From an optimization exercise on the open Yosys and OpenROAD flow, aimed at small area, a short achievable clock period and few clock cycles; shortcuts taken in it are not production practice. RTL that was checked went through simulation tests only; none was proved equivalent to the original. Some runs may be left out. An edit can pass the tests and still lose a function that they never use. Function not checked in runs 2 to 5: the RTL went through the layout flow alone. Power and IR-drop figures of this design are not reliable: the tool's default activity estimate is inflated in some of its runs.

==> run_1/pdn.png <==
Drawn at 2 px/um. Pins as bars on the die edge.
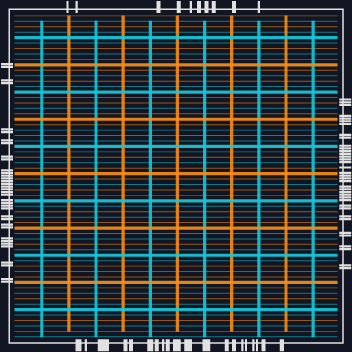
==> run_1/zoom.png <==
Window x 68 to 98, y 101 to 131 um. Cells in grey, sequential cells in the stronger grey; small squares are vias.
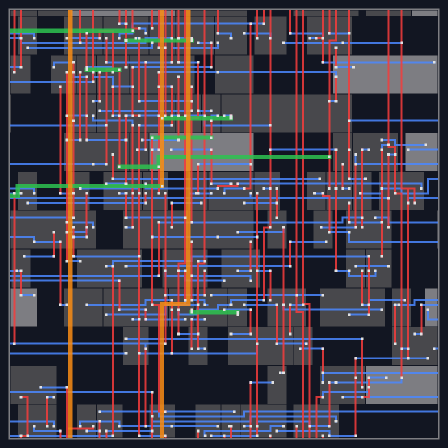
==> run_1/metal_stack.png <==
Drawn at 3 px/um.
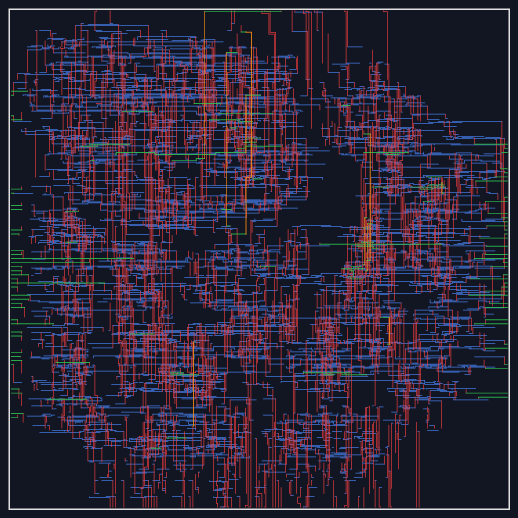
### flow/constraint.sdc
create_clock -name core_clock -period 21.0 [get_ports {clk}]
set_input_delay 4.2000 -clock core_clock [delete_from_list [all_inputs] [get_ports {clk}]]
set_output_delay 4.2000 -clock core_clock [all_outputs]
set_load 0.01 [all_outputs]
### flow/run.sh
#!/bin/bash
# synth_recipe.tcl (not shown) runs the flow's synth.tcl, then flattens the netlist and writes it again
# the make line also repeats each setting of config.mk as NAME=value (left out here)
make -C /OpenROAD-flow-scripts/flow DESIGN_CONFIG=/design/flow/config.mk WORK_HOME=/design/flow/orfs CLKGATE_MAP_FILE= SYNTH_SCRIPT=/design/flow/synth_recipe.tcl finish
### flow/config.mk
export PLATFORM = sky130hd
export DESIGN_NAME = knn_top
export DESIGN_NICKNAME = knn_top
export VERILOG_FILES = /design/flow/design.v
export SDC_FILE = /design/flow/constraint.sdc
export NUM_CORES = 4
export LEC_CHECK = 0
export CAP_MARGIN = 20
export CORE_MARGIN = 2
export CORE_UTILIZATION = 40
export SLEW_MARGIN = 20
### flow/design.v
`timescale 1ns / 1ps
module knn_distance_cal #(
    parameter DATA_WIDTH = 8,
    parameter FEATURES   = 8,
    parameter K          = 5
    )
    (
    input                           clk,
    input                           rst_n,
    input [DATA_WIDTH*FEATURES-1:0] train_data,
    input                           train_label,
    input                           data_valid,
    input [DATA_WIDTH*FEATURES-1:0] test_data,
    output [DATA_WIDTH-1:0]         distance_o,
    output                          label_o
    );
    reg [DATA_WIDTH-1:0]    train_data_feature  [0:FEATURES-1];
    reg [DATA_WIDTH-1:0]    test_data_feature   [0:FEATURES-1];
    reg [DATA_WIDTH-1:0]    distance            [0:FEATURES-1];
    reg [DATA_WIDTH*2-1:0]  distance_cal                      ;
    integer i;
    reg [ (2*DATA_WIDTH)-1 : 0] diff;
    always @(*)
        begin
        distance_cal = 0;
        if(data_valid & rst_n)
            begin
            for (i = 0; i < FEATURES; i = i + 1)
                begin
                train_data_feature[i] = train_data[i * DATA_WIDTH +: DATA_WIDTH];
                test_data_feature [i] = test_data [i * DATA_WIDTH +: DATA_WIDTH];
                if (train_data_feature[i] > test_data_feature[i])
                    diff = train_data_feature[i] - test_data_feature[i];
                else
                    diff = test_data_feature[i] - train_data_feature[i];
                    distance[i]     = diff;
                end
                distance_cal = distance[0];
                for (i = 1; i < FEATURES; i = i + 1)
                    begin
                    if (distance[i] > distance_cal)
                        distance_cal = distance[i];
                    end
            end
        end
    assign distance_o = distance_cal;
    assign label_o    = train_label;
endmodule
`timescale 1ns / 1ps
module knn_distance_comporator #(
    parameter DATA_WIDTH = 8,
    parameter K          = 5
    )
    (
    input                           clk             ,
    input                           rst_n           ,
    input [DATA_WIDTH-1:0]          distance_i      ,
    input                           label_i         ,
    input                           training_done   ,
    input                           data_valid      ,
    output                          valid_o         ,
    output                          label_o
    );
    reg [DATA_WIDTH-1:0] top_dist [0:K-1] ;
    reg                  top_label [0:K-1];
    reg                  out_valid;
    wire [3:0]           label_sum;
    reg  [3:0]           label_reg;
    wire                 training_posedge;
    reg                  training_done_d0;
    reg                  training_done_d1;
    reg                  training_done_d2;
    always @(posedge clk )
        begin
        if (!rst_n) 
            begin
            training_done_d0 <= 1'b0;
            training_done_d1 <= 1'b0;
            training_done_d2 <= 1'b0;
            end
        else
            begin
            training_done_d0 <= training_done;
            training_done_d1 <= training_done_d0;
            training_done_d2 <= training_done_d1;
            end
        end
    assign training_posedge = training_done && ~training_done_d1;
    integer i, j;
    always @(posedge clk)
        begin
        if (!rst_n)
            begin
            out_valid <= 0;
            for (i = 0; i < K; i = i + 1)
                begin
                top_dist[i]  <= {DATA_WIDTH{1'b1}};
                top_label[i] <= 0;
                end
            end
            else if (data_valid && !training_done)
            begin
            if (distance_i < top_dist[0]) 
                begin
                top_dist[0]  <= distance_i;
                top_label[0] <= label_i;
                end
            for (i = 1; i < K; i = i + 1) 
                begin
                if (distance_i < top_dist[i-1])
                    begin
                    top_dist[i]  <= top_dist[i-1];
                    top_label[i] <= top_label[i-1];
                    end
                else if (distance_i < top_dist[i])
                    begin
                    top_dist[i]  <= distance_i;
                    top_label[i] <= label_i;
                    end
                end
            end
            else if (training_done_d2) 
                begin
                out_valid <= 1;
                end 
            else if (out_valid) 
                begin
                out_valid <= 0;
            for (i = 0; i < K; i = i + 1)
                begin
                top_dist[i]  <= {DATA_WIDTH{1'b1}};
                top_label[i] <= 0;
                end
            end
        end
    assign label_sum = top_label[0] + top_label[1] + top_label[2] + top_label[3] + top_label[4];
    always @(posedge clk )
        begin
            if (!rst_n)
                begin
                    label_reg <= 0;
                end
            else if (training_posedge)
                begin
                    label_reg <= label_sum;
                end
        end
    assign valid_o = out_valid;
    assign label_o = out_valid ? (label_reg > (K/2)) ? 1'b1 : 1'b0 : 1'b0;
endmodule
`timescale 1ns / 1ps
module knn_top #(
    parameter DATA_WIDTH = 8,
    parameter FEATURES   = 8,
    parameter K          = 5
    )(
    input                           clk                 ,
    input                           rst_n               ,
    input [DATA_WIDTH*FEATURES-1:0] train_data          ,
    input                           train_label         ,
    input                           data_valid          ,
    input                           training_done       ,
    input [DATA_WIDTH*FEATURES-1:0] test_data           ,
    output                          predicted_valid_o   ,
    output                          predicted_label_o
    );
    wire [DATA_WIDTH-1:0] distance_cal;
    wire label;
    knn_distance_cal #(
        .DATA_WIDTH (DATA_WIDTH     ),
        .FEATURES   (FEATURES       ),
        .K          (K              )
    ) knn_distance_cal_inst (
        .clk         (clk           ),
        .rst_n       (rst_n         ),
        .train_data  (train_data    ),
        .train_label (train_label   ),
        .data_valid  (data_valid    ),
        .test_data   (test_data     ),
        .distance_o  (distance_cal  ),
        .label_o     (label         )
        );
    knn_distance_comporator #(
        .DATA_WIDTH         (DATA_WIDTH     ),
        .K                  (K              )
    ) knn_distance_comparator_inst (
        .clk                (clk                    ),
        .rst_n              (rst_n                  ),
        .distance_i         (distance_cal           ),
        .label_i            (label                  ),
        .data_valid         (data_valid             ),
        .training_done      (training_done          ),
        .valid_o            (predicted_valid_o      ),
        .label_o            (predicted_label_o      )
        );
endmodule
==> impl_metrics.yaml, run 1 <==
final_layout:
  final_common_cell: "inv_1"
  final_cells: 1848
  mostFrequentLayoutCells: "inv_1, ha_1, clkdlybuf4s50_1"
  drive_gt1_share_pct: 12.89
  diodes: 0
  syn_to_final_growth_pct: 25.37
  fill_cells: 2542
  finalNetCount: 1866
  largest_reg_flops: 40
critical_path:
  critical_path.top_delay_family: "compound AO/OA/AOI/OAI gates"
  slowest_delay_ns: 0.49
  cp_slowest_cell: "clkdlybuf4s50_1"
  crit_type: "input port to flip-flop"
  cp.arrival_ns: 20.38
  cp_max_fo: 8
  ff2ff_path_depth: 10
  cp-start-kind: "input port"
  critPathBufInv: 16
  crit_top_cell: "ha_1"
  endpoint_kind: "flip-flop"
  path_depth: 96
  critPathRequiredTime_ns: 21.23
global_routing:
  met3_usage_pct: 1.907
  antenna_found_initial: 0
  grt-ovfl-total: 0
  grt_use_met1_pct: 24.30
  grt_pass1_wl_mm: 43.66
  grt_use_met2_pct: 32.60
  busiest_layer: "met2"
  first_global_vias: 9297
  grt.total_usage_pct: 18.30
  grt_max_degree: 20
yosys:
  synth-edff-count: 0
  synth_area_um2: 10520
  yosysWarnings: 7
  ys_seq_area_share_pct: 9.900
  syn_avg_cell_area_um2: 7.859
  ys.flop_type: "dfxtp_1"
  synth_top_area_share_pct: 24.16
  synthesis.nets: 1692
  yosys.cell_types.count: 82
  ys_ff_latch: 52
  syn-instance-count: 1338
  synth_area_leaders: "ha_1, dfxtp_1, inv_1, a21oi_1, a21o_1"
  synth_top_area_cell: "ha_1"
  async_reset_ff_share_pct: 0
floorplan:
  die_area_um2: 27600
  num_rows: 59
  io_pins: 135
  initial_core_util_pct: 40.58
route:
  first_pass_iters: 6
  routed_wl_mm: 27.09
  num_vias: 9804
  routed_via_density: 5.305
  drt_iter0_markers: 472
  antenna_left: 0
  wl_per_cell_um: 14.66
  drc_errors: 0
place:
  gp_congestion: 0.8600
  hpwl_mm: 21.97
  io_buffers: 134
  dp.cells: 1803
  pre_cts_ws_ns: -0.5138
clock_tree:
  cts-root-buf: "clkbuf_16"
  cts_buffer_depth: 2
  h-tree-depth: 2
  clk_pin_slew_worst_paths_ns: 0.07
  cts.sink_count: 52
  cts_tree: "built"
  clock_latency_ns: 0.30
  cts_buffers: 5
timing:
  period_minus_slack_ns: 20.15
  tightestPinTransition_ns: 0.9778
  max_freq_mhz: 49.63
  slew_headroom_pct: 34.61
  drv_slew: 0
  fin_crit_sh_pct: 95.94
  hold_viol_final: 0
  fin_worst_skew_ns: 0.003925
  setup_ws_ns: 0.8527
  setup_viol: 0
min_path:
  hp-class: "flip-flop to flip-flop"
  min_delay_path_depth: 1
job:
  maxCapViolations: 0
status:
  outcome: "finished clean"
Testbench counts for the RTL of run 1, summed over its fixed seeds: cycles 49,728.
## Picture notes: pdn.png
[cyan] VSS
[orange] VDD
rows: 59
signal pins: 135
met4 straps: 11
met1 rails: 60
Core Box Area: 25910 um2
Die W: 166.1 um
Die Y: 166.1 um

## Picture notes: zoom.png
[red] met2
[orange] met4
[green] met3
[blue] met1
cells with their middle in the window: 73
sequential cells in the window: 3
most frequent: inv_1 (10), a2bb2oi_1 (10), ha_1 (10)
netlist names of flops here include: `knn_distance_comparator_inst.top_dist` (3)

## Picture notes: metal_stack.png
[orange] met4 | wire length: 310 um
[red] met2 | wire length: 13100 um
[blue] met1 | wire length: 12900 um
[green] met3 | wire length: 859 um

[run 1: worst paths after layout]
| kind | startpoint | slack [ns] | end |
|---|---|---|---|
| setup / recovery | train_data[0] | 0.85 | knn_distance_comparator_inst.top_dist[1][0] |
| hold / removal | knn_distance_comparator_inst.training_done_d0 | 0.44 | knn_distance_comparator_inst.training_done_d1 |
| setup reg to reg | knn_distance_comparator_inst.top_dist[1][5] | 18.56 | knn_distance_comparator_inst.top_dist[2][3] |
| hold reg to reg | knn_distance_comparator_inst.training_done_d0 | 0.44 | knn_distance_comparator_inst.training_done_d1 |
[run 1: layout make-up]
class / instances / area, um2 / share of cell area, %
multi-input combinational: 1030 / 8832 / 67.00
timing repair buffer: 199 / 1903 / 14.44
sequential: 52 / 1041 / 7.897
inverter: 224 / 840.8 / 6.378
tap: 335 / 419.2 / 3.180
clock buffer: 5 / 125.1 / 0.9491
clock inverter: 3 / 21.27 / 0.1614
[run 1: layer usage]
layer / routed length (um) / vias up
met5: 0 / -
met4: 310 / 0
met3: 858 / 21
met2: 13060 / 187
met1: 12860 / 4521
li1: - / 5075
[run 1: cells by family (layout without fill, tap and decap cells)]
kind of cell / count (synthesis) / in the layout / synth area share (%)
AO/OA/AOI/OAI: 408 / 409 / 28.09
XOR/XNOR: 52 / 52 / 4.331
adder cells (fa/ha/maj): 222 / 222 / 27.68
buffers and inverters: 258 / 431 / 9.317
flip-flops: 52 / 52 / 9.900
multiplexers: 71 / 71 / 7.175
AND/OR/NAND/NOR: 275 / 276 / 13.51
[run 1: through the flow]
stage / instance area, um2 / utilization, % / TNS (ns) / hold WS [ns]
5_1_grt: 13180 / 50.88 / -5.668 / 0.4660
6_report: 13180 / 50.88 / 0 / 0.4386
2_1_floorplan: 10520 / - / 0 / 0.4119
3_5_place_dp: 12360 / 47.72 / -13.08 / 0.4203
4_1_cts: 12520 / 48.32 / 0 / 0.4405
3_3_place_gp: 12360 / 47.71 / -1.037 / 0.4148
[run 1: cells in the mapped netlist, types with 5 or more instances]
library cell  instances
and2_1               10
buf_2                 6
mux2i_1              47
o21ai_0              56
a221oi_1             18
mux2_2               19
o31ai_1               9
and4_1                7
a211o_1               8
a2bb2oi_1            15
o32a_1                8
xnor2_1              33
ha_1                203
nor3_1                6
nand2b_1             16
a211oi_1              7
nand2_1              67
o21a_1               16
a221o_1              10
inv_1               224
a21o_1               65
o22a_1               10
nor2b_1              42
a31oi_1               6
nand3_1              27
nand4_1              18
a21oi_1             108
or2_2                 6
nor2_1               59
dfxtp_1              52
a2bb2oi_2             9
xor2_1               19
clkbuf_1             26
fa_1                 18
and3_1                5
o21bai_1              8
[run 1: what timing repair did]
action,in CTS,in global routing
pin swaps,0,16
resized for setup,4,89
cloned,0,3
buffers inserted,0,34
setup endpoints to repair,34,45
hold buffers,0,0
==> run 2: a larger rewrite; changed files in full <==
==> flow/design.v <==
`timescale 1ns / 1ps
module knn_distance_cal #(
    parameter DATA_WIDTH = 8,
    parameter FEATURES   = 8
    )
    (
    input                           clk,
    input                           rst_n,
    input [DATA_WIDTH*FEATURES-1:0] train_data,
    input                           train_label,
    input                           sample_valid,
    input [DATA_WIDTH*FEATURES-1:0] test_data,
    output reg [DATA_WIDTH-1:0]     distance_o,
    output reg                      label_o,
    output reg                      valid_o
    );
    reg [DATA_WIDTH*FEATURES-1:0] diff_q;
    reg                           label_q;
    reg                           valid_q;
    integer i;
    reg [DATA_WIDTH-1:0] a, b;
    reg [DATA_WIDTH*FEATURES-1:0] diff_d;
    always @(*) begin
        for (i = 0; i < FEATURES; i = i + 1) begin
            a = train_data[i*DATA_WIDTH +: DATA_WIDTH];
            b = test_data [i*DATA_WIDTH +: DATA_WIDTH];
            diff_d[i*DATA_WIDTH +: DATA_WIDTH] = (a > b) ? (a - b) : (b - a);
        end
    end
    always @(posedge clk) begin
        diff_q  <= diff_d;
        label_q <= train_label;
        if (!rst_n) valid_q <= 1'b0;
        else        valid_q <= sample_valid;
    end
    function [DATA_WIDTH-1:0] max2(input [DATA_WIDTH-1:0] x, input [DATA_WIDTH-1:0] y);
        max2 = (x > y) ? x : y;
    endfunction
    wire [DATA_WIDTH-1:0] m0 = max2(diff_q[0*DATA_WIDTH +: DATA_WIDTH], diff_q[1*DATA_WIDTH +: DATA_WIDTH]);
    wire [DATA_WIDTH-1:0] m1 = max2(diff_q[2*DATA_WIDTH +: DATA_WIDTH], diff_q[3*DATA_WIDTH +: DATA_WIDTH]);
    wire [DATA_WIDTH-1:0] m2 = max2(diff_q[4*DATA_WIDTH +: DATA_WIDTH], diff_q[5*DATA_WIDTH +: DATA_WIDTH]);
    wire [DATA_WIDTH-1:0] m3 = max2(diff_q[6*DATA_WIDTH +: DATA_WIDTH], diff_q[7*DATA_WIDTH +: DATA_WIDTH]);
    wire [DATA_WIDTH-1:0] m01 = max2(m0, m1);
    wire [DATA_WIDTH-1:0] m23 = max2(m2, m3);
    always @(posedge clk) begin
        distance_o <= max2(m01, m23);
        label_o    <= label_q;
        if (!rst_n) valid_o <= 1'b0;
        else        valid_o <= valid_q;
    end
endmodule
`timescale 1ns / 1ps
module knn_distance_comporator #(
    parameter DATA_WIDTH = 8,
    parameter K          = 5
    )
    (
    input                           clk,
    input                           rst_n,
    input [DATA_WIDTH-1:0]          distance_i,
    input                           label_i,
    input                           valid_i,         
    input                           clear_i,         
    input                           show_i,          
    output reg                      valid_o,
    output reg                      label_o
    );
    reg [DATA_WIDTH-1:0] top_dist  [0:K-1];
    reg                  top_label [0:K-1];
    reg [DATA_WIDTH-1:0] nxt_dist  [0:K-1];
    reg                  nxt_label [0:K-1];
    reg [K-1:0]          lt;
    reg [3:0]            sum;
    integer i;
    always @(*) begin
        for (i = 0; i < K; i = i + 1)
            lt[i] = valid_i && (distance_i < top_dist[i]);
        for (i = 0; i < K; i = i + 1) begin
            if (i > 0 && lt[i > 0 ? i-1 : 0]) begin
                nxt_dist[i]  = top_dist[i > 0 ? i-1 : 0];
                nxt_label[i] = top_label[i > 0 ? i-1 : 0];
            end else if (lt[i]) begin
                nxt_dist[i]  = distance_i;
                nxt_label[i] = label_i;
            end else begin
                nxt_dist[i]  = top_dist[i];
                nxt_label[i] = top_label[i];
            end
        end
        sum = 0;
        for (i = 0; i < K; i = i + 1)
            sum = sum + nxt_label[i];
    end
    always @(posedge clk) begin
        for (i = 0; i < K; i = i + 1) begin
            if (!rst_n || clear_i) begin
                top_dist[i]  <= {DATA_WIDTH{1'b1}};
                top_label[i] <= 1'b0;
            end else begin
                top_dist[i]  <= nxt_dist[i];
                top_label[i] <= nxt_label[i];
            end
        end
        if (!rst_n) begin
            valid_o <= 1'b0;
            label_o <= 1'b0;
        end else begin
            valid_o <= show_i;
            label_o <= show_i && (sum > (K/2));
        end
    end
endmodule
`timescale 1ns / 1ps
module knn_top #(
    parameter DATA_WIDTH = 8,
    parameter FEATURES   = 8,
    parameter K          = 5
    )(
    input                           clk                 ,
    input                           rst_n               ,
    input [DATA_WIDTH*FEATURES-1:0] train_data          ,
    input                           train_label         ,
    input                           data_valid          ,
    input                           training_done       ,
    input [DATA_WIDTH*FEATURES-1:0] test_data           ,
    output                          predicted_valid_o   ,
    output                          predicted_label_o
    );
    wire [DATA_WIDTH-1:0] distance;
    wire                  label;
    wire                  dvalid;
    reg td1;
    always @(posedge clk) begin
        if (!rst_n) td1 <= 1'b0;
        else        td1 <= training_done;
    end
    knn_distance_cal #(
        .DATA_WIDTH (DATA_WIDTH),
        .FEATURES   (FEATURES  )
    ) knn_distance_cal_inst (
        .clk          (clk                          ),
        .rst_n        (rst_n                        ),
        .train_data   (train_data                   ),
        .train_label  (train_label                  ),
        .sample_valid (data_valid & ~training_done  ),
        .test_data    (test_data                    ),
        .distance_o   (distance                     ),
        .label_o      (label                        ),
        .valid_o      (dvalid                       )
    );
    knn_distance_comporator #(
        .DATA_WIDTH (DATA_WIDTH),
        .K          (K         )
    ) knn_distance_comparator_inst (
        .clk        (clk                                        ),
        .rst_n      (rst_n                                      ),
        .distance_i (distance                                   ),
        .label_i    (label                                      ),
        .valid_i    (dvalid                                     ),
        .clear_i    (predicted_valid_o & ~training_done         ),
        .show_i     (training_done & td1                        ),
        .valid_o    (predicted_valid_o                          ),
        .label_o    (predicted_label_o                          )
    );
endmodule
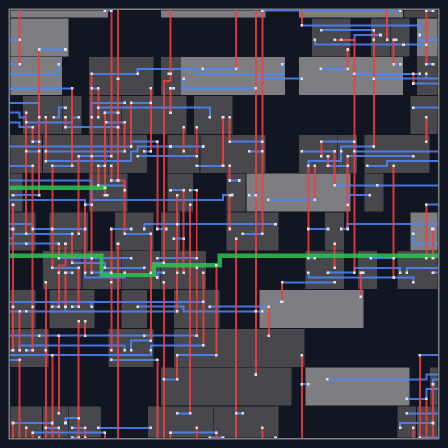
(run_2/zoom.png)
Window x 75 to 105, y 112 to 142 um. Cells in grey, sequential cells in the stronger grey; small squares are vias.
[green] met3
[red] met2
[blue] met1
cells with their middle in the window: 54
netlist names of flops here include: `knn_distance_comparator_inst.top_dist` (4), `knn_distance_cal_inst.diff_q` (2)
sequential cells in the window: 6
most frequent: o21a_1 (7), ha_1 (7)

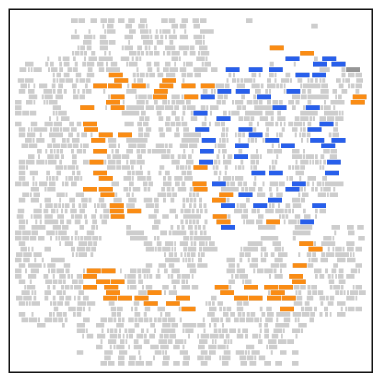
(run_2/hierarchy.png)
Drawn at 2 px/um. Other sequential cells in the stronger grey, the rest of the logic in the fainter grey.
[blue] `knn_distance_comparator_inst` | placed flops: 47
[orange] `knn_distance_cal_inst` | placed flops: 76
not coloured: 1
Finished Layout Cells: 2005
die area: 32680 um2

==> run 2 against run 1 <==
Against the previous run: global-route usage down 1.4 points; via count up 7.0%; worst hold slack worse by 0.11 ns; setup slack better by 13 ns; wire length up 1.1%; synthesized area up 19%; clock skew up 0.0053 ns; largest cell class unchanged; highest routed layer unchanged.
==> impl_metrics.yaml, run 2 <==
route:
  routed_via_density: 5.234
  routed_wl_mm: 27.40
  top_layer: "met4"
  drc_errors: 0
  drt-met1-wl_mm: 13.62
  num_vias: 10490
  drt_iter0_markers: 498
  dr_wl_met2_mm: 12.73
  first_pass_iters: 7
  wl_met3_um: 841
  wl_per_cell_um: 13.66
  antenna_left: 0
floorplan:
  io_pins: 135
  coreArea_um2: 30670
  initial_core_util_pct: 40.75
  num_rows: 64
  die_y_um: 180.8
  die-width_um: 180.8
place:
  pre_cts_ws_ns: 13.30
  gp_congestion: 0.8556
  io_buffers: 134
  hpwl_mm: 22.03
  place_area_um2: 14110
global_routing:
  grt_pass1_wl_mm: 47.52
  grt_max_degree: 46
  antenna_found_initial: 0
  grt-ovfl-total: 0
  grt.total_usage_pct: 16.87
  first_global_vias: 10320
critical_path:
  endpoint: "knn_distance_cal_inst.diff_q[37]"
  cp_max_fo: 13
  endpoint_kind: "flip-flop"
  rrSetupSlack_ns: 14.90
  rr_endpoint: "knn_distance_cal_inst.distance_o[6]"
  critPathRequiredTime_ns: 21.29
  ff2ff_path_depth: 22
  cp-start-kind: "input port"
  crit_type: "input port to flip-flop"
  crit_top_cell: "o21ai_1"
  cp_slowest_cell: "o21ai_1"
  crit_start: "train_data[32]"
  r2r-start: "knn_distance_cal_inst.diff_q[14]"
yosys:
  synth_top_area_share_pct: 21.22
  ys.flop_type: "dfxtp_1"
  yosysWarnings: 7
  synth_top_area_cell: "ha_1"
  yosys.cell_types.count: 68
  syn_avg_cell_area_um2: 8.428
  syn-instance-count: 1483
  synth-xor-area-share_pct: 3.364
  yosysMostFrequentCell: "inv_1"
  synth-edff-count: 0
  synth-compound-area-share_pct: 21.94
  synth_top_family_by_area: "adder cells"
  async_reset_ff_share_pct: 0
  synth_common_cells: "inv_1, ha_1, dfxtp_1"
  synth-simple-area-share_pct: 13.38
  ys_ff_latch: 124
  muxShareOfSynthArea_pct: 8.129
  ys_seq_area_share_pct: 19.86
  synth_area_leaders: "ha_1, dfxtp_1, inv_1, mux2i_1, fa_1"
  synthesis.nets: 1846
  synth_fa_ha_area_share_pct: 24.11
  synth_area_um2: 12500
status:
  outcome: "finished clean"
timing:
  period_minus_slack_ns: 7.302
  max_freq_mhz: 137.0
  slew_headroom_pct: 34.46
  fin_worst_skew_ns: 0.009184
  whs_ns: 0.3308
  setup_viol: 0
  finalSetupTns_ns: 0
  tightestPinTransition_ns: 0.9765
  hold_viol_final: 0
  fin_crit_sh_pct: 34.77
  setup_ws_ns: 13.70
clock_tree:
  cts_setup_buffers: 0
  cts_buffer_depth: 2
  cts_tree: "built"
  ctsHoldBuffers: 0
  cts.sink_count: 124
  clock_latency_ns: 0.41
  cts_buffers: 17
  h-tree-depth: 4
  postCtsResizedCells: 0
  cts-root-buf: "clkbuf_16"
final_layout:
  diodes: 0
  mostFrequentLayoutCells: "inv_1, ha_1, clkdlybuf4s50_1"
  finalNetCount: 1959
  design_area_um2: 14710
  syn_to_final_growth_pct: 17.66
  final_common_cell: "inv_1"
  drive_gt1_share_pct: 6.464
  largest_reg_flops: 64
min_path:
  hp-class: "flip-flop to flip-flop"
job:
  maxCapViolations: 0
## run 2: cell types whose count changed after synthesis, sizes merged, moves of 27 or more
cell    change
dfxtp      +72
nor3       +55
a21oi      -48
o211ai     +45
buf        +27
## run 2: area by class of cell
| type | count | area, um2 |
|---|---|---|
| Timing Repair Buffer | 138 | 1371 |
| Fill cell | 3023 | 15960 |
| Tap cell | 396 | 495.5 |
| Sequential cell | 124 | 2482 |
| Multi-Input combinational cell | 1078 | 8881 |
| Inverter | 237 | 889.6 |
| Clock inverter | 13 | 142.6 |
| Clock buffer | 19 | 442.9 |
## run 2: per-layer routing
metal | up-vias | track usage, %
li1 | 5470 | -
met1 | 4853 | 22.58
met2 | 154 | 28.91
met3 | 17 | 2.641
met4 | 0 | 2.968
met5 | - | 0
## run 2: worst min-delay path by stage
| stage | start | endpoint | slack (ns) | cells after the start |
|---|---|---|---|---|
| floorplan | knn_distance_cal_inst.label_q | knn_distance_cal_inst.label_o | 0.31 | 0 |
| global route | knn_distance_cal_inst.label_q | knn_distance_cal_inst.label_o | 0.35 | 0 |
| CTS | knn_distance_cal_inst.label_q | knn_distance_cal_inst.label_o | 0.34 | 0 |
| detailed placement | knn_distance_cal_inst.label_q | knn_distance_cal_inst.label_o | 0.33 | 0 |
| global placement | knn_distance_cal_inst.label_q | knn_distance_cal_inst.label_o | 0.34 | 0 |
| finish | knn_distance_cal_inst.label_q | knn_distance_cal_inst.label_o | 0.33 | 0 |
## run 2: worst max-delay path: cells and delay by family
| kind | cells | cell delay, ns |
|---|---|---|
| AO/OA/AOI/OAI | 4 | 1.19 |
| adder cells (fa/ha/maj) | 2 | 0.61 |
| buffers and inverters | 2 | 0.53 |
| AND/OR/NAND/NOR | 2 | 0.49 |
| multiplexers | 1 | 0.43 |
| XOR/XNOR | 1 | 0.14 |
## run 2: kinds of logic after synthesis
family / Yosys count
AO/OA/AOI/OAI: 381
multiplexers: 96
AND/OR/NAND/NOR: 323
XOR/XNOR: 48
flip-flops: 124
buffers and inverters: 281
adder cells (fa/ha/maj): 230
## run 2: per-stage QoR
step | utilization (%) | std cells
finish | 47.95 | 2005
detailed placement | 46.02 | 1973
global route | 47.95 | 2005
floorplan | - | 1483
global placement | 46.02 | 1973
CTS | 47.93 | 2005
## Run 3: files that changed since run 2, shown whole
==> flow/design.v <==
`timescale 1ns / 1ps
module knn_distance_cal (
    input             clk,
    input             rst_n,
    input      [63:0] train_data,
    input             train_label,
    input             sample_valid,
    input      [63:0] test_data,
    output     [7:0]  distance_o,
    output            label_o,
    output            valid_o
    );
    reg  [71:0] s1_q;                  
    reg         label_q;
    reg         valid_q;
    reg  [71:0] s1_d;
    integer f, i;
    reg c;
    always @(*) begin
        for (f = 0; f < 8; f = f + 1) begin
            c = 1'b0;
            for (i = 0; i < 8; i = i + 1) begin
                s1_d[f*9+i] = train_data[f*8+i] ^ ~test_data[f*8+i] ^ c;
                c = (train_data[f*8+i] & ~test_data[f*8+i]) |
                    (c & (train_data[f*8+i] | ~test_data[f*8+i]));
            end
            s1_d[f*9+8] = c;
        end
    end
    always @(posedge clk) begin
        s1_q    <= s1_d;
        label_q <= train_label;
        if (!rst_n) valid_q <= 1'b0;
        else        valid_q <= sample_valid;
    end
    reg [71:0] key;
    always @(*)
        for (f = 0; f < 8; f = f + 1)
            key[f*9 +: 9] = {s1_q[f*9 +: 8] ^ {8{~s1_q[f*9+8]}}, s1_q[f*9+8]};
    function gt(input [8:0] a, input [8:0] b);
        integer j; reg g;
        begin
            g = 1'b0;
            for (j = 0; j < 9; j = j + 1)
                g = (a[j] & ~b[j]) | (~(a[j] ^ b[j]) & g);
            gt = g;
        end
    endfunction
    function [8:0] mx(input [8:0] a, input [8:0] b);
        mx = (a > b) ? a : b;
    endfunction
    wire [8:0] m0 = mx(key[0*9 +: 9], key[1*9 +: 9]);
    wire [8:0] m1 = mx(key[2*9 +: 9], key[3*9 +: 9]);
    wire [8:0] m2 = mx(key[4*9 +: 9], key[5*9 +: 9]);
    wire [8:0] m3 = mx(key[6*9 +: 9], key[7*9 +: 9]);
    wire [8:0] kmax = mx(mx(m0, m1), mx(m2, m3));
    wire [7:0] cheb = kmax[8:1] + kmax[0];
    reg [7:0] dist_q;
    reg       label_q2;
    reg       valid_q2;
    always @(posedge clk) begin
        dist_q   <= cheb;
        label_q2 <= label_q;
        if (!rst_n) valid_q2 <= 1'b0;
        else        valid_q2 <= valid_q;
    end
    assign distance_o = dist_q;
    assign label_o    = label_q2;
    assign valid_o    = valid_q2;
endmodule
`timescale 1ns / 1ps
module knn_distance_comporator #(
    parameter K = 5
    )
    (
    input             clk,
    input             rst_n,
    input      [7:0]  distance_i,
    input             label_i,
    input             valid_i,         
    input             clear_i,         
    input             show_i,          
    output reg        valid_o,
    output reg        label_o
    );
    reg [7:0] top_dist  [0:K-1];
    reg       top_label [0:K-1];
    reg [7:0] nxt_dist  [0:K-1];
    reg       nxt_label [0:K-1];
    reg [K-1:0] lt;
    reg [3:0]   sum;
    function lt8(input [7:0] a, input [7:0] b);
        integer j; reg l;
        begin
            l = 1'b0;
            for (j = 0; j < 8; j = j + 1)
                l = (~a[j] & b[j]) | (~(a[j] ^ b[j]) & l);
            lt8 = l;
        end
    endfunction
    integer i;
    always @(*) begin
        for (i = 0; i < K; i = i + 1)
            lt[i] = valid_i && lt8(distance_i, top_dist[i]);
        for (i = 0; i < K; i = i + 1) begin
            if (i > 0 && lt[i > 0 ? i-1 : 0]) begin
                nxt_dist[i]  = top_dist[i > 0 ? i-1 : 0];
                nxt_label[i] = top_label[i > 0 ? i-1 : 0];
            end else if (lt[i]) begin
                nxt_dist[i]  = distance_i;
                nxt_label[i] = label_i;
            end else begin
                nxt_dist[i]  = top_dist[i];
                nxt_label[i] = top_label[i];
            end
        end
        sum = 4'd0;
        for (i = 0; i < K; i = i + 1)
            sum = sum + nxt_label[i];
    end
    always @(posedge clk) begin
        for (i = 0; i < K; i = i + 1) begin
            if (!rst_n || clear_i) begin
                top_dist[i]  <= 8'hff;
                top_label[i] <= 1'b0;
            end else begin
                top_dist[i]  <= nxt_dist[i];
                top_label[i] <= nxt_label[i];
            end
        end
        if (!rst_n) begin
            valid_o <= 1'b0;
            label_o <= 1'b0;
        end else begin
            valid_o <= show_i;
            label_o <= show_i && (sum > (K/2));
        end
    end
endmodule
`timescale 1ns / 1ps
module knn_top #(
    parameter DATA_WIDTH = 8,
    parameter FEATURES   = 8,
    parameter K          = 5
    )(
    input                           clk                 ,
    input                           rst_n               ,
    input [DATA_WIDTH*FEATURES-1:0] train_data          ,
    input                           train_label         ,
    input                           data_valid          ,
    input                           training_done       ,
    input [DATA_WIDTH*FEATURES-1:0] test_data           ,
    output                          predicted_valid_o   ,
    output                          predicted_label_o
    );
    wire [7:0] distance;
    wire       label;
    wire       dvalid;
    reg td1;
    always @(posedge clk) begin
        if (!rst_n) td1 <= 1'b0;
        else        td1 <= training_done;
    end
    knn_distance_cal knn_distance_cal_inst (
        .clk          (clk                          ),
        .rst_n        (rst_n                        ),
        .train_data   (train_data                   ),
        .train_label  (train_label                  ),
        .sample_valid (data_valid & ~training_done  ),
        .test_data    (test_data                    ),
        .distance_o   (distance                     ),
        .label_o      (label                        ),
        .valid_o      (dvalid                       )
    );
    knn_distance_comporator #(
        .K (K)
    ) knn_distance_comparator_inst (
        .clk        (clk                                ),
        .rst_n      (rst_n                              ),
        .distance_i (distance                           ),
        .label_i    (label                              ),
        .valid_i    (dvalid                             ),
        .clear_i    (predicted_valid_o & ~training_done ),
        .show_i     (training_done & td1                ),
        .valid_o    (predicted_valid_o                  ),
        .label_o    (predicted_label_o                  )
    );
endmodule
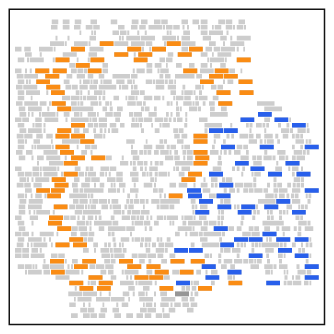
(run_3/hierarchy.png)
Drawn at 2 px/um. Other sequential cells in the stronger grey, the rest of the logic in the fainter grey.
[orange] `knn_distance_cal_inst` | placed flops: 84
[blue] `knn_distance_comparator_inst` | placed flops: 47
not coloured: 1
Util after Layout: 50.78%
Finished Layout Cells: 1462

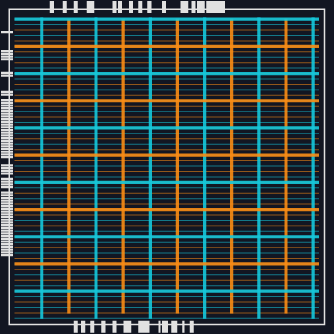
(run_3/pdn.png)
Drawn at 2 px/um. Pins as bars on the die edge.
[cyan] VSS
[orange] VDD
signal pins: 135
rows: 55
met4 straps: 11
met5 straps: 11
Die W: 156.9 um

==> run 3 against run 2 <==
Against the previous run: maximum frequency shrank 6.3%; final area shrank 21%; critical path type is now flip-flop to flip-flop; count of clock-buffer cells in the layout shrank 2; register-to-register slack lost 1.7 ns; setup slack lost 0.49 ns; largest cell class unchanged; non-clock buffer count grew 3; utilization grew 2.8 points; worst hold slack lost 0.0015 ns.
==> impl_metrics.yaml, run 3 <==
final_layout:
  fill_cells: 2160
  largest_reg_flops: 72
  final_common_cell: "inv_1"
  mostFrequentLayoutCells: "inv_1, clkdlybuf4s50_1, dfxtp_1"
  top_register: "knn_distance_cal_inst.s1_q"
  drive_gt1_share_pct: 6.440
  diodes: 0
  finalNetCount: 1437
  syn_to_final_growth_pct: 23.71
yosys:
  synth_area_leaders: "dfxtp_1, ha_1, fa_1, inv_1, a21oi_1"
  yosysMostFrequentCell: "inv_1"
  synth_top_area_cell: "dfxtp_1"
  async_reset_ff_share_pct: 0
  synthesis.nets: 1313
  synth_area_um2: 9350
  ys.flop_type: "dfxtp_1"
  synth_common_cells: "inv_1, dfxtp_1, ha_1"
  syn-instance-count: 1012
  synth_top_area_share_pct: 28.26
  syn_avg_cell_area_um2: 9.239
  ys_ff_latch: 132
  ys_seq_area_share_pct: 28.26
  synth-edff-count: 0
  yosys.cell_types.count: 62
  yosysWarnings: 7
timing:
  tightestPinTransition_ns: 0.8019
  finalSetupTns_ns: 0
  slew_headroom_pct: 46.54
  setup_viol: 0
  whs_ns: 0.3293
  fin_worst_skew_ns: 0.01482
  max_freq_mhz: 128.3
  drv_slew: 0
  rsz0062_at_grt: "false"
  hold_viol_final: 0
  setup_ws_ns: 13.21
  period_minus_slack_ns: 7.794
  fin_crit_sh_pct: 37.11
place:
  gp_congestion: 0.8390
  io_buffers: 134
  hpwl_mm: 14.93
  pre_cts_ws_ns: 13.25
floorplan:
  die_area_um2: 24610
  io_pins: 135
  num_rows: 55
  coreArea_um2: 22780
  initial_core_util_pct: 41.05
clock_tree:
  h-tree-depth: 4
  postCtsResizedCells: 0
  cts_tree: "built"
  cts.sink_count: 132
  ctsHoldBuffers: 0
  cts-root-buf: "clkbuf_16"
  clk_pin_slew_worst_paths_ns: 0.06
  clock_latency_ns: 0.43
  cts_buffers: 17
  cts_setup_buffers: 0
  cts_buffer_depth: 2
critical_path:
  cp_slowest_cell: "dfxtp_1"
  crit_top_cell: "ha_1"
  crit_type: "flip-flop to flip-flop"
  cp_max_fo: 14
  slowest_delay_ns: 0.63
  critPathRequiredTime_ns: 21.34
  critPathBufInv: 4
  endpoint_kind: "flip-flop"
  cp-start-kind: "flip-flop"
  cp.arrival_ns: 8.14
  critical_path.top_delay_family: "compound AO/OA/AOI/OAI gates"
global_routing:
  antenna_found_initial: 0
  grt-ovfl-total: 0
  first_global_vias: 6942
  grt_use_met1_pct: 19.55
  busiest_layer: "met2"
  grt.total_usage_pct: 15.91
  grt_use_met2_pct: 27.76
  grt_max_degree: 36
  met3_usage_pct: 3.607
  grt_pass1_wl_mm: 31.51
route:
  drt_iter0_markers: 295
  wl_per_cell_um: 12.65
  antenna_left: 0
  routed_via_density: 4.728
  drc_errors: 0
  num_vias: 6912
  first_pass_iters: 4
  routed_wl_mm: 18.50
min_path:
  hp-class: "flip-flop to flip-flop"
status:
  outcome: "finished clean"
job:
  maxCapViolations: 0
run 3: cell types whose count changed in the layout (fill, tap and decap cells not counted), moves of 40 or more:
cell	previous run	this run
a21oi_1	56	98
fa_1	18	58
ha_1	212	110
inv_1	237	176
nand2_1	78	34
o21ai_0	57	16
run 3: final timing paths:
path	cells after the start	slack [ns]	startpoint	to
max	30	13.21	knn_distance_cal_inst.s1_q[8]	knn_distance_cal_inst.dist_q[7]
min	0	0.33	knn_distance_cal_inst.label_q	knn_distance_cal_inst.label_q2
max reg2reg	30	13.21	knn_distance_cal_inst.s1_q[8]	knn_distance_cal_inst.dist_q[7]
min reg2reg	0	0.33	knn_distance_cal_inst.label_q	knn_distance_cal_inst.label_q2
run 3: area by class of cell:
cell class	instances	area, um2	area share, %
tap	313	391.6	3.386
clock buffer	17	425.4	3.678
clock inverter	15	172.7	1.493
multi-input combinational	668	5881	50.84
timing repair buffer	141	1394	12.05
sequential	132	2643	22.84
inverter	176	660.6	5.711
run 3: through the flow:
stage | cell area, um2 | instances | utilization, %
final | 11570 | 1462 | 50.78
after global routing | 11570 | 1462 | 50.78
after CTS | 11570 | 1462 | 50.78
after detailed placement | 10970 | 1430 | 48.16
after global placement | 10970 | 1430 | 48.16
after floorplan | 9350 | 1012 | -
run 3: cell families (layout without fill, tap and decap cells):
kind of cell,after synthesis,count (layout),synth area share (%)
AO/OA/AOI/OAI,196,196,13.90
XOR/XNOR,70,70,6.557
adder cells (fa/ha/maj),168,168,27.14
buffers and inverters,212,349,8.885
flip-flops,132,132,28.26
multiplexers,49,49,5.419
AND/OR/NAND/NOR,185,185,9.835
run 3: metal layers:
| metal | routed length, um | vias up |
|---|---|---|
| met1 | 8468 | 3166 |
| li1 | - | 3609 |
| met5 | 0 | - |
| met2 | 9137 | 121 |
| met3 | 633 | 16 |
| met4 | 258 | 0 |
==> run 4: changes to the inputs <==
==> flow/flow/run.sh (new file) <==
#!/bin/bash
# Standard ORFS layout, with two changes to how it is made (the SDC, the clock
# period and the standard synthesis are the standard flow's, unchanged):
#  - port buffers are sky130_fd_sc_hd__buf_1 instead of the delay buffer that
#    buffer_ports picks by default;
#  - timing repair aims for extra setup slack (SETUP_SLACK_MARGIN), so that the
#    achieved period, not just the 21 ns clock, is what repair works on.
set -euo pipefail
bash standard.sh synth > synth.log 2>&1
bash standard.sh SETUP_SLACK_MARGIN=15 TNS_END_PERCENT=100 \
    BUFFER_PORTS_ARGS="-buffer_cell sky130_fd_sc_hd__buf_1"  finish > layout.log 2>&1
==> flow/standard.sh (new file) <==
#!/bin/bash
# synth_recipe.tcl (not shown) runs the flow's synth.tcl, then flattens the netlist and writes it again
# the make line also repeats each setting of config.mk as NAME=value (left out here)
make -C /OpenROAD-flow-scripts/flow DESIGN_CONFIG=/design/flow/config.mk WORK_HOME=/design/flow/orfs CLKGATE_MAP_FILE= SYNTH_SCRIPT=/design/flow/synth_recipe.tcl "${@:-finish}"
removed: flow/run.sh
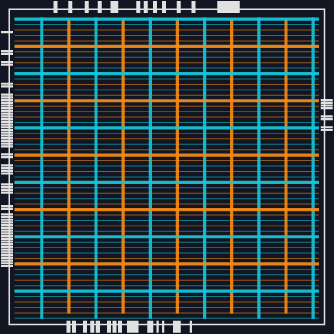
(run_4/pdn.png)
Drawn at 2 px/um. Pins as bars on the die edge.
[cyan] VSS
[orange] VDD
rows: 55
met5 straps: 11
signal pins: 135
met4 straps: 11

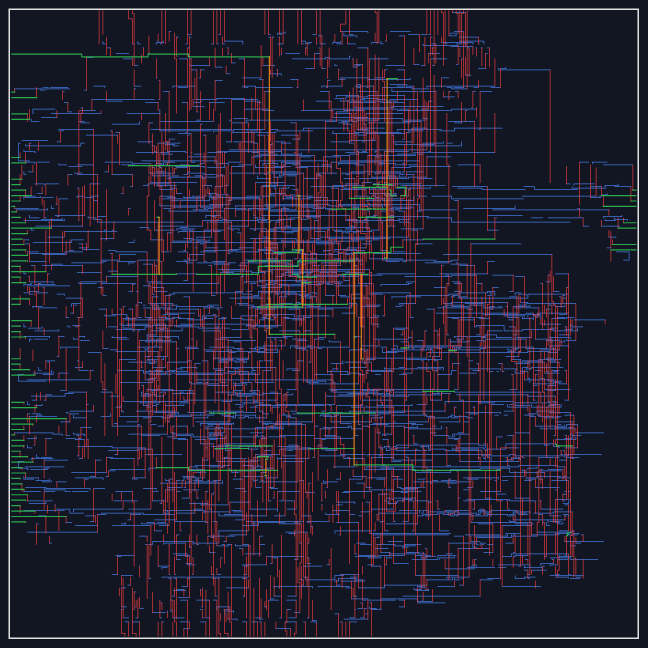
(run_4/metal_stack.png)
Drawn at 4 px/um.
[red] met2 | wire length: 10000 um
[orange] met4 | wire length: 235 um
[green] met3 | wire length: 713 um
[blue] met1 | wire length: 9200 um
routed vias: 7294
WL/cell: 13.14 um
GRT Util Overall: 15.89%
total wire length: 20.15 mm

==> run 4 against run 3 <==
Against the previous run: still clean; synthesized area unchanged; maximum frequency grew 18%; clock skew down 0.0021 ns; wire length rose by 8.9%; first-iteration DRC count down 13%; worst hold slack lost 0.0038 ns.
==> impl_metrics.yaml, run 4 <==
yosys:
  async_reset_ff_share_pct: 0
  synth-edff-count: 0
  syn_avg_cell_area_um2: 9.239
  yosysWarnings: 7
  syn-instance-count: 1012
  synthesis.nets: 1313
  synth_top_area_cell: "dfxtp_1"
  ys.flop_type: "dfxtp_1"
  ys_ff_latch: 132
  synth_common_cells: "inv_1, dfxtp_1, ha_1"
  synth_area_leaders: "dfxtp_1, ha_1, fa_1, inv_1, a21oi_1"
  synth_area_um2: 9350
  synth_top_area_share_pct: 28.26
  ys_seq_area_share_pct: 28.26
global_routing:
  grt-ovfl-total: 0
  grt_max_degree: 36
  grt_pass1_wl_mm: 31.68
  first_global_vias: 6876
clock_tree:
  cts_tree: "built"
  clock_latency_ns: 0.42
  clk_pin_slew_worst_paths_ns: 0.06
  cts-root-buf: "clkbuf_16"
  cts_buffers: 17
timing:
  fin_worst_skew_ns: 0.01271
  drv_slew: 0
  fin_crit_sh_pct: 31.43
  setup_viol: 0
  tightestPinTransition_ns: 0.7666
  setup_ws_ns: 14.40
  period_minus_slack_ns: 6.601
floorplan:
  initial_core_util_pct: 41.05
  die_area_um2: 24610
  die-width_um: 156.9
  die_y_um: 156.9
final_layout:
  finalNetCount: 1508
  mostFrequentLayoutCells: "inv_1, dfxtp_1, buf_1"
  syn_to_final_growth_pct: 38.00
  top_register: "knn_distance_cal_inst.s1_q"
  diodes: 0
critical_path:
  cp-start-kind: "input port"
  crit_start: "test_data[8]"
  crit_type: "input port to flip-flop"
  cp_max_fo: 1
  r2r-start: "knn_distance_cal_inst.s1_q[71]"
  critPathRequiredTime_ns: 21.29
  endpoint_kind: "flip-flop"
route:
  drc_errors: 0
  routed_via_density: 4.758
  drt_iter0_markers: 257
status:
  outcome: "finished clean"
job:
  maxCapViolations: 0
min_path:
  hp-class: "flip-flop to flip-flop"
place:
  hpwl_mm: 14.70
## run 4: logic make-up after synthesis
group / after synthesis / share of synthesized area (%)
multiplexers: 49 / 5.419
AND/OR/NAND/NOR: 185 / 9.835
flip-flops: 132 / 28.26
buffers and inverters: 212 / 8.885
XOR/XNOR: 70 / 6.557
AO/OA/AOI/OAI: 196 / 13.90
adder cells (fa/ha/maj): 168 / 27.14
## run 4: critical path, cell delays in order
cell    delay, ns
buf_8        0.11
inv_12       0.04
ha_4         0.11
fa_2         0.18
inv_2        0.04
fa_2         0.33
fa_2         0.37
fa_2         0.35
fa_2         0.35
fa_2         0.34
inv_2        0.06
fa_2         0.42
## run 4: through the flow
step                      std cells  hold slack, ns  instance area, um2  utilization, %
after detailed placement       1428          0.3138               10750           47.18
after CTS                      1471          0.3276               11700           51.38
after global placement         1428          0.3124               10750           47.18
after global routing           1533          0.3298               12900           56.65
final                          1533          0.3254               12900           56.65
after floorplan                1012          0.3096               10070               -
## run 4: repair_timing
item                       CTS  global route
hold buffers                 0             0
buffers inserted            11            58
gates resized for setup     63           130
cloned                       0             4
setup endpoints to repair   40            37
pin swaps                    8            41
## run 4: final timing paths
| path | depth (start not counted) | endpoint | slack (ns) |
|---|---|---|---|
| setup / recovery | 12 | knn_distance_cal_inst.s1_q[16] | 14.40 |
| hold reg to reg | 0 | knn_distance_cal_inst.label_q2 | 0.33 |
| setup reg to reg | 29 | knn_distance_cal_inst.dist_q[7] | 14.53 |
| hold / removal | 0 | knn_distance_cal_inst.label_q2 | 0.33 |
## run 4: cell type report
type                            instances  area, um2  area share [%]
Clock inverter                         12      201.4           1.561
Multi-Input combinational cell        671       7118           55.16
Timing Repair Buffer                  209       1292           10.02
Inverter                              176      760.7           5.895
Sequential cell                       132       2673           20.71
Clock buffer                           20      466.7           3.617
Tap cell                              313      391.6           3.035
## run 4: layer usage
layer / track usage, % / wire, um
met5: 0 / 0
met3: 3.304 / 712
met2: 27.01 / 10000
met1: 20.74 / 9201
met4: 3.713 / 235
--- run 5 (changed files replaced; the others as in run 4) ---
==> flow/design.v <==
`timescale 1ns / 1ps
module knn_distance_cal (
    input             clk,
    input             rst_n,
    input      [63:0] train_data,
    input             train_label,
    input             sample_valid,
    input      [63:0] test_data,
    output     [7:0]  distance_o,
    output            label_o,
    output            valid_o
    );
    function [7:0] absdiff(input [7:0] a, input [7:0] b);
        reg [7:0] g, t, G, T;
        reg       c;
        integer i, j, k;
        begin
            g = a & ~b;
            t = a | ~b;
            G = g;
            T = t;
            for (k = 0; k < 3; k = k + 1)
                for (i = 0; i < 8; i = i + 1)
                    if (i & (1 << k)) begin
                        j = ((i >> k) << k) - 1;
                        G[i] = G[i] | (T[i] & G[j]);
                        T[i] = T[i] & T[j];
                    end
            c = G[7];
            absdiff[0] = a[0] ^ b[0];
            for (i = 1; i < 8; i = i + 1)
                absdiff[i] = a[i] ^ (b[i] ^ (c ^ (G[i-1] | (c & T[i-1]))));
        end
    endfunction
    function gt8(input [7:0] a, input [7:0] b);
        integer j;
        reg r;
        begin
            r = 1'b0;
            for (j = 0; j < 8; j = j + 1)
                r = (a[j] & ~b[j]) | ((a[j] | ~b[j]) & r);
            gt8 = r;
        end
    endfunction
    function [7:0] max2(input [7:0] a, input [7:0] b);
        max2 = gt8(a, b) ? a : b;
    endfunction
    reg  [63:0] train_q, test_q;
    reg         label_q0;
    reg         valid_q0;
    always @(posedge clk) begin
        train_q  <= train_data;
        test_q   <= test_data;
        label_q0 <= train_label;
        if (!rst_n) valid_q0 <= 1'b0;
        else        valid_q0 <= sample_valid;
    end
    reg  [63:0] diff;
    integer f;
    always @(*)
        for (f = 0; f < 8; f = f + 1)
            diff[f*8 +: 8] = absdiff(train_q[f*8 +: 8], test_q[f*8 +: 8]);
    wire [7:0] m0   = max2(diff[ 7: 0], diff[15: 8]);
    wire [7:0] m1   = max2(diff[23:16], diff[31:24]);
    wire [7:0] m2   = max2(diff[39:32], diff[47:40]);
    wire [7:0] m3   = max2(diff[55:48], diff[63:56]);
    wire [7:0] m01  = max2(m0, m1);
    wire [7:0] m23  = max2(m2, m3);
    wire [7:0] cheb = max2(m01, m23);
    reg [7:0] cheb_q;
    reg       label_q2;
    reg       valid_q2;
    always @(posedge clk) begin
        cheb_q   <= cheb;
        label_q2 <= label_q0;
        if (!rst_n) valid_q2 <= 1'b0;
        else        valid_q2 <= valid_q0;
    end
    assign distance_o = cheb_q;
    assign label_o    = label_q2;
    assign valid_o    = valid_q2;
endmodule
`timescale 1ns / 1ps
module knn_distance_comporator #(
    parameter K = 5
    )
    (
    input             clk,
    input             rst_n,
    input      [7:0]  distance_i,
    input             label_i,
    input             valid_i,         
    input             clear_i,         
    input             show_i,          
    output reg        valid_o,
    output reg        label_o
    );
    reg [8*K-1:0] ndist;               
    reg [K-1:0]   lab;
    reg [8*K-1:0] ndist_d;
    reg [K-1:0]   lab_d;
    reg [K-1:0]   lt;                  
    reg [K-1:0]   take_prev, take_new, keep;
    wire          clr = ~rst_n | clear_i;
    function lt8(input [7:0] a, input [7:0] b);
        integer j;
        reg r;
        begin
            r = 1'b0;
            for (j = 0; j < 8; j = j + 1)
                r = (~a[j] & b[j]) | ((~a[j] | b[j]) & r);
            lt8 = r;
        end
    endfunction
    function [7:0] top_dist(input integer i);
        top_dist = ~ndist[8*i +: 8];
    endfunction
    integer i;
    always @(*) begin
        for (i = 0; i < K; i = i + 1)
            lt[i] = valid_i & lt8(distance_i, top_dist(i));
        for (i = 0; i < K; i = i + 1) begin
            take_prev[i] = ~clr & (i > 0 ? lt[i > 0 ? i-1 : 0] : 1'b0);
            take_new[i]  = ~clr & lt[i] & (i > 0 ? ~lt[i > 0 ? i-1 : 0] : 1'b1);
            keep[i]      = ~clr & ~lt[i];
        end
        for (i = 0; i < K; i = i + 1) begin
            ndist_d[8*i +: 8] = ({8{take_prev[i]}} & (i > 0 ? ndist[8*(i > 0 ? i-1 : 0) +: 8] : 8'h00))
                              | ({8{take_new[i]}}  & ~distance_i)
                              | ({8{keep[i]}}      & ndist[8*i +: 8]);
            lab_d[i] = (take_prev[i] & (i > 0 ? lab[i > 0 ? i-1 : 0] : 1'b0))
                     | (take_new[i]  & label_i)
                     | (keep[i]      & lab[i]);
        end
    end
    reg [2:0] sum4;
    reg       last;
    always @(*) begin
        sum4 = 3'd0;
        for (i = 0; i < K-1; i = i + 1)
            sum4 = sum4 + lab[i];
        last = lt[K-1] ? label_i : lab[K-1];
    end
    wire vote = (sum4 > (K/2)) | ((sum4 == (K/2)) & last);
    always @(posedge clk) begin
        ndist <= ndist_d;
        lab   <= lab_d;
        if (!rst_n) begin
            valid_o <= 1'b0;
            label_o <= 1'b0;
        end else begin
            valid_o <= show_i;
            label_o <= show_i & vote;
        end
    end
endmodule
`timescale 1ns / 1ps
module knn_top #(
    parameter DATA_WIDTH = 8,
    parameter FEATURES   = 8,
    parameter K          = 5
    )(
    input                           clk                 ,
    input                           rst_n               ,
    input [DATA_WIDTH*FEATURES-1:0] train_data          ,
    input                           train_label         ,
    input                           data_valid          ,
    input                           training_done       ,
    input [DATA_WIDTH*FEATURES-1:0] test_data           ,
    output                          predicted_valid_o   ,
    output                          predicted_label_o
    );
    wire [7:0] distance;
    wire       label;
    wire       dvalid;
    reg td1;
    always @(posedge clk) begin
        if (!rst_n) td1 <= 1'b0;
        else        td1 <= training_done;
    end
    knn_distance_cal knn_distance_cal_inst (
        .clk          (clk                          ),
        .rst_n        (rst_n                        ),
        .train_data   (train_data                   ),
        .train_label  (train_label                  ),
        .sample_valid (data_valid & ~training_done  ),
        .test_data    (test_data                    ),
        .distance_o   (distance                     ),
        .label_o      (label                        ),
        .valid_o      (dvalid                       )
    );
    knn_distance_comporator #(
        .K (K)
    ) knn_distance_comparator_inst (
        .clk        (clk                                ),
        .rst_n      (rst_n                              ),
        .distance_i (distance                           ),
        .label_i    (label                              ),
        .valid_i    (dvalid                             ),
        .clear_i    (predicted_valid_o & ~training_done ),
        .show_i     (training_done & td1                ),
        .valid_o    (predicted_valid_o                  ),
        .label_o    (predicted_label_o                  )
    );
endmodule
==> flow/flow/run.sh <==
#!/bin/bash
set -euo pipefail
bash standard.sh synth > synth.log 2>&1
bash standard.sh BUFFER_PORTS_ARGS="-buffer_cell sky130_fd_sc_hd__buf_1"  finish > layout.log 2>&1
==> flow/config.mk <==
export PLATFORM = sky130hd
export DESIGN_NAME = knn_top
export DESIGN_NICKNAME = knn_top
export VERILOG_FILES = /design/flow/design.v
export SDC_FILE = /design/flow/constraint.sdc
export NUM_CORES = 4
export LEC_CHECK = 0
export CAP_MARGIN = 20
export CORE_MARGIN = 2
export CORE_UTILIZATION = 65
export SLEW_MARGIN = 20
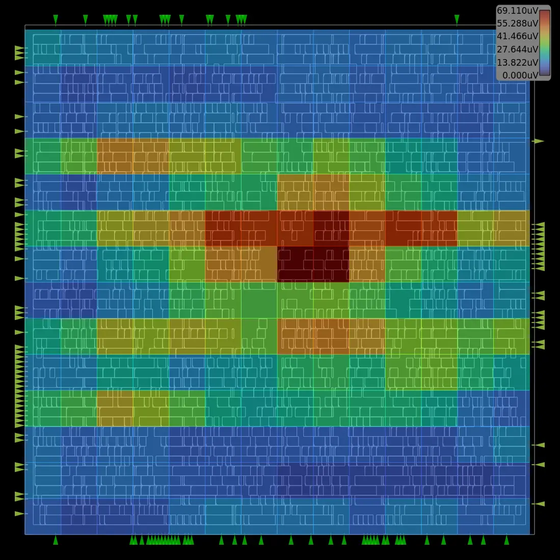
(run_5/final_ir_drop.png)

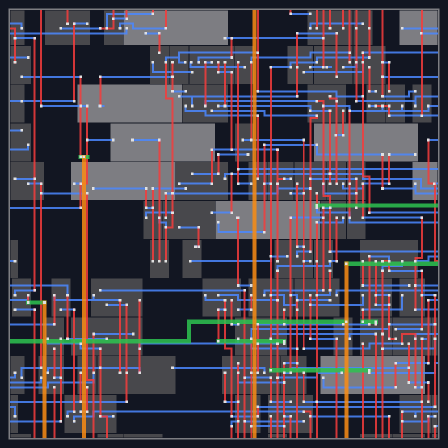
(run_5/zoom.png)
Window x 56 to 86, y 84 to 114 um. Cells in grey, sequential cells in the stronger grey; small squares are vias.
[red] met2
[green] met3
[blue] met1
[orange] met4
netlist names of flops here include: `knn_distance_comparator_inst.ndist` (5), `knn_distance_cal_inst.cheb_q` (2)
cells with their middle in the window: 66
sequential cells in the window: 7
most frequent: nor2_1 (14), nand2_1 (8), dfxtp_1 (7)

==> run 5 against run 4 <==
Against the previous run: final area up 4.7%; clock skew up 0.0027 ns; critical path type is now flip-flop to flip-flop; register-to-register slack worse by 0.12 ns; first-iteration DRC count up 130%.
==> impl_metrics.yaml, run 5 <==
floorplan:
  io_pins: 135
  die_y_um: 141.4
  initial_core_util_pct: 66.01
  die-width_um: 141.4
route:
  dr_wl_met2_mm: 13.83
  antenna_left: 0
  wl_met3_mm: 1.184
  routed_via_density: 6.090
  num_vias: 11210
timing:
  slew_headroom_pct: 30.09
  finalSetupTns_ns: 0
  fin_crit_sh_pct: 31.38
  drv_slew: 0
  tightestPinTransition_ns: 1.022
  setup_viol: 0
  fin_worst_skew_ns: 0.01543
  max_freq_mhz: 151.7
place:
  place_area_um2: 12900
clock_tree:
  cts-root-buf: "clkbuf_16"
  cts.sink_count: 188
  clk_pin_slew_worst_paths_ns: 0.08
  postCtsResizedCells: 0
  cts_buffer_depth: 2
  cts_tree: "built"
  cts_buffers: 17
global_routing:
  grt_max_degree: 46
  grt.total_usage_pct: 27.90
final_layout:
  finalNetCount: 1746
  design_area_um2: 13510
  mostFrequentLayoutCells: "dfxtp_1, nor2_1, buf_1"
yosys:
  yosysWarnings: 3
  async_reset_ff_share_pct: 0
  ys_ff_latch: 188
  synth_top_area_share_pct: 30.68
  ys_seq_area_share_pct: 30.68
  synth-edff-count: 0
  synth_area_um2: 12270
  synthesis.nets: 1626
critical_path:
  cp_slowest_cell: "a31o_1"
  crit_type: "flip-flop to flip-flop"
  cp_max_fo: 12
  critPathRequiredTime_ns: 21.33
  slowest_delay_ns: 0.43
  rrSetupSlack_ns: 14.41
status:
  outcome: "finished clean"
==> run 5: cell count changes after synthesis, moves of 62 or more <==
cell	previous run	this run
ha_1	110	19
inv_1	176	86
nand2_1	34	100
nor2_1	51	176
nor2b_1	3	65
==> run 5: metal layers <==
| layer | vias up | global-route usage [%] |
|---|---|---|
| met3 | 35 | 5.164 |
| met1 | 5245 | 34.02 |
| met5 | - | 0 |
| met4 | 0 | 8.105 |
| li1 | 5634 | - |
| met2 | 292 | 50.15 |
==> run 5: kinds of logic (layout without fill, tap and decap cells) <==
kind of cell    count (synthesis)  after routing  share of synthesized area [%]
simple gates                  533            533                          21.78
compound gates                419            419                          26.02
flops                         188            188                          30.68
buf+inv                       123            256                          4.121
fa+ha+maj                      87             87                          7.712
xor+xnor                       83             83                          6.162
mux                            40             40                          3.519
==> run 5: path summary, 6_finish.rpt <==
path	start	end	depth (start not counted)
max	knn_distance_cal_inst.test_q[0]	knn_distance_cal_inst.cheb_q[3]	24
min reg2reg	knn_distance_cal_inst.label_q0	knn_distance_cal_inst.label_q2	0
min	knn_distance_cal_inst.label_q0	knn_distance_cal_inst.label_q2	0
max reg2reg	knn_distance_cal_inst.test_q[0]	knn_distance_cal_inst.cheb_q[3]	24
==> run 5: area by class of cell <==
type | count | area (um2)
Fill cell | 1517 | 5072
Sequential cell | 188 | 3764
Timing Repair Buffer | 136 | 518.0
Multi-Input combinational cell | 1162 | 8000
Inverter | 88 | 330.3
Clock buffer | 18 | 439.2
Clock inverter | 14 | 163.9
Tap cell | 234 | 292.8
==> run 5: metrics by stage <==
stage          hold slack (ns)  util [%]  worst slack, ns  cells
3_3_place_gp            0.3157     69.45            14.60   1808
5_1_grt                 0.3517     72.70            13.94   1840
4_1_cts                 0.3390     72.70            14.47   1840
6_report                0.3355     72.70            14.41   1840
3_5_place_dp            0.3139     69.45            14.48   1808
2_1_floorplan           0.3096         -            15.32   1473
==> run 5: critical path, delay by kind of cell, from the launching register on <==
kind,cells,cell delay [ns]
AO/OA/AOI/OAI,12,3.15
buffers and inverters,1,0.05
adder cells (fa/ha/maj),4,1.29
multiplexers,1,0.39
flip-flops,1,0.35
XOR/XNOR,1,0.19
AND/OR/NAND/NOR,5,1.07
==> run 6: changes to the inputs <==
--- a/flow/design.v
+++ b/flow/design.v
@@ -10,9 +10,8 @@
     output            label_o,
     output            valid_o
     );
-    function [7:0] absdiff(input [7:0] a, input [7:0] b);
+    function [8:0] addnot(input [7:0] a, input [7:0] b);
         reg [7:0] g, t, G, T;
-        reg       c;
         integer i, j, k;
         begin
             g = a & ~b;
@@ -26,55 +25,59 @@
                         G[i] = G[i] | (T[i] & G[j]);
                         T[i] = T[i] & T[j];
                     end
-            c = G[7];
-            absdiff[0] = a[0] ^ b[0];
+            addnot[0] = ~(a[0] ^ b[0]);
             for (i = 1; i < 8; i = i + 1)
-                absdiff[i] = a[i] ^ (b[i] ^ (c ^ (G[i-1] | (c & T[i-1]))));
-        end
-    endfunction
-    function gt8(input [7:0] a, input [7:0] b);
+                addnot[i] = ~(a[i] ^ b[i]) ^ G[i-1];
+            addnot[8] = G[7];
+        end
+    endfunction
+    reg  [71:0] s_q;                   
+    reg         label_q;
+    reg         valid_q;
+    reg  [71:0] s_d;
+    integer f;
+    always @(*)
+        for (f = 0; f < 8; f = f + 1)
+            s_d[f*9 +: 9] = addnot(train_data[f*8 +: 8], test_data[f*8 +: 8]);
+    always @(posedge clk) begin
+        s_q     <= s_d;
+        label_q <= train_label;
+        if (!rst_n) valid_q <= 1'b0;
+        else        valid_q <= sample_valid;
+    end
+    function gt9(input [8:0] a, input [8:0] b);
         integer j;
         reg r;
         begin
             r = 1'b0;
-            for (j = 0; j < 8; j = j + 1)
+            for (j = 0; j < 9; j = j + 1)
                 r = (a[j] & ~b[j]) | ((a[j] | ~b[j]) & r);
-            gt8 = r;
-        end
-    endfunction
-    function [7:0] max2(input [7:0] a, input [7:0] b);
-        max2 = gt8(a, b) ? a : b;
-    endfunction
-    reg  [63:0] train_q, test_q;
-    reg         label_q0;
-    reg         valid_q0;
-    always @(posedge clk) begin
-        train_q  <= train_data;
-        test_q   <= test_data;
-        label_q0 <= train_label;
-        if (!rst_n) valid_q0 <= 1'b0;
-        else        valid_q0 <= sample_valid;
-    end
-    reg  [63:0] diff;
-    integer f;
-    always @(*)
-        for (f = 0; f < 8; f = f + 1)
-            diff[f*8 +: 8] = absdiff(train_q[f*8 +: 8], test_q[f*8 +: 8]);
-    wire [7:0] m0   = max2(diff[ 7: 0], diff[15: 8]);
-    wire [7:0] m1   = max2(diff[23:16], diff[31:24]);
-    wire [7:0] m2   = max2(diff[39:32], diff[47:40]);
-    wire [7:0] m3   = max2(diff[55:48], diff[63:56]);
-    wire [7:0] m01  = max2(m0, m1);
-    wire [7:0] m23  = max2(m2, m3);
-    wire [7:0] cheb = max2(m01, m23);
+            gt9 = r;
+        end
+    endfunction
+    function [8:0] max2(input [8:0] a, input [8:0] b);
+        max2 = gt9(a, b) ? a : b;
+    endfunction
+    function [8:0] key(input [8:0] cs);
+        key = {cs[7:0] ^ {8{~cs[8]}}, cs[8]};
+    endfunction
+    wire [8:0] k0   = max2(key(s_q[ 8: 0]), key(s_q[17: 9]));
+    wire [8:0] k1   = max2(key(s_q[26:18]), key(s_q[35:27]));
+    wire [8:0] k2   = max2(key(s_q[44:36]), key(s_q[53:45]));
+    wire [8:0] k3   = max2(key(s_q[62:54]), key(s_q[71:63]));
+    wire [8:0] k01  = max2(k0, k1);
+    wire [8:0] k23  = max2(k2, k3);
+    wire [7:0] d01  = k01[8:1] + k01[0];
+    wire [7:0] d23  = k23[8:1] + k23[0];
+    wire [7:0] cheb = gt9(k01, k23) ? d01 : d23;
     reg [7:0] cheb_q;
     reg       label_q2;
     reg       valid_q2;
     always @(posedge clk) begin
         cheb_q   <= cheb;
-        label_q2 <= label_q0;
+        label_q2 <= label_q;
         if (!rst_n) valid_q2 <= 1'b0;
-        else        valid_q2 <= valid_q0;
+        else        valid_q2 <= valid_q;
     end
     assign distance_o = cheb_q;
     assign label_o    = label_q2;
--- a/flow/config.mk
+++ b/flow/config.mk
@@ -8,4 +8,7 @@
 export CAP_MARGIN = 20
 export CORE_MARGIN = 2
 export CORE_UTILIZATION = 65
+export CTS_BUF_LIST = sky130_fd_sc_hd__clkbuf_8
+export CTS_CLUSTER_DIAMETER = 80
+export CTS_CLUSTER_SIZE = 40
 export SLEW_MARGIN = 20
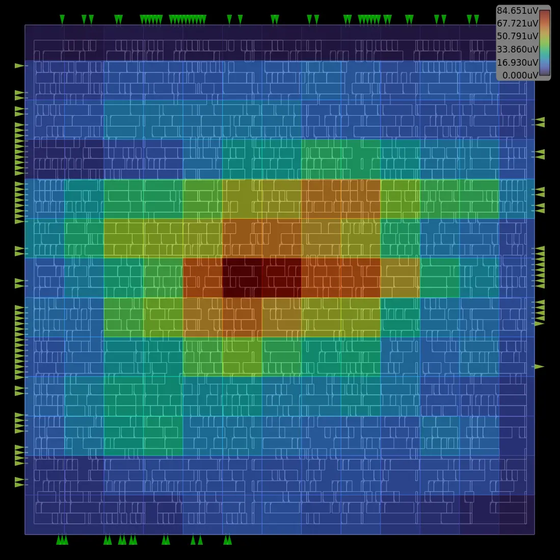
(run_6/final_ir_drop.png)

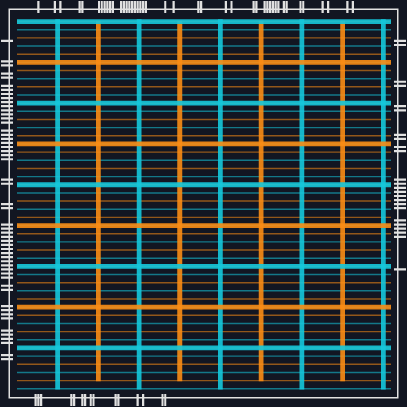
(run_6/pdn.png)
Drawn at 3 px/um. Pins as bars on the die edge.
[cyan] VSS
[orange] VDD
met4 straps: 9
met5 straps: 9

==> run 6 against run 5 <==
Against the previous run: cell count fell by 17%; setup slack improved by 0.78 ns; still clean; register-to-register slack improved by 0.78 ns; global-route usage decreased by 5.0 points; maximum frequency rose by 14%.
==> impl_metrics.yaml, run 6 <==
critical_path:
  cp.arrival_ns: 6.13
  path_cells: "xnor2_1 -> a222oi_1 -> o21ai_0 -> a21o_1 -> o21bai_1 -> mux2i_1 -> a222oi_1 -> o21ai_1 -> a21oi_1 -> o21ai_1 -> mux2i_1 -> o2111ai_1 -> a31oi_1 -> nor4b_4 -> a211oi_4 -> mux2_4"
  path_depth: 16
  ff2ff_path_depth: 16
  cp-start-kind: "flip-flop"
  slowest_delay_ns: 0.83
  cp_slowest_cell: "dfxtp_1"
  endpoint_kind: "flip-flop"
  critPathBufInv: 0
  critPathRequiredTime_ns: 21.32
final_layout:
  drive_gt1_share_pct: 4.116
  fin_util_pct: 72.37
  largest_reg_flops: 72
  mostFrequentLayoutCells: "inv_1, nor2_1, buf_1"
  top_register: "knn_distance_cal_inst.s_q"
  syn_to_final_growth_pct: 8.775
  multiInputGateArea_um2: 6655
  finalNetCount: 1569
  design_area_um2: 11040
  final_cells: 1523
  diodes: 0
route:
  dr_wl_met2_mm: 9.087
  drt-met1-wl_mm: 8.451
  routed_via_density: 5.292
  first_pass_iters: 6
  drt_iter0_markers: 469
  wl_per_cell_um: 12.15
  top_layer: "met4"
  wl_met3_um: 832
  drc_errors: 0
  num_vias: 8059
timing:
  setup_ws_ns: 15.19
  tightestPinTransition_ns: 0.7927
  slew_headroom_pct: 47.05
  fin_worst_skew_ns: 0.01531
  setup_viol: 0
  drv_slew: 0
  fin_crit_sh_pct: 27.65
  max_freq_mhz: 172.2
place:
  place_area_um2: 10710
  io_buffers: 134
  gp_congestion: 0.8457
  pre_cts_ws_ns: 14.96
  dp.cells: 1492
  hpwl_mm: 14.68
global_routing:
  grt_pass1_wl_mm: 31.24
  antenna_found_initial: 0
  grt_max_degree: 46
  grt.total_usage_pct: 22.91
  grt-ovfl-total: 0
min_path:
  min_delay_path_depth: 0
  hp-class: "flip-flop to flip-flop"
yosys:
  yosysMostFrequentCell: "inv_1"
  syn_avg_cell_area_um2: 8.531
  synth_top_area_cell: "dfxtp_1"
  ys_ff_latch: 132
  ys.flop_type: "dfxtp_1"
  synth_common_cells: "inv_1, nor2_1, dfxtp_1"
  yosys.cell_types.count: 75
  yosysWarnings: 3
  async_reset_ff_share_pct: 0
  synth_area_leaders: "dfxtp_1, ha_1, xnor2_1, inv_1, nor2_1"
  synth_top_area_share_pct: 26.03
  syn-instance-count: 1190
  ys_seq_area_share_pct: 26.03
floorplan:
  coreArea_um2: 15260
  num_rows: 45
  die_area_um2: 16630
  initial_core_util_pct: 66.54
  die_y_um: 129.0
clock_tree:
  cts-root-buf: "clkbuf_8"
  cts_buffers: 17
  ctsHoldBuffers: 0
  clock_latency_ns: 0.45
  cts_setup_buffers: 0
  h-tree-depth: 4
  cts.sink_count: 132
  postCtsResizedCells: 0
status:
  outcome: "finished clean"
Testbench counts for the RTL of run 6, summed over its fixed seeds: cycles 49,352.
[run 6: changes by cell type in the layout (fill, tap and decap cells not counted), moves of 28 or more]
cell,delta
dfxtp_1,-56
ha_1,+92
inv_1,+92
maj3_1,-28
nand2_1,-50
nand2b_1,-47
nor2b_1,-50
o21ai_0,-38
xnor2_1,+29
[run 6: logic make-up after synthesis]
family	count (synthesis)	share of synthesized area, %
AO/OA/AOI/OAI	213	15.48
XOR/XNOR	122	10.52
adder cells (fa/ha/maj)	164	21.41
buffers and inverters	215	8.454
flip-flops	132	26.03
multiplexers	46	4.917
AND/OR/NAND/NOR	298	13.19
[run 6: path summary, 6_finish.rpt]
kind                                                    start                         endpoint  slack, ns
worst max-delay path             knn_distance_cal_inst.s_q[8]  knn_distance_cal_inst.cheb_q[0]      15.19
worst min register to register  knn_distance_cal_inst.label_q   knn_distance_cal_inst.label_q2       0.34
worst max register to register   knn_distance_cal_inst.s_q[8]  knn_distance_cal_inst.cheb_q[0]      15.19
worst min-delay path            knn_distance_cal_inst.label_q   knn_distance_cal_inst.label_q2       0.34
[run 6: worst reg2reg max path, cell delays in order (launching register included)]
cell	delay, ns
dfxtp_1	0.83
xnor2_1	0.22
a222oi_1	0.39
o21ai_0	0.14
a21o_1	0.19
o21bai_1	0.64
mux2i_1	0.47
a222oi_1	0.18
o21ai_1	0.12
a21oi_1	0.11
o21ai_1	0.52
mux2i_1	0.38
o2111ai_1	0.18
a31oi_1	0.33
nor4b_4	0.09
a211oi_4	0.55
mux2_4	0.35
[run 6: per-layer routing]
layer  vias up  global-route usage (%)
met5         -                       0
met4         0                   5.499
met3        15                   5.572
met2       167                   40.34
met1      3692                   28.29
li1       4185                       -
[run 6: stage by stage]
step	hold WS [ns]
6_report	0.3371
5_1_grt	0.3515
4_1_cts	0.3456
3_5_place_dp	0.3234
3_3_place_gp	0.3384
2_1_floorplan	0.3096
[run 6: cell type report]
class | count | share of cell area, %
Clock buffer | 18 | 2.243
Clock inverter | 13 | 0.7365
Inverter | 171 | 5.812
Multi-Input combinational cell | 843 | 60.27
Sequential cell | 132 | 23.93
Tap cell | 211 | 2.391
Timing Repair Buffer | 135 | 4.623
==> run 7: changes to the inputs <==
==> flow/flow/run.sh (replaced) <==
#!/bin/bash
set -euo pipefail
bash standard.sh synth > synth.log 2>&1
bash standard.sh SETUP_SLACK_MARGIN=16 TNS_END_PERCENT=100 \
    BUFFER_PORTS_ARGS="-buffer_cell sky130_fd_sc_hd__buf_1"  finish > layout.log 2>&1
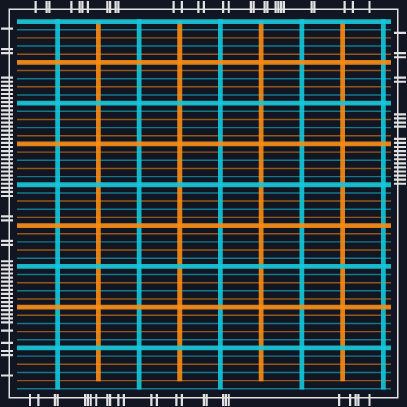
(run_7/pdn.png)
Drawn at 3 px/um. Pins as bars on the die edge.
[orange] VDD
[cyan] VSS
signal pins: 135
rows: 45
met4 straps: 9
met1 rails: 46
met5 straps: 9

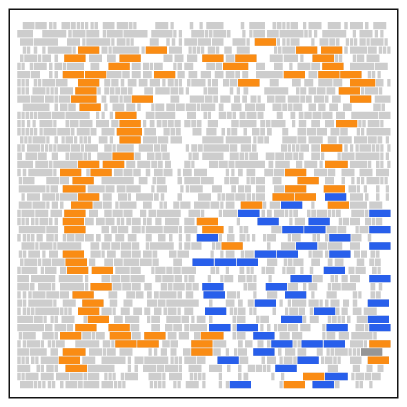
(run_7/hierarchy.png)
Drawn at 3 px/um. Other sequential cells in the stronger grey, the rest of the logic in the fainter grey.
[orange] `knn_distance_cal_inst` | placed flops: 84 | where: spread over the die
[blue] `knn_distance_comparator_inst` | placed flops: 47
not coloured: 1
Finished Layout Cells: 1557
Util after Layout: 78.82%

==> run 7 against run 6 <==
Against the previous run: still clean; via count up 4.1%; synthesized cell count unchanged; synthesized area unchanged; register-to-register slack gained 1.0 ns; count of clock-buffer cells in the layout is 1 lower; first-iteration DRC count increased by 10%; cell count up 2.2%; critical path type is now input port to flip-flop; largest cell class unchanged.
==> impl_metrics.yaml, run 7 <==
final_layout:
  diodes: 0
  syn_to_final_growth_pct: 18.46
  finalNetCount: 1602
  final_common_cell: "nor2_1"
  mostFrequentLayoutCells: "nor2_1, inv_1, dfxtp_1"
  fill_cells: 1072
  top_register: "knn_distance_cal_inst.s_q"
  drive_gt1_share_pct: 16.49
  largest_reg_flops: 72
place:
  dp.cells: 1493
  io_buffers: 134
  hpwl_mm: 15.41
  gp_congestion: 0.8751
status:
  outcome: "finished clean"
yosys:
  synth_area_leaders: "dfxtp_1, ha_1, xnor2_1, inv_1, nor2_1"
  synth_area_um2: 10150
  synth-compound-area-share_pct: 15.48
  yosysWarnings: 3
  ys_seq_area_share_pct: 26.03
  synth_top_family_by_area: "adder cells"
  synth-xor-area-share_pct: 10.53
  ys_ff_latch: 132
  synth-simple-area-share_pct: 13.19
  synth_common_cells: "inv_1, nor2_1, dfxtp_1"
  synth_top_area_cell: "dfxtp_1"
  synth_fa_ha_area_share_pct: 21.41
  synthesis.nets: 1459
  muxShareOfSynthArea_pct: 4.917
  syn-instance-count: 1190
  async_reset_ff_share_pct: 0
  syn_avg_cell_area_um2: 8.531
  synth-edff-count: 0
  ys.flop_type: "dfxtp_1"
  yosys.cell_types.count: 75
  yosysMostFrequentCell: "inv_1"
  synth_top_area_share_pct: 26.03
timing:
  fin_crit_sh_pct: 25.92
  setup_viol: 0
  fin_worst_skew_ns: 0.01145
  rsz0062_at_grt: "true"
  tightestPinTransition_ns: 0.7691
  max_freq_mhz: 183.7
  period_minus_slack_ns: 5.443
  slew_headroom_pct: 48.62
  hold_viol_final: 0
  drv_slew: 0
  finalSetupTns_ns: 0
  whs_ns: 0.3313
min_path:
  whs_endpoint: "knn_distance_cal_inst.label_q2"
  hp-class: "flip-flop to flip-flop"
  hp-start: "knn_distance_cal_inst.label_q"
  min_delay_path_depth: 0
global_routing:
  grt_pass1_wl_mm: 34.42
  first_global_vias: 7888
  grt-ovfl-total: 0
  grt_max_degree: 46
  grt.total_usage_pct: 25.03
  antenna_found_initial: 0
route:
  num_vias: 8391
  routed_wl_mm: 20.74
  drt_iter0_markers: 517
  antenna_left: 0
  wl_per_cell_um: 13.32
  first_pass_iters: 6
  routed_via_density: 5.389
  drc_errors: 0
clock_tree:
  h-tree-depth: 4
  cts_buffers: 17
  clock_latency_ns: 0.44
  cts_buffer_depth: 2
  ctsHoldBuffers: 0
  cts.sink_count: 132
  cts-root-buf: "clkbuf_8"
  cts_tree: "built"
  clk_pin_slew_worst_paths_ns: 0.08
critical_path:
  endpoint_kind: "flip-flop"
  cp.arrival_ns: 5.83
  critPathRequiredTime_ns: 21.38
  rrSetupSlack_ns: 16.24
  crit_type: "input port to flip-flop"
  cp-start-kind: "input port"
  r2r-start: "knn_distance_cal_inst.s_q[53]"
  rr_endpoint: "knn_distance_cal_inst.cheb_q[0]"
  ff2ff_path_depth: 16
  cp_max_fo: 2
floorplan:
  io_pins: 135
  coreArea_um2: 15260
  initial_core_util_pct: 66.54
  die_area_um2: 16630
  num_rows: 45
  die_y_um: 129.0
  die-width_um: 129.0
job:
  maxCapViolations: 0
run 7: layer usage:
metal	wire length (um)	part of all wire (%)	track usage [%]
met1	9636	46	32.07
met2	10240	49	43.67
met3	714	3.4	4.574
met4	152	0.73	6.330
met5	0	0	0
run 7: worst max path at each step:
stage,from,to,slack (ns),depth (start not counted)
2_1_floorplan,test_data[8],knn_distance_cal_inst.s_q[17],15.35,13
3_3_place_gp,test_data[40],knn_distance_cal_inst.s_q[53],15.04,14
3_5_place_dp,test_data[48],knn_distance_cal_inst.s_q[62],14.93,14
4_1_cts,test_data[8],knn_distance_cal_inst.s_q[16],15.61,14
5_1_grt,test_data[16],knn_distance_cal_inst.s_q[25],15.46,14
6_report,test_data[16],knn_distance_cal_inst.s_q[22],15.56,11
run 7: stage by stage:
stage | cell area [um2] | setup WS [ns] | utilization, %
after floorplan | 10390 | 15.35 | -
after global placement | 10950 | 15.04 | 71.78
after detailed placement | 10950 | 14.93 | 71.78
after CTS | 11820 | 15.61 | 77.44
after global routing | 12030 | 15.46 | 78.82
final | 12030 | 15.56 | 78.82
run 7: cell type report:
type	instances	area [um2]	share of cell area [%]
multi-input cells	843	7030	58.46
flip-flops and latches	132	2664	22.15
repair buffers	168	983.4	8.177
inverters	171	706.9	5.878
well taps	211	264.0	2.195
clock buffers	17	234.0	1.945
clock inverters	15	143.9	1.196
run 7: logic make-up (layout without fill, tap and decap cells):
group	after synthesis	in the layout
buf+inv	215	371
xor+xnor	122	122
mux	46	46
simple gates	298	298
flops	132	132
fa+ha+maj	164	164
compound gates	213	213
run 7: critical path: stages:
cell and delay (ns):
buf_8 0.08, inv_8 0.03, ha_4 0.14, fa_2 0.35
a21oi_2 0.13, nor2_1 0.05, nor2_1 0.15, buf_4 0.14
buf_6 0.08, fa_2 0.43, inv_2 0.05
run 7: repair_timing:
item | in CTS | in global routing
gates resized for setup | 98 | 48
endpoints found under the hold margin | 0 | 0
buffers inserted | 26 | 6
setup endpoints to repair | 58 | 53
pin swaps | 51 | 39
==> run 8: changes to the inputs <==
==> flow/flow/run.sh (replaced) <==
#!/bin/bash
set -euo pipefail
bash standard.sh synth > synth.log 2>&1
bash standard.sh SETUP_SLACK_MARGIN=15.5 TNS_END_PERCENT=100 \
    BUFFER_PORTS_ARGS="-buffer_cell sky130_fd_sc_hd__buf_1"  finish > layout.log 2>&1
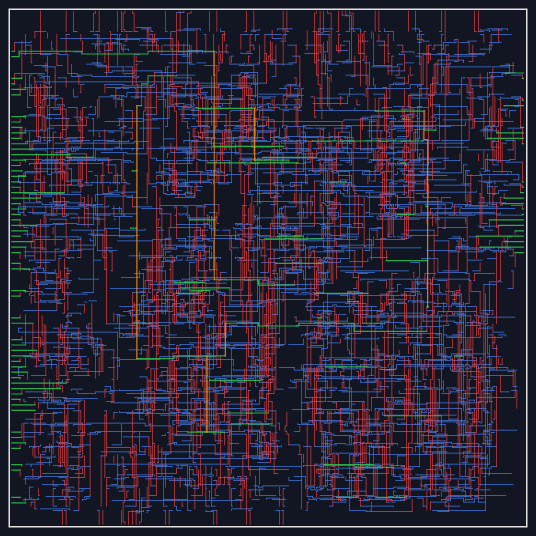
(run_8/metal_stack.png)
Drawn at 4 px/um.
[blue] met1 | wire length: 8850 um
[orange] met4 | wire length: 210 um
[green] met3 | wire length: 827 um
[red] met2 | wire length: 9230 um

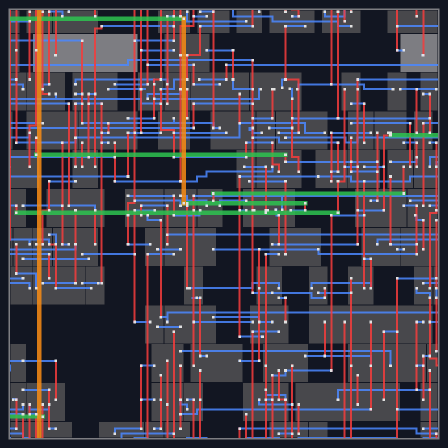
(run_8/zoom.png)
Window x 49 to 79, y 75 to 105 um. Cells in grey, sequential cells in the stronger grey; small squares are vias.
[blue] met1
[orange] met4
[green] met3
[red] met2
netlist names of flops here include: `knn_distance_cal_inst.s_q` (1)
most frequent: mux2i_1 (8), inv_1 (7)
cells with their middle in the window: 71
sequential cells in the window: 1

==> run 8 against run 7 <==
Against the previous run: still clean; cell count fell by 1.5%; utilization fell by 3.5 points; synthesized cell count did not move; first-iteration DRC count fell by 14%.
==> impl_metrics.yaml, run 8 <==
critical_path:
  crit_type: "input port to flip-flop"
  rr_endpoint: "knn_distance_cal_inst.cheb_q[0]"
  cp-start-kind: "input port"
  cp.arrival_ns: 5.78
  cp_slowest_cell: "fa_2"
  critical_path.top_delay_family: "simple AND/OR/NAND/NOR gates"
  slowest_delay_ns: 0.34
  path_cells: "buf_2 -> inv_8 -> ha_4 -> fa_2 -> a21oi_2 -> nor2_1 -> nor2_2 -> nor2_1 -> nor2_1 -> nor2_1 -> nor2_2 -> nor2_1 -> nor2_1 -> o21bai_1"
  critPathRequiredTime_ns: 21.34
  ff2ff_path_depth: 17
  endpoint_kind: "flip-flop"
  path_depth: 14
  r2r-start: "knn_distance_cal_inst.s_q[71]"
  endpoint: "knn_distance_cal_inst.s_q[44]"
floorplan:
  die_area_um2: 16630
  initial_core_util_pct: 66.54
  io_pins: 135
  coreArea_um2: 15260
  num_rows: 45
  die-width_um: 129.0
  die_y_um: 129.0
route:
  antenna_left: 0
  first_pass_iters: 5
  drt_iter0_markers: 445
  routed_via_density: 5.319
  drc_errors: 0
  wl_per_cell_um: 12.46
  routed_wl_mm: 19.11
timing:
  fin_crit_sh_pct: 25.90
  setup_viol: 0
  rsz0062_at_grt: "true"
  finalSetupTns_ns: 0
  max_freq_mhz: 183.8
  fin_worst_skew_ns: 0.01319
  hold_viol_final: 0
  drv_slew: 0
  slew_headroom_pct: 48.27
global_routing:
  grt.total_usage_pct: 23.61
  grt_max_degree: 46
  first_global_vias: 7615
  antenna_found_initial: 0
  grt_pass1_wl_mm: 32.44
  grt-ovfl-total: 0
final_layout:
  diodes: 0
  syn_to_final_growth_pct: 13.27
  finalNetCount: 1579
  mostFrequentLayoutCells: "inv_1, nor2_1, dfxtp_1"
  drive_gt1_share_pct: 10.73
  largest_reg_flops: 72
  fin_util_pct: 75.37
  fill_cells: 1177
  final_common_cell: "inv_1"
yosys:
  syn_avg_cell_area_um2: 8.531
  synth_area_um2: 10150
  synth_top_area_share_pct: 26.03
  yosysMostFrequentCell: "inv_1"
  synth-edff-count: 0
  async_reset_ff_share_pct: 0
  ys.flop_type: "dfxtp_1"
  synth_area_leaders: "dfxtp_1, ha_1, xnor2_1, inv_1, nor2_1"
  yosys.cell_types.count: 75
  synth_top_area_cell: "dfxtp_1"
  synthesis.nets: 1459
  syn-instance-count: 1190
  synth_common_cells: "inv_1, nor2_1, dfxtp_1"
  yosysWarnings: 3
clock_tree:
  clk_pin_slew_worst_paths_ns: 0.08
  cts_tree: "built"
  h-tree-depth: 4
  clock_latency_ns: 0.46
  cts_buffer_depth: 2
  cts.sink_count: 132
status:
  outcome: "finished clean"
job:
  maxCapViolations: 0
place:
  io_buffers: 134
run 8: cell count changes in the layout (fill, tap and decap cells not counted), sizes merged:
cell      delta
clkinv       -2
buf         -20
clkinvlp     +1
clkbuf       -2
run 8: cell families after synthesis:
logic type / after synthesis / share of synthesized area (%)
compound gates: 213 / 15.48
xor+xnor: 122 / 10.52
fa+ha+maj: 164 / 21.41
buf+inv: 215 / 8.454
flops: 132 / 26.03
mux: 46 / 4.917
simple gates: 298 / 13.19
run 8: routing by layer:
layer  global-route usage, %  up-vias  wire length (um)
met1                   29.65     3771              8848
met5                       0        -                 0
li1                        -     4202                 -
met3                   4.449       17               826
met2                   40.90      170              9226
met4                   7.864        0               210
run 8: worst min-delay path by stage:
stage / startpoint / endpoint / slack [ns] / cells after the start
final: knn_distance_cal_inst.label_q / knn_distance_cal_inst.label_q2 / 0.34 / 0
after global routing: knn_distance_cal_inst.label_q / knn_distance_cal_inst.label_q2 / 0.36 / 0
after CTS: knn_distance_cal_inst.label_q / knn_distance_cal_inst.label_q2 / 0.34 / 0
after detailed placement: knn_distance_cal_inst.label_q / knn_distance_cal_inst.label_q2 / 0.31 / 0
after global placement: knn_distance_cal_inst.label_q / knn_distance_cal_inst.label_q2 / 0.32 / 0
after floorplan: knn_distance_cal_inst.label_q / knn_distance_cal_inst.label_q2 / 0.31 / 0
run 8: cell type report:
| class | count | area, um2 | area share (%) |
|---|---|---|---|
| inverter | 171 | 701.9 | 6.104 |
| sequential | 132 | 2650 | 23.04 |
| clock buffer | 18 | 247.7 | 2.154 |
| multi-input combinational | 843 | 6865 | 59.70 |
| clock inverter | 14 | 152.6 | 1.327 |
| tap | 211 | 264.0 | 2.296 |
| timing repair buffer | 145 | 618.1 | 5.375 |
run 8: timing repair:
item | in CTS | in global routing
setup buffers | 0 | 10
pin swaps | 0 | 22
setup endpoints to repair | 20 | 24
resized for setup | 9 | 37
run 8: stage by stage:
step / cells / hold slack (ns) / worst slack [ns] / cell area, um2
CTS: 1524 / 0.3369 / 15.51 / 11340
finish: 1534 / 0.3351 / 15.56 / 11500
global placement: 1492 / 0.3178 / 15.01 / 10920
global route: 1534 / 0.3565 / 15.46 / 11500
floorplan: 1190 / 0.3096 / 15.35 / 10360
detailed placement: 1492 / 0.3143 / 14.95 / 10920
==> run 9: changes to the inputs <==
--- a/flow/config.mk
+++ b/flow/config.mk
@@ -7,7 +7,7 @@
 export LEC_CHECK = 0
 export CAP_MARGIN = 20
 export CORE_MARGIN = 2
-export CORE_UTILIZATION = 65
+export CORE_UTILIZATION = 75
 export CTS_BUF_LIST = sky130_fd_sc_hd__clkbuf_8
 export CTS_CLUSTER_DIAMETER = 80
 export CTS_CLUSTER_SIZE = 40
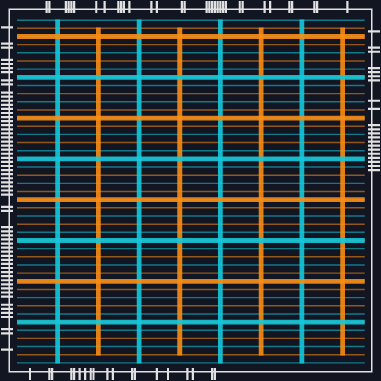
(run_9/pdn.png)
Drawn at 3 px/um. Pins as bars on the die edge.
[orange] VDD
[cyan] VSS
met1 rails: 43
met4 straps: 8

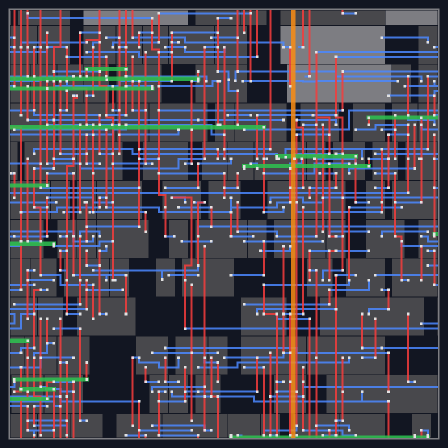
(run_9/zoom.png)
Window x 45 to 75, y 69 to 99 um. Cells in grey, sequential cells in the stronger grey; small squares are vias.
[blue] met1
[orange] met4
[red] met2
[green] met3
netlist names of flops here include: `knn_distance_cal_inst.s_q` (2)
cells with their middle in the window: 96
most frequent: mux2i_1 (10), inv_1 (9), nand2_1 (9)
sequential cells in the window: 2

==> run 9 against run 8 <==
Against the previous run: synthesized cell count unchanged; worst hold slack better by 0.00099 ns; cell count down 2.3%; setup slack worse by 0.39 ns; sequential share of layout area about the same; flip-flop and latch count unchanged; wire length up 32%; die area down 13%; via count up 8.9%; still clean; global-route usage up 6.5 points.
==> impl_metrics.yaml, run 9 <==
critical_path:
  crit_top_cell: "nor2_1"
  critPathBufInv: 2
  crit_type: "input port to flip-flop"
  path_cells: "buf_8 -> inv_8 -> ha_4 -> fa_2 -> a21oi_2 -> nor2_1 -> nor2_2 -> nor2_1 -> nor2_1 -> nor2_1 -> nor2_1 -> nor2_1 -> nor2_2 -> xnor2_1"
  critPathRequiredTime_ns: 21.38
  endpoint_kind: "flip-flop"
  critical_path.top_delay_family: "simple AND/OR/NAND/NOR gates"
  cp_slowest_cell: "fa_2"
  slowest_delay_ns: 0.38
  cp_max_fo: 2
  cp-start-kind: "input port"
  crit_start: "test_data[32]"
  cp.arrival_ns: 6.21
  r2r-start: "knn_distance_cal_inst.s_q[62]"
yosys:
  synth_top_area_share_pct: 26.03
  yosysMostFrequentCell: "inv_1"
  synth_top_area_cell: "dfxtp_1"
  syn_avg_cell_area_um2: 8.531
  yosys.cell_types.count: 75
  ys.flop_type: "dfxtp_1"
  synth-compound-area-share_pct: 15.48
  ys_seq_area_share_pct: 26.03
  synth_area_leaders: "dfxtp_1, ha_1, xnor2_1, inv_1, nor2_1"
  synth_top_family_by_area: "adder cells"
  synth_fa_ha_area_share_pct: 21.41
  synth_common_cells: "inv_1, nor2_1, dfxtp_1"
  synth-edff-count: 0
  synth-simple-area-share_pct: 13.19
  synthesis.nets: 1459
  syn-instance-count: 1190
  synth_area_um2: 10150
  async_reset_ff_share_pct: 0
  ys_ff_latch: 132
  synth-xor-area-share_pct: 10.53
  yosysWarnings: 3
  muxShareOfSynthArea_pct: 4.917
timing:
  drv_slew: 0
  tightestPinTransition_ns: 0.7817
  finalSetupTns_ns: 0
  slew_headroom_pct: 47.82
  hold_viol_final: 0
  period_minus_slack_ns: 5.832
  setup_viol: 0
  fin_crit_sh_pct: 27.77
  max_freq_mhz: 171.5
  rsz0062_at_grt: "true"
  fin_worst_skew_ns: 0.01907
global_routing:
  grt-ovfl-total: 0
  grt_max_degree: 46
  grt.total_usage_pct: 30.07
  antenna_found_initial: 0
  first_global_vias: 8125
  grt_pass1_wl_mm: 35.65
clock_tree:
  clk_pin_slew_worst_paths_ns: 0.08
  cts_buffer_depth: 2
  clock_latency_ns: 0.46
  cts_buffers: 17
  cts_tree: "built"
  h-tree-depth: 4
  cts.sink_count: 132
  cts-root-buf: "clkbuf_8"
min_path:
  hp-start: "knn_distance_cal_inst.label_q"
  hp-class: "flip-flop to flip-flop"
route:
  drc_errors: 0
  antenna_left: 0
  wl_per_cell_um: 16.85
  drt_iter0_markers: 943
  num_vias: 8886
  routed_via_density: 5.928
  routed_wl_mm: 25.26
  first_pass_iters: 6
final_layout:
  drive_gt1_share_pct: 10.73
  fill_cells: 692
  syn_to_final_growth_pct: 13.36
  finalNetCount: 1582
  mostFrequentLayoutCells: "inv_1, nor2_1, dfxtp_1"
  final_common_cell: "inv_1"
  final_cells: 1499
  top_register: "knn_distance_cal_inst.s_q"
  diodes: 0
  largest_reg_flops: 72
floorplan:
  io_pins: 135
  initial_core_util_pct: 76.66
  die_area_um2: 14480
  die-width_um: 120.3
  num_rows: 42
  coreArea_um2: 13240
  die_y_um: 120.3
place:
  gp_congestion: 0.8290
  dp.cells: 1457
  hpwl_mm: 15.79
job:
  maxCapViolations: 0
status:
  outcome: "finished clean"
## run 9: worst paths after layout
path                                endpoint  slack (ns)  cells after the start
max            knn_distance_cal_inst.s_q[43]       15.17                     14
min           knn_distance_cal_inst.label_q2        0.34                      0
max reg2reg  knn_distance_cal_inst.cheb_q[1]       15.50                     16
min reg2reg   knn_distance_cal_inst.label_q2        0.34                      0
## run 9: stage by stage
stage / hold WS [ns] / util, % / setup slack [ns] / area (um2)
3_3_place_gp: 0.3116 / 82.16 / 15.03 / 10880
6_report: 0.3361 / 86.90 / 15.17 / 11510
4_1_cts: 0.3348 / 85.31 / 15.50 / 11300
2_1_floorplan: 0.3096 / - / 15.35 / 10360
3_5_place_dp: 0.3171 / 82.16 / 14.89 / 10880
5_1_grt: 0.3376 / 86.90 / 15.10 / 11510
## run 9: area by class of cell
class	instances	area (um2)	area share [%]
clock buffers	22	302.8	2.631
clock inverters	7	58.81	0.5110
inverters	171	701.9	6.099
multi-input cells	843	6858	59.59
flip-flops and latches	132	2650	23.03
well taps	176	220.2	1.913
repair buffers	148	716.9	6.230
## run 9: cell families after synthesis
| logic type | count (synthesis) |
|---|---|
| multiplexers | 46 |
| XOR/XNOR | 122 |
| AND/OR/NAND/NOR | 298 |
| AO/OA/AOI/OAI | 213 |
| adder cells (fa/ha/maj) | 164 |
| buffers and inverters | 215 |
| flip-flops | 132 |
## run 9: worst reg2reg max path: stages, from the launching register on
cell       delay (ns)
dfxtp_2          0.60
xor2_1           0.36
o22ai_1          0.17
a222oi_1         0.63
nand2_1          0.15
o311ai_1         0.50
o311ai_1         0.21
maj3_2           0.35
maj3_2           0.32
o211ai_2         0.10
nand2_4          0.14
mux2i_2          0.25
a2111oi_4        0.38
nor3_2           0.11
nor4b_2          0.19
a211oi_4         0.57
mux2_4           0.35
## run 9: metal layers
layer	GRT usage, %	vias to the layer above	routed length (um)
li1	-	4208	-
met1	35.74	4187	10050
met2	53.94	411	12780
met5	0	-	0
met3	5.094	80	1522
met4	11.92	0	898
## run 9: timing repair
item                                    in CTS  in global routing
gates resized for setup                     17                 52
endpoints found under the hold margin        0                  0
pin swaps                                    6                 35
buffers inserted                             3                 10
endpoints found under the setup margin      24                 27
hold buffers                                 0                  0
==> run 10: changes to the inputs <==
--- a/flow/config.mk
+++ b/flow/config.mk
@@ -8,7 +8,7 @@
 export CAP_MARGIN = 20
 export CORE_MARGIN = 2
 export CORE_UTILIZATION = 75
-export CTS_BUF_LIST = sky130_fd_sc_hd__clkbuf_8
+export CTS_BUF_LIST = sky130_fd_sc_hd__clkbuf_4
 export CTS_CLUSTER_DIAMETER = 80
 export CTS_CLUSTER_SIZE = 40
 export SLEW_MARGIN = 20
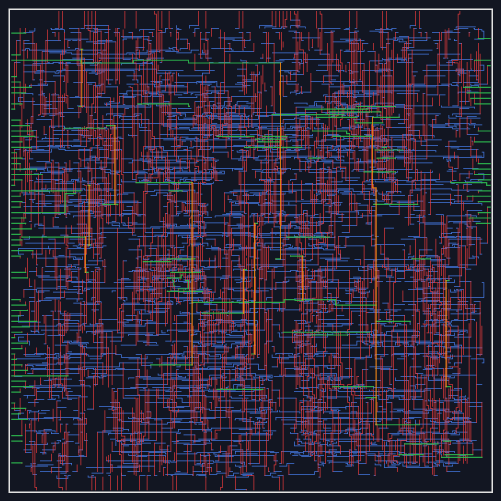
(run_10/metal_stack.png)
Drawn at 4 px/um.
[orange] met4 | wire length: 311 um
[red] met2 | wire length: 10100 um
[green] met3 | wire length: 864 um
[blue] met1 | wire length: 9050 um

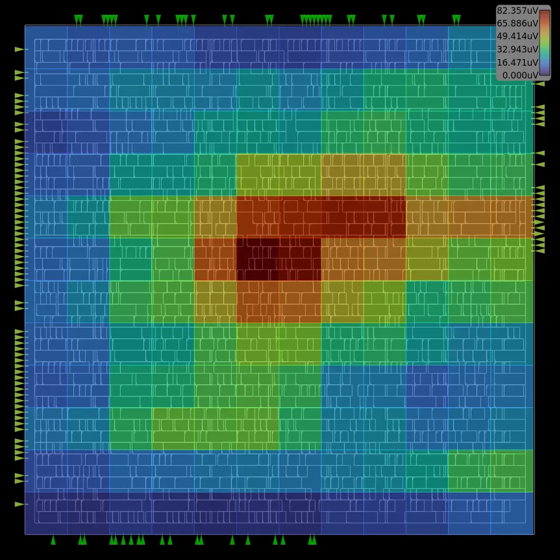
(run_10/final_ir_drop.png)

==> run 10 against run 9 <==
Against the previous run: still clean; wire length down 20%; utilization down 2.5 points; register-to-register slack better by 0.32 ns; critical path depth unchanged; maximum frequency up 7.7%.
==> impl_metrics.yaml, run 10 <==
status:
  outcome: "finished clean"
min_path:
  hp-start: "knn_distance_cal_inst.label_q"
  hp-class: "flip-flop to flip-flop"
  min_delay_path_depth: 0
route:
  antenna_left: 0
  drt_iter0_markers: 645
  routed_via_density: 5.556
  routed_wl_mm: 20.29
  drc_errors: 0
  wl_per_cell_um: 13.64
  num_vias: 8268
final_layout:
  finalNetCount: 1571
  final_common_cell: "inv_1"
  mostFrequentLayoutCells: "inv_1, nor2_1, buf_1, dfxtp_1, ha_1"
  diodes: 0
  drive_gt1_share_pct: 9.070
  syn_to_final_growth_pct: 10.07
  final_cells: 1488
  top_register: "knn_distance_cal_inst.s_q"
  multiInputGateArea_um2: 6850
  largest_reg_flops: 72
  register_area_um2: 2650
timing:
  period_minus_slack_ns: 5.413
  fin_crit_sh_pct: 25.78
  fin_worst_skew_ns: 0.01832
  drv_slew: 0
  max_freq_mhz: 184.7
  finalSetupTns_ns: 0
  rsz0062_at_grt: "true"
  hold_viol_final: 0
  tightestPinTransition_ns: 0.7196
  slew_headroom_pct: 51.96
floorplan:
  die_y_um: 120.3
  io_pins: 135
  initial_core_util_pct: 76.66
  die-width_um: 120.3
  coreArea_um2: 13240
  die_area_um2: 14480
  num_rows: 42
yosys:
  synth_fa_ha_area_share_pct: 21.41
  syn-instance-count: 1190
  yosysWarnings: 3
  synthesis.nets: 1459
  synth-simple-area-share_pct: 13.19
  synth_top_area_cell: "dfxtp_1"
  yosysMostFrequentCell: "inv_1"
  ys.flop_type: "dfxtp_1"
  syn_avg_cell_area_um2: 8.531
  synth-xor-area-share_pct: 10.53
  ys_ff_latch: 132
  synth_area_um2: 10150
  synth_common_cells: "inv_1, nor2_1, dfxtp_1"
  synth_top_area_share_pct: 26.03
  yosys.cell_types.count: 75
  synth_top_family_by_area: "adder cells"
  synth_area_leaders: "dfxtp_1, ha_1, xnor2_1, inv_1, nor2_1"
  async_reset_ff_share_pct: 0
clock_tree:
  cts_buffers: 17
  clock_latency_ns: 0.54
  cts_tree: "built"
  h-tree-depth: 4
  ctsHoldBuffers: 0
  cts_buffer_depth: 2
  cts.sink_count: 132
  cts-root-buf: "clkbuf_4"
critical_path:
  endpoint: "knn_distance_cal_inst.s_q[53]"
  cp-start-kind: "input port"
  critPathRequiredTime_ns: 21.42
  crit_top_cell: "nor2_1"
  crit_start: "test_data[40]"
  path_cells: "clkbuf_2 -> inv_8 -> ha_4 -> fa_2 -> a21oi_2 -> nor2_1 -> nor2_1 -> nor2_1 -> nor2_1 -> nor2_1 -> nor2_2 -> nor2_1 -> nor2_1 -> o21bai_1"
  r2r-start: "knn_distance_cal_inst.s_q[62]"
  endpoint_kind: "flip-flop"
  cp_slowest_cell: "fa_2"
  rr_endpoint: "knn_distance_cal_inst.cheb_q[1]"
global_routing:
  first_global_vias: 7967
  grt_max_degree: 46
  grt_pass1_wl_mm: 34.36
  grt-ovfl-total: 0
  grt.total_usage_pct: 28.57
  antenna_found_initial: 0
place:
  gp_congestion: 0.8290
run 10: cell counts after synthesis:
Identical to the previous run, type by type.
run 10: timing repair:
item	in CTS	in global routing
setup buffers	0	2
resized for setup	7	24
pin swaps	0	3
setup endpoints to repair	13	24
run 10: per-layer routing:
metal | vias up | routed length (um) | track usage (%)
li1 | 4190 | - | -
met1 | 3851 | 9050 | 35.20
met2 | 200 | 10070 | 51.07
met3 | 27 | 863 | 4.858
met4 | 0 | 311 | 8.721
met5 | - | 0 | 0
run 10: cells by family (layout without fill, tap and decap cells):
logic type | count (synthesis) | count (layout)
xor+xnor | 122 | 122
simple gates | 298 | 298
buf+inv | 215 | 337
fa+ha+maj | 164 | 164
compound gates | 213 | 213
mux | 46 | 46
flops | 132 | 132
run 10: worst max-delay path: cells and delay by family:
| kind | cells | cell delay (ns) |
|---|---|---|
| fa+ha+maj | 2 | 0.48 |
| buf+inv | 2 | 0.17 |
| simple gates | 8 | 0.74 |
| compound gates | 2 | 0.24 |
run 10: through the flow:
stage	hold slack, ns	utilization, %	instance area (um2)	worst slack, ns
2_1_floorplan	0.3096	-	10360	15.35
3_3_place_gp	0.3116	82.16	10880	15.03
3_5_place_dp	0.3171	82.16	10880	14.89
4_1_cts	0.3426	83.89	11110	15.51
5_1_grt	0.3468	84.38	11170	15.48
6_report	0.3404	84.38	11170	15.59
run 10: layout make-up:
| cell class | count | share of cell area, % |
|---|---|---|
| flip-flops and latches | 132 | 23.72 |
| well taps | 176 | 1.971 |
| clock buffers | 20 | 1.344 |
| multi-input cells | 843 | 61.30 |
| clock inverters | 9 | 0.5934 |
| repair buffers | 137 | 4.792 |
| inverters | 171 | 6.281 |
run 10: worst min path at each step:
stage	end	slack, ns
floorplan	knn_distance_cal_inst.label_q2	0.31
global placement	knn_distance_cal_inst.label_q2	0.31
detailed placement	knn_distance_cal_inst.label_q2	0.32
CTS	knn_distance_cal_inst.label_q2	0.34
global route	knn_distance_cal_inst.label_q2	0.35
finish	knn_distance_cal_inst.label_q2	0.34
==> run 11: changes to the inputs <==
--- a/flow/config.mk
+++ b/flow/config.mk
@@ -11,4 +11,5 @@
 export CTS_BUF_LIST = sky130_fd_sc_hd__clkbuf_4
 export CTS_CLUSTER_DIAMETER = 80
 export CTS_CLUSTER_SIZE = 40
+export PLACE_DENSITY = 0.85
 export SLEW_MARGIN = 20
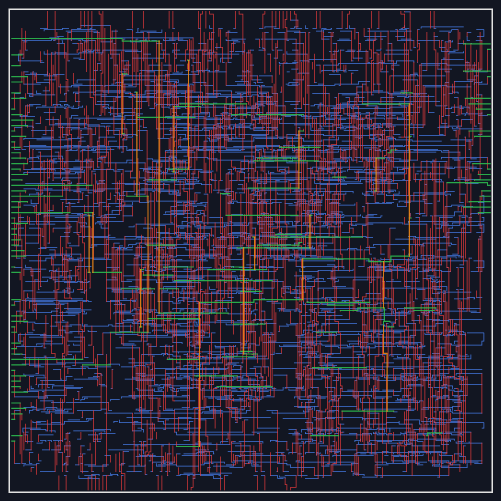
(run_11/metal_stack.png)
Drawn at 4 px/um.
[orange] met4 | wire length: 413 um
[blue] met1 | wire length: 8850 um
[red] met2 | wire length: 10300 um
[green] met3 | wire length: 889 um

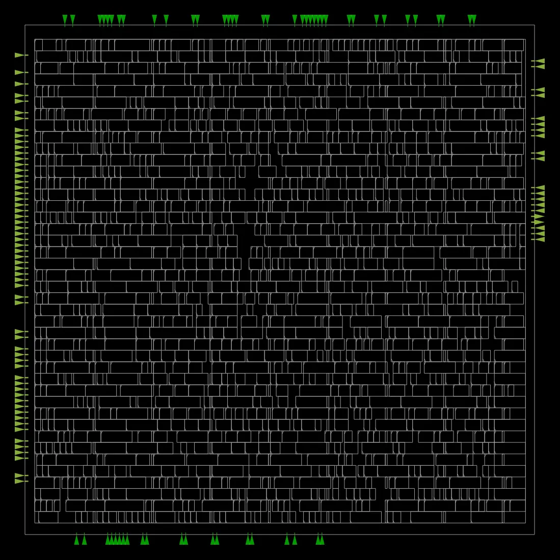
(run_11/final_placement.png)
Util after Layout: 84.98%
Finished Layout Cells: 1496
Fill cells: 810
Core Box Area: 13240 um2

==> run 11 against run 10 <==
Against the previous run: still clean on timing, DRC and antenna; global-route usage increased by 0.28 points; flip-flop and latch count did not move; worst hold slack worse by 0.0019 ns; critical endpoint is now knn_distance_cal_inst.s_q[25].
==> impl_metrics.yaml, run 11 <==
clock_tree:
  cts_buffers: 17
  cts_buffer_depth: 2
  cts-root-buf: "clkbuf_4"
  h-tree-depth: 4
  cts_tree: "built"
  clock_latency_ns: 0.58
  cts.sink_count: 132
  ctsHoldBuffers: 0
  clk_pin_slew_worst_paths_ns: 0.10
yosys:
  syn_avg_cell_area_um2: 8.531
  muxShareOfSynthArea_pct: 4.917
  yosysWarnings: 3
  synth-xor-area-share_pct: 10.53
  synth_area_um2: 10150
  syn-instance-count: 1190
  synth_top_area_share_pct: 26.03
  async_reset_ff_share_pct: 0
  synth_fa_ha_area_share_pct: 21.41
  yosys.cell_types.count: 75
  synth-compound-area-share_pct: 15.48
  synth_top_family_by_area: "adder cells"
  synthesis.nets: 1459
  synth_common_cells: "inv_1, nor2_1, dfxtp_1"
  ys.flop_type: "dfxtp_1"
  synth_top_area_cell: "dfxtp_1"
  synth_area_leaders: "dfxtp_1, ha_1, xnor2_1, inv_1, nor2_1"
  synth-simple-area-share_pct: 13.19
  yosysMostFrequentCell: "inv_1"
  ys_seq_area_share_pct: 26.03
  synth-edff-count: 0
  ys_ff_latch: 132
final_layout:
  register_area_um2: 2649
  syn_to_final_growth_pct: 10.85
  largest_reg_flops: 72
  drive_gt1_share_pct: 9.401
  final_common_cell: "inv_1"
  multiInputGateArea_um2: 6848
  finalNetCount: 1575
  top_register: "knn_distance_cal_inst.s_q"
  mostFrequentLayoutCells: "inv_1, nor2_1, dfxtp_1"
global_routing:
  grt_pass1_wl_mm: 34.58
  antenna_found_initial: 1
  grt_max_degree: 46
  first_global_vias: 7904
  grt.total_usage_pct: 28.85
  grt-ovfl-total: 0
timing:
  drv_slew: 0
  setup_viol: 0
  hold_viol_final: 0
  slew_headroom_pct: 52.31
  fin_crit_sh_pct: 25.63
  period_minus_slack_ns: 5.381
  fin_worst_skew_ns: 0.02378
  rsz0062_at_grt: "false"
  tightestPinTransition_ns: 0.7144
  setup_ws_ns: 15.62
  finalSetupTns_ns: 0
  max_freq_mhz: 185.8
critical_path:
  cp.arrival_ns: 5.88
  cp_max_fo: 2
  cp-start-kind: "input port"
  crit_type: "input port to flip-flop"
  critPathRequiredTime_ns: 21.50
  endpoint_kind: "flip-flop"
floorplan:
  io_pins: 135
  die_y_um: 120.3
  die_area_um2: 14480
  die-width_um: 120.3
  num_rows: 42
  initial_core_util_pct: 76.66
route:
  drc_errors: 0
  routed_via_density: 5.572
  wl_per_cell_um: 13.64
  first_pass_iters: 7
  routed_wl_mm: 20.41
  drt_iter0_markers: 602
  num_vias: 8336
  antenna_left: 0
min_path:
  hp-class: "flip-flop to flip-flop"
place:
  hpwl_mm: 15.88
  gp_congestion: 0.8578
  pre_cts_ws_ns: 14.91
  io_buffers: 134
  dp.cells: 1457
status:
  outcome: "finished clean"
job:
  maxCapViolations: 0
-- run 11: cell counts after synthesis --
Identical to the previous run, type by type.
-- run 11: path summary, 6_finish.rpt --
path                                 start  slack, ns                         endpoint  depth (start not counted)
min          knn_distance_cal_inst.label_q       0.34   knn_distance_cal_inst.label_q2                          0
min reg2reg  knn_distance_cal_inst.label_q       0.34   knn_distance_cal_inst.label_q2                          0
max                          test_data[16]      15.62    knn_distance_cal_inst.s_q[25]                         14
max reg2reg  knn_distance_cal_inst.s_q[62]      15.83  knn_distance_cal_inst.cheb_q[0]                         17
-- run 11: timing repair --
item / in CTS / in global routing
buffers inserted: 0 / 6
cloned: 0 / 0
setup endpoints to repair: 8 / 24
pin swaps: 0 / 2
resized for setup: 4 / 23
-- run 11: cell families after synthesis --
logic type	after synthesis
mux	46
xor+xnor	122
flops	132
simple gates	298
compound gates	213
buf+inv	215
fa+ha+maj	164
-- run 11: worst max-delay path, stage by stage --
cell      delay (ns)
clkbuf_2        0.14
inv_8           0.04
ha_4            0.15
fa_2            0.34
a21oi_2         0.13
nor2_1          0.05
nor2_1          0.15
nor2_1          0.06
nor2_1          0.08
nor2_1          0.06
nor2_2          0.12
nor2_1          0.06
nor2_1          0.16
xnor2_1         0.14
-- run 11: routing by layer --
metal / GRT usage (%) / share of wire (%) / routed length [um]
met1: 35.06 / 43 / 8845
met2: 51.10 / 50 / 10260
met3: 5.377 / 4.4 / 888
met4: 10.17 / 2.0 / 413
met5: 0 / 0 / 0
-- run 11: per-stage QoR --
stage	hold slack (ns)	cell area (um2)
6_report	0.3385	11250
5_1_grt	0.3567	11250
4_1_cts	0.3402	11140
3_5_place_dp	0.3146	10880
3_3_place_gp	0.3121	10880
2_1_floorplan	0.3096	10360
-- run 11: area by class of cell --
class | count | area share, %
Clock inverter | 13 | 0.9895
Timing Repair Buffer | 141 | 5.137
Antenna cell | 1 | 0.02224
Tap cell | 176 | 1.957
Clock buffer | 19 | 1.268
Multi-Input combinational cell | 843 | 60.85
Inverter | 171 | 6.237
Sequential cell | 132 | 23.54
==> run 12: changes to the inputs <==
--- a/flow/config.mk
+++ b/flow/config.mk
@@ -7,9 +7,8 @@
 export LEC_CHECK = 0
 export CAP_MARGIN = 20
 export CORE_MARGIN = 2
-export CORE_UTILIZATION = 75
+export CORE_UTILIZATION = 82
 export CTS_BUF_LIST = sky130_fd_sc_hd__clkbuf_4
 export CTS_CLUSTER_DIAMETER = 80
 export CTS_CLUSTER_SIZE = 40
-export PLACE_DENSITY = 0.85
 export SLEW_MARGIN = 20
==> run 12 against run 11 <==
Against the previous run: the run now fails in 5_1_grt; synthesized cell count did not move; synthesized area did not move.
==> impl_metrics.yaml, run 12 <==
yosys:
  synth-edff-count: 0
  synth_area_leaders: "dfxtp_1, ha_1, xnor2_1, inv_1, nor2_1"
  synthesis.nets: 1459
  yosysMostFrequentCell: "inv_1"
  synth_top_area_cell: "dfxtp_1"
  ys_seq_area_share_pct: 26.03
  synth_top_area_share_pct: 26.03
  yosys.cell_types.count: 75
  syn_avg_cell_area_um2: 8.531
  ys_ff_latch: 132
  async_reset_ff_share_pct: 0
  synth_area_um2: 10150
  ys.flop_type: "dfxtp_1"
  synth_common_cells: "inv_1, nor2_1, dfxtp_1"
  yosysWarnings: 3
  syn-instance-count: 1190
place:
  io_buffers: 134
  pre_cts_ws_ns: 14.76
  hpwl_mm: 18.42
  place_area_um2: 10870
  gp_congestion: 0.8597
clock_tree:
  cts_buffers: 17
  cts.sink_count: 132
  ctsHoldBuffers: 0
  cts-root-buf: "clkbuf_4"
  h-tree-depth: 4
  cts_buffer_depth: 2
timing:
  grt-worst-endpoint: "knn_distance_cal_inst.s_q[70]$_DFF_P_/D"
  worst-ep-kind: "register data pin"
status:
  haltStage: "5_1_grt"
  outcome: "did not finish"
  stop_error: "[ERROR GRT-0232] Routing congestion too high. Check the congestion heatmap in the GUI."
global_routing:
  grt-ovfl-total: 120
  grt.total_usage_pct: 74.88
  grt_max_degree: 46
floorplan:
  die-width_um: 115.3
  die_y_um: 115.3
  initial_core_util_pct: 84.17
  num_rows: 40
  io_pins: 135
-- run 12: worst max-delay path by stage --
| stage | startpoint | slack [ns] | endpoint | depth (start not counted) |
|---|---|---|---|---|
| global placement | test_data[16] | 15.05 | knn_distance_cal_inst.s_q[26] | 14 |
| floorplan | test_data[8] | 15.35 | knn_distance_cal_inst.s_q[17] | 13 |
| CTS | knn_distance_cal_inst.s_q[62] | 15.50 | knn_distance_cal_inst.cheb_q[1] | 16 |
| detailed placement | test_data[56] | 14.76 | knn_distance_cal_inst.s_q[70] | 14 |
-- run 12: logic make-up after synthesis --
group                      count (synthesis)  share of synthesized area (%)
and+or+nand+nor                          298                          13.19
DFF                                      132                          26.03
AOI/OAI and AO/OA                        213                          15.48
xor gates and xnor gates                 122                          10.52
muxes                                     46                          4.917
buffers and inverters                    215                          8.454
adders and majority gates                164                          21.41
-- run 12: layer usage --
layer	global-route usage, %	overflow
met1	72.44	1
met2	96.31	66
met3	53.93	0
met4	84.90	53
met5	0.7407	0
-- run 12: metrics by stage --
stage | cells
after floorplan | 1190
after global placement | 1449
after detailed placement | 1449
after CTS | 1490
-- run 12: repair_timing --
action	4_1_cts
pin swaps	13
buffers inserted	9
gates resized for setup	33
endpoints found under the setup margin	25
hold endpoints to repair	0

==> gallery <==
IR drop over the die.
shot_01.png
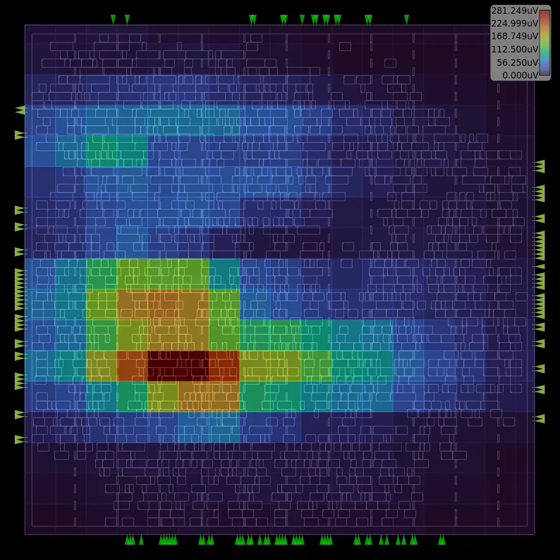
shot_02.png
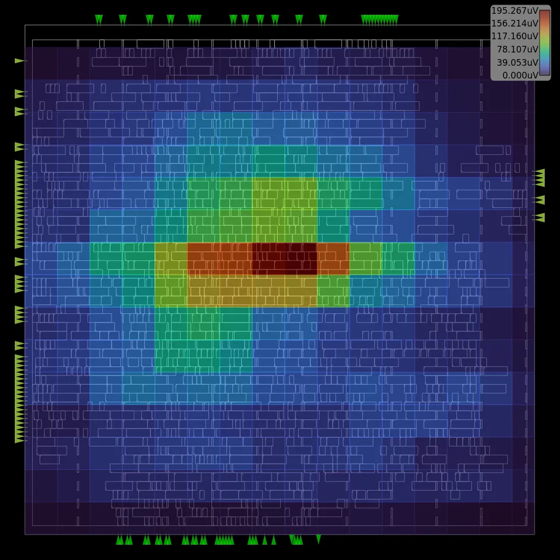
shot_03.png
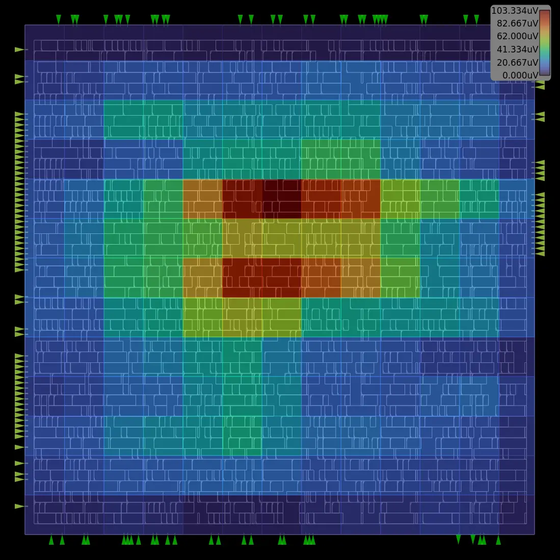
shot_04.png
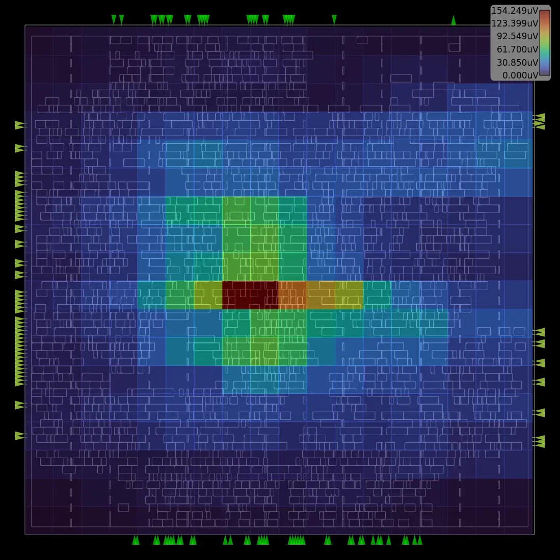
shot_05.png
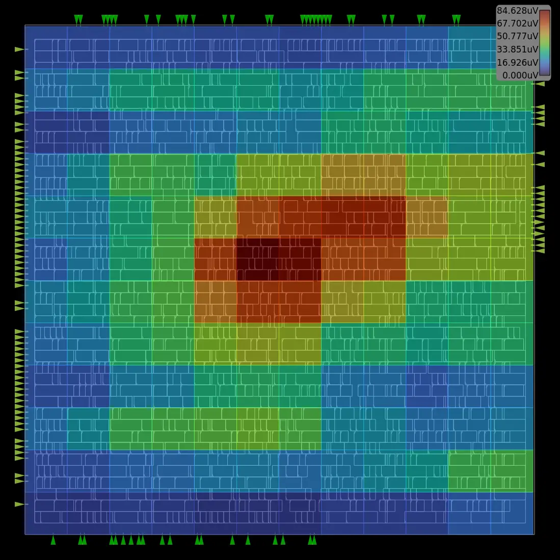
run 7 -> shot_03.png
run 2 -> shot_04.png
run 9 -> shot_05.png
run 1 -> shot_01.png
run 4 -> shot_02.png


==> screenshots <==
Zoomed window.
image #1
Window x 49 to 79, y 75 to 105 um. Cells in grey, sequential cells in the stronger grey; small squares are vias.
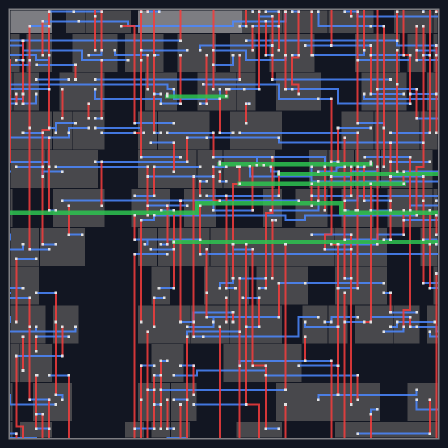
image #2
Window x 63 to 93, y 95 to 125 um. Cells in grey, sequential cells in the stronger grey; small squares are vias.
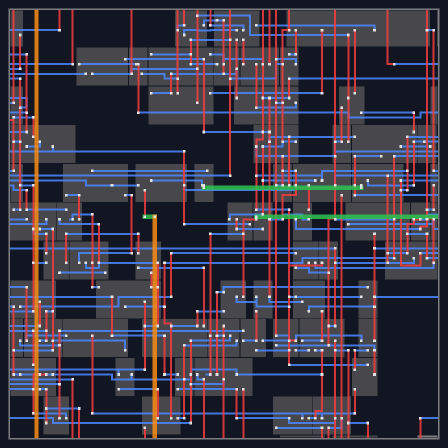
image #3
Window x 49 to 79, y 75 to 105 um. Cells in grey, sequential cells in the stronger grey; small squares are vias.
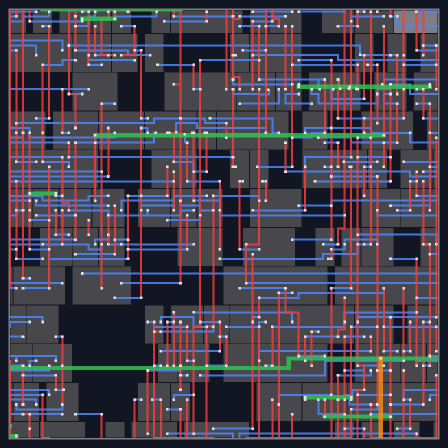
image #4
Window x 45 to 75, y 69 to 99 um. Cells in grey, sequential cells in the stronger grey; small squares are vias.
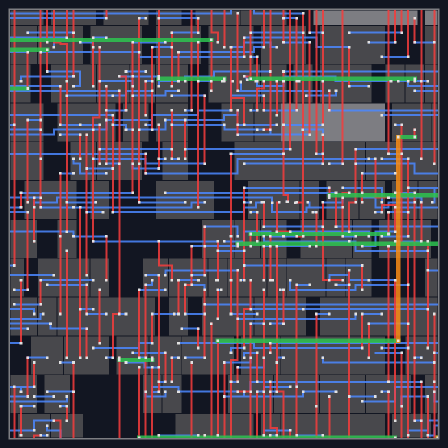
image #5
Window x 45 to 75, y 69 to 99 um. Cells in grey, sequential cells in the stronger grey; small squares are vias.
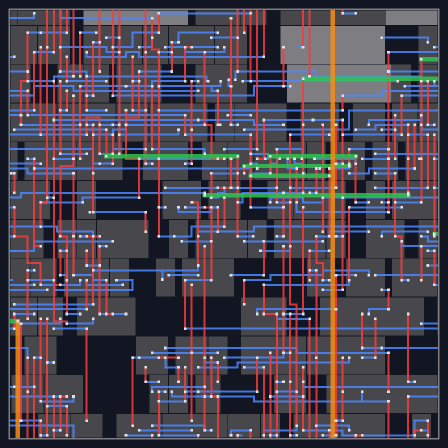
image #6
Window x 63 to 93, y 95 to 125 um. Cells in grey, sequential cells in the stronger grey; small squares are vias.
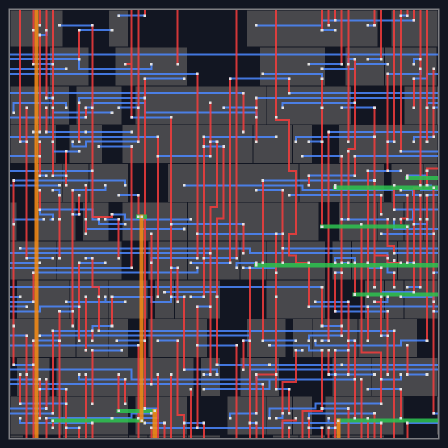
For run 3, see image #2.
For run 4, see image #6.
For run 10, see image #5.
For run 7, see image #3.
For run 6, see image #1.
For run 11, see image #4.

Key to image #3:
[blue] met1
[orange] met4
[red] met2
[green] met3
most frequent: inv_1 (8), nand2_1 (8), a21oi_1 (6)
sequential cells in the window: 0
cells with their middle in the window: 86

## static timing again, ports no longer ideal
No port has a modelled driver above. Below, the same layouts with a new extraction and two added sets of constraints.
Step 1 (the two cells are an assumption about what drives the block):
set clk [get_ports {clk}]
set_driving_cell -lib_cell sky130_fd_sc_hd__clkbuf_16 $clk
set_driving_cell -lib_cell sky130_fd_sc_hd__buf_2 [delete_from_list [all_inputs] $clk]
Step 2 moves the port delays by t, midway between the first and last clock arrival at a register: inputs arrive t later, outputs are due t later. That takes back most of the time a late clock gives input paths.
a / b / c = no drivers / after step 1 / after step 2; a / b = the first two.
run	t (ns)	setup slack, ns	hold WS [ns]
run 1	0.332	0.853 / 0.858 / 0.526	0.439 / 0.439 / 0.439
run 2	0.452	13.698 / 13.715 / 13.264	0.331 / 0.331 / 0.331
run 3	0.466	13.206 / 13.206 / 13.206	0.329 / 0.329 / 0.329
run 4	0.464	14.399 / 14.408 / 13.944	0.325 / 0.325 / 0.325
run 5	0.486	14.409 / 14.409 / 14.409	0.336 / 0.336 / 0.336
run 6	0.474	15.193 / 15.193 / 14.933	0.337 / 0.337 / 0.337
run 7	0.469	15.557 / 15.536 / 15.068	0.331 / 0.331 / 0.331
run 8	0.490	15.561 / 15.573 / 15.083	0.335 / 0.335 / 0.335
run 9	0.494	15.168 / 15.154 / 14.660	0.336 / 0.336 / 0.336
run 10	0.569	15.587 / 15.602 / 15.033	0.340 / 0.340 / 0.340
run 11	0.609	15.619 / 15.637 / 15.029	0.339 / 0.339 / 0.339
After both steps every run listed still meets setup and hold. For run 11, which loses most, drivers alone change the setup slack by +0.018 ns; drivers and shift together by -0.590 ns.
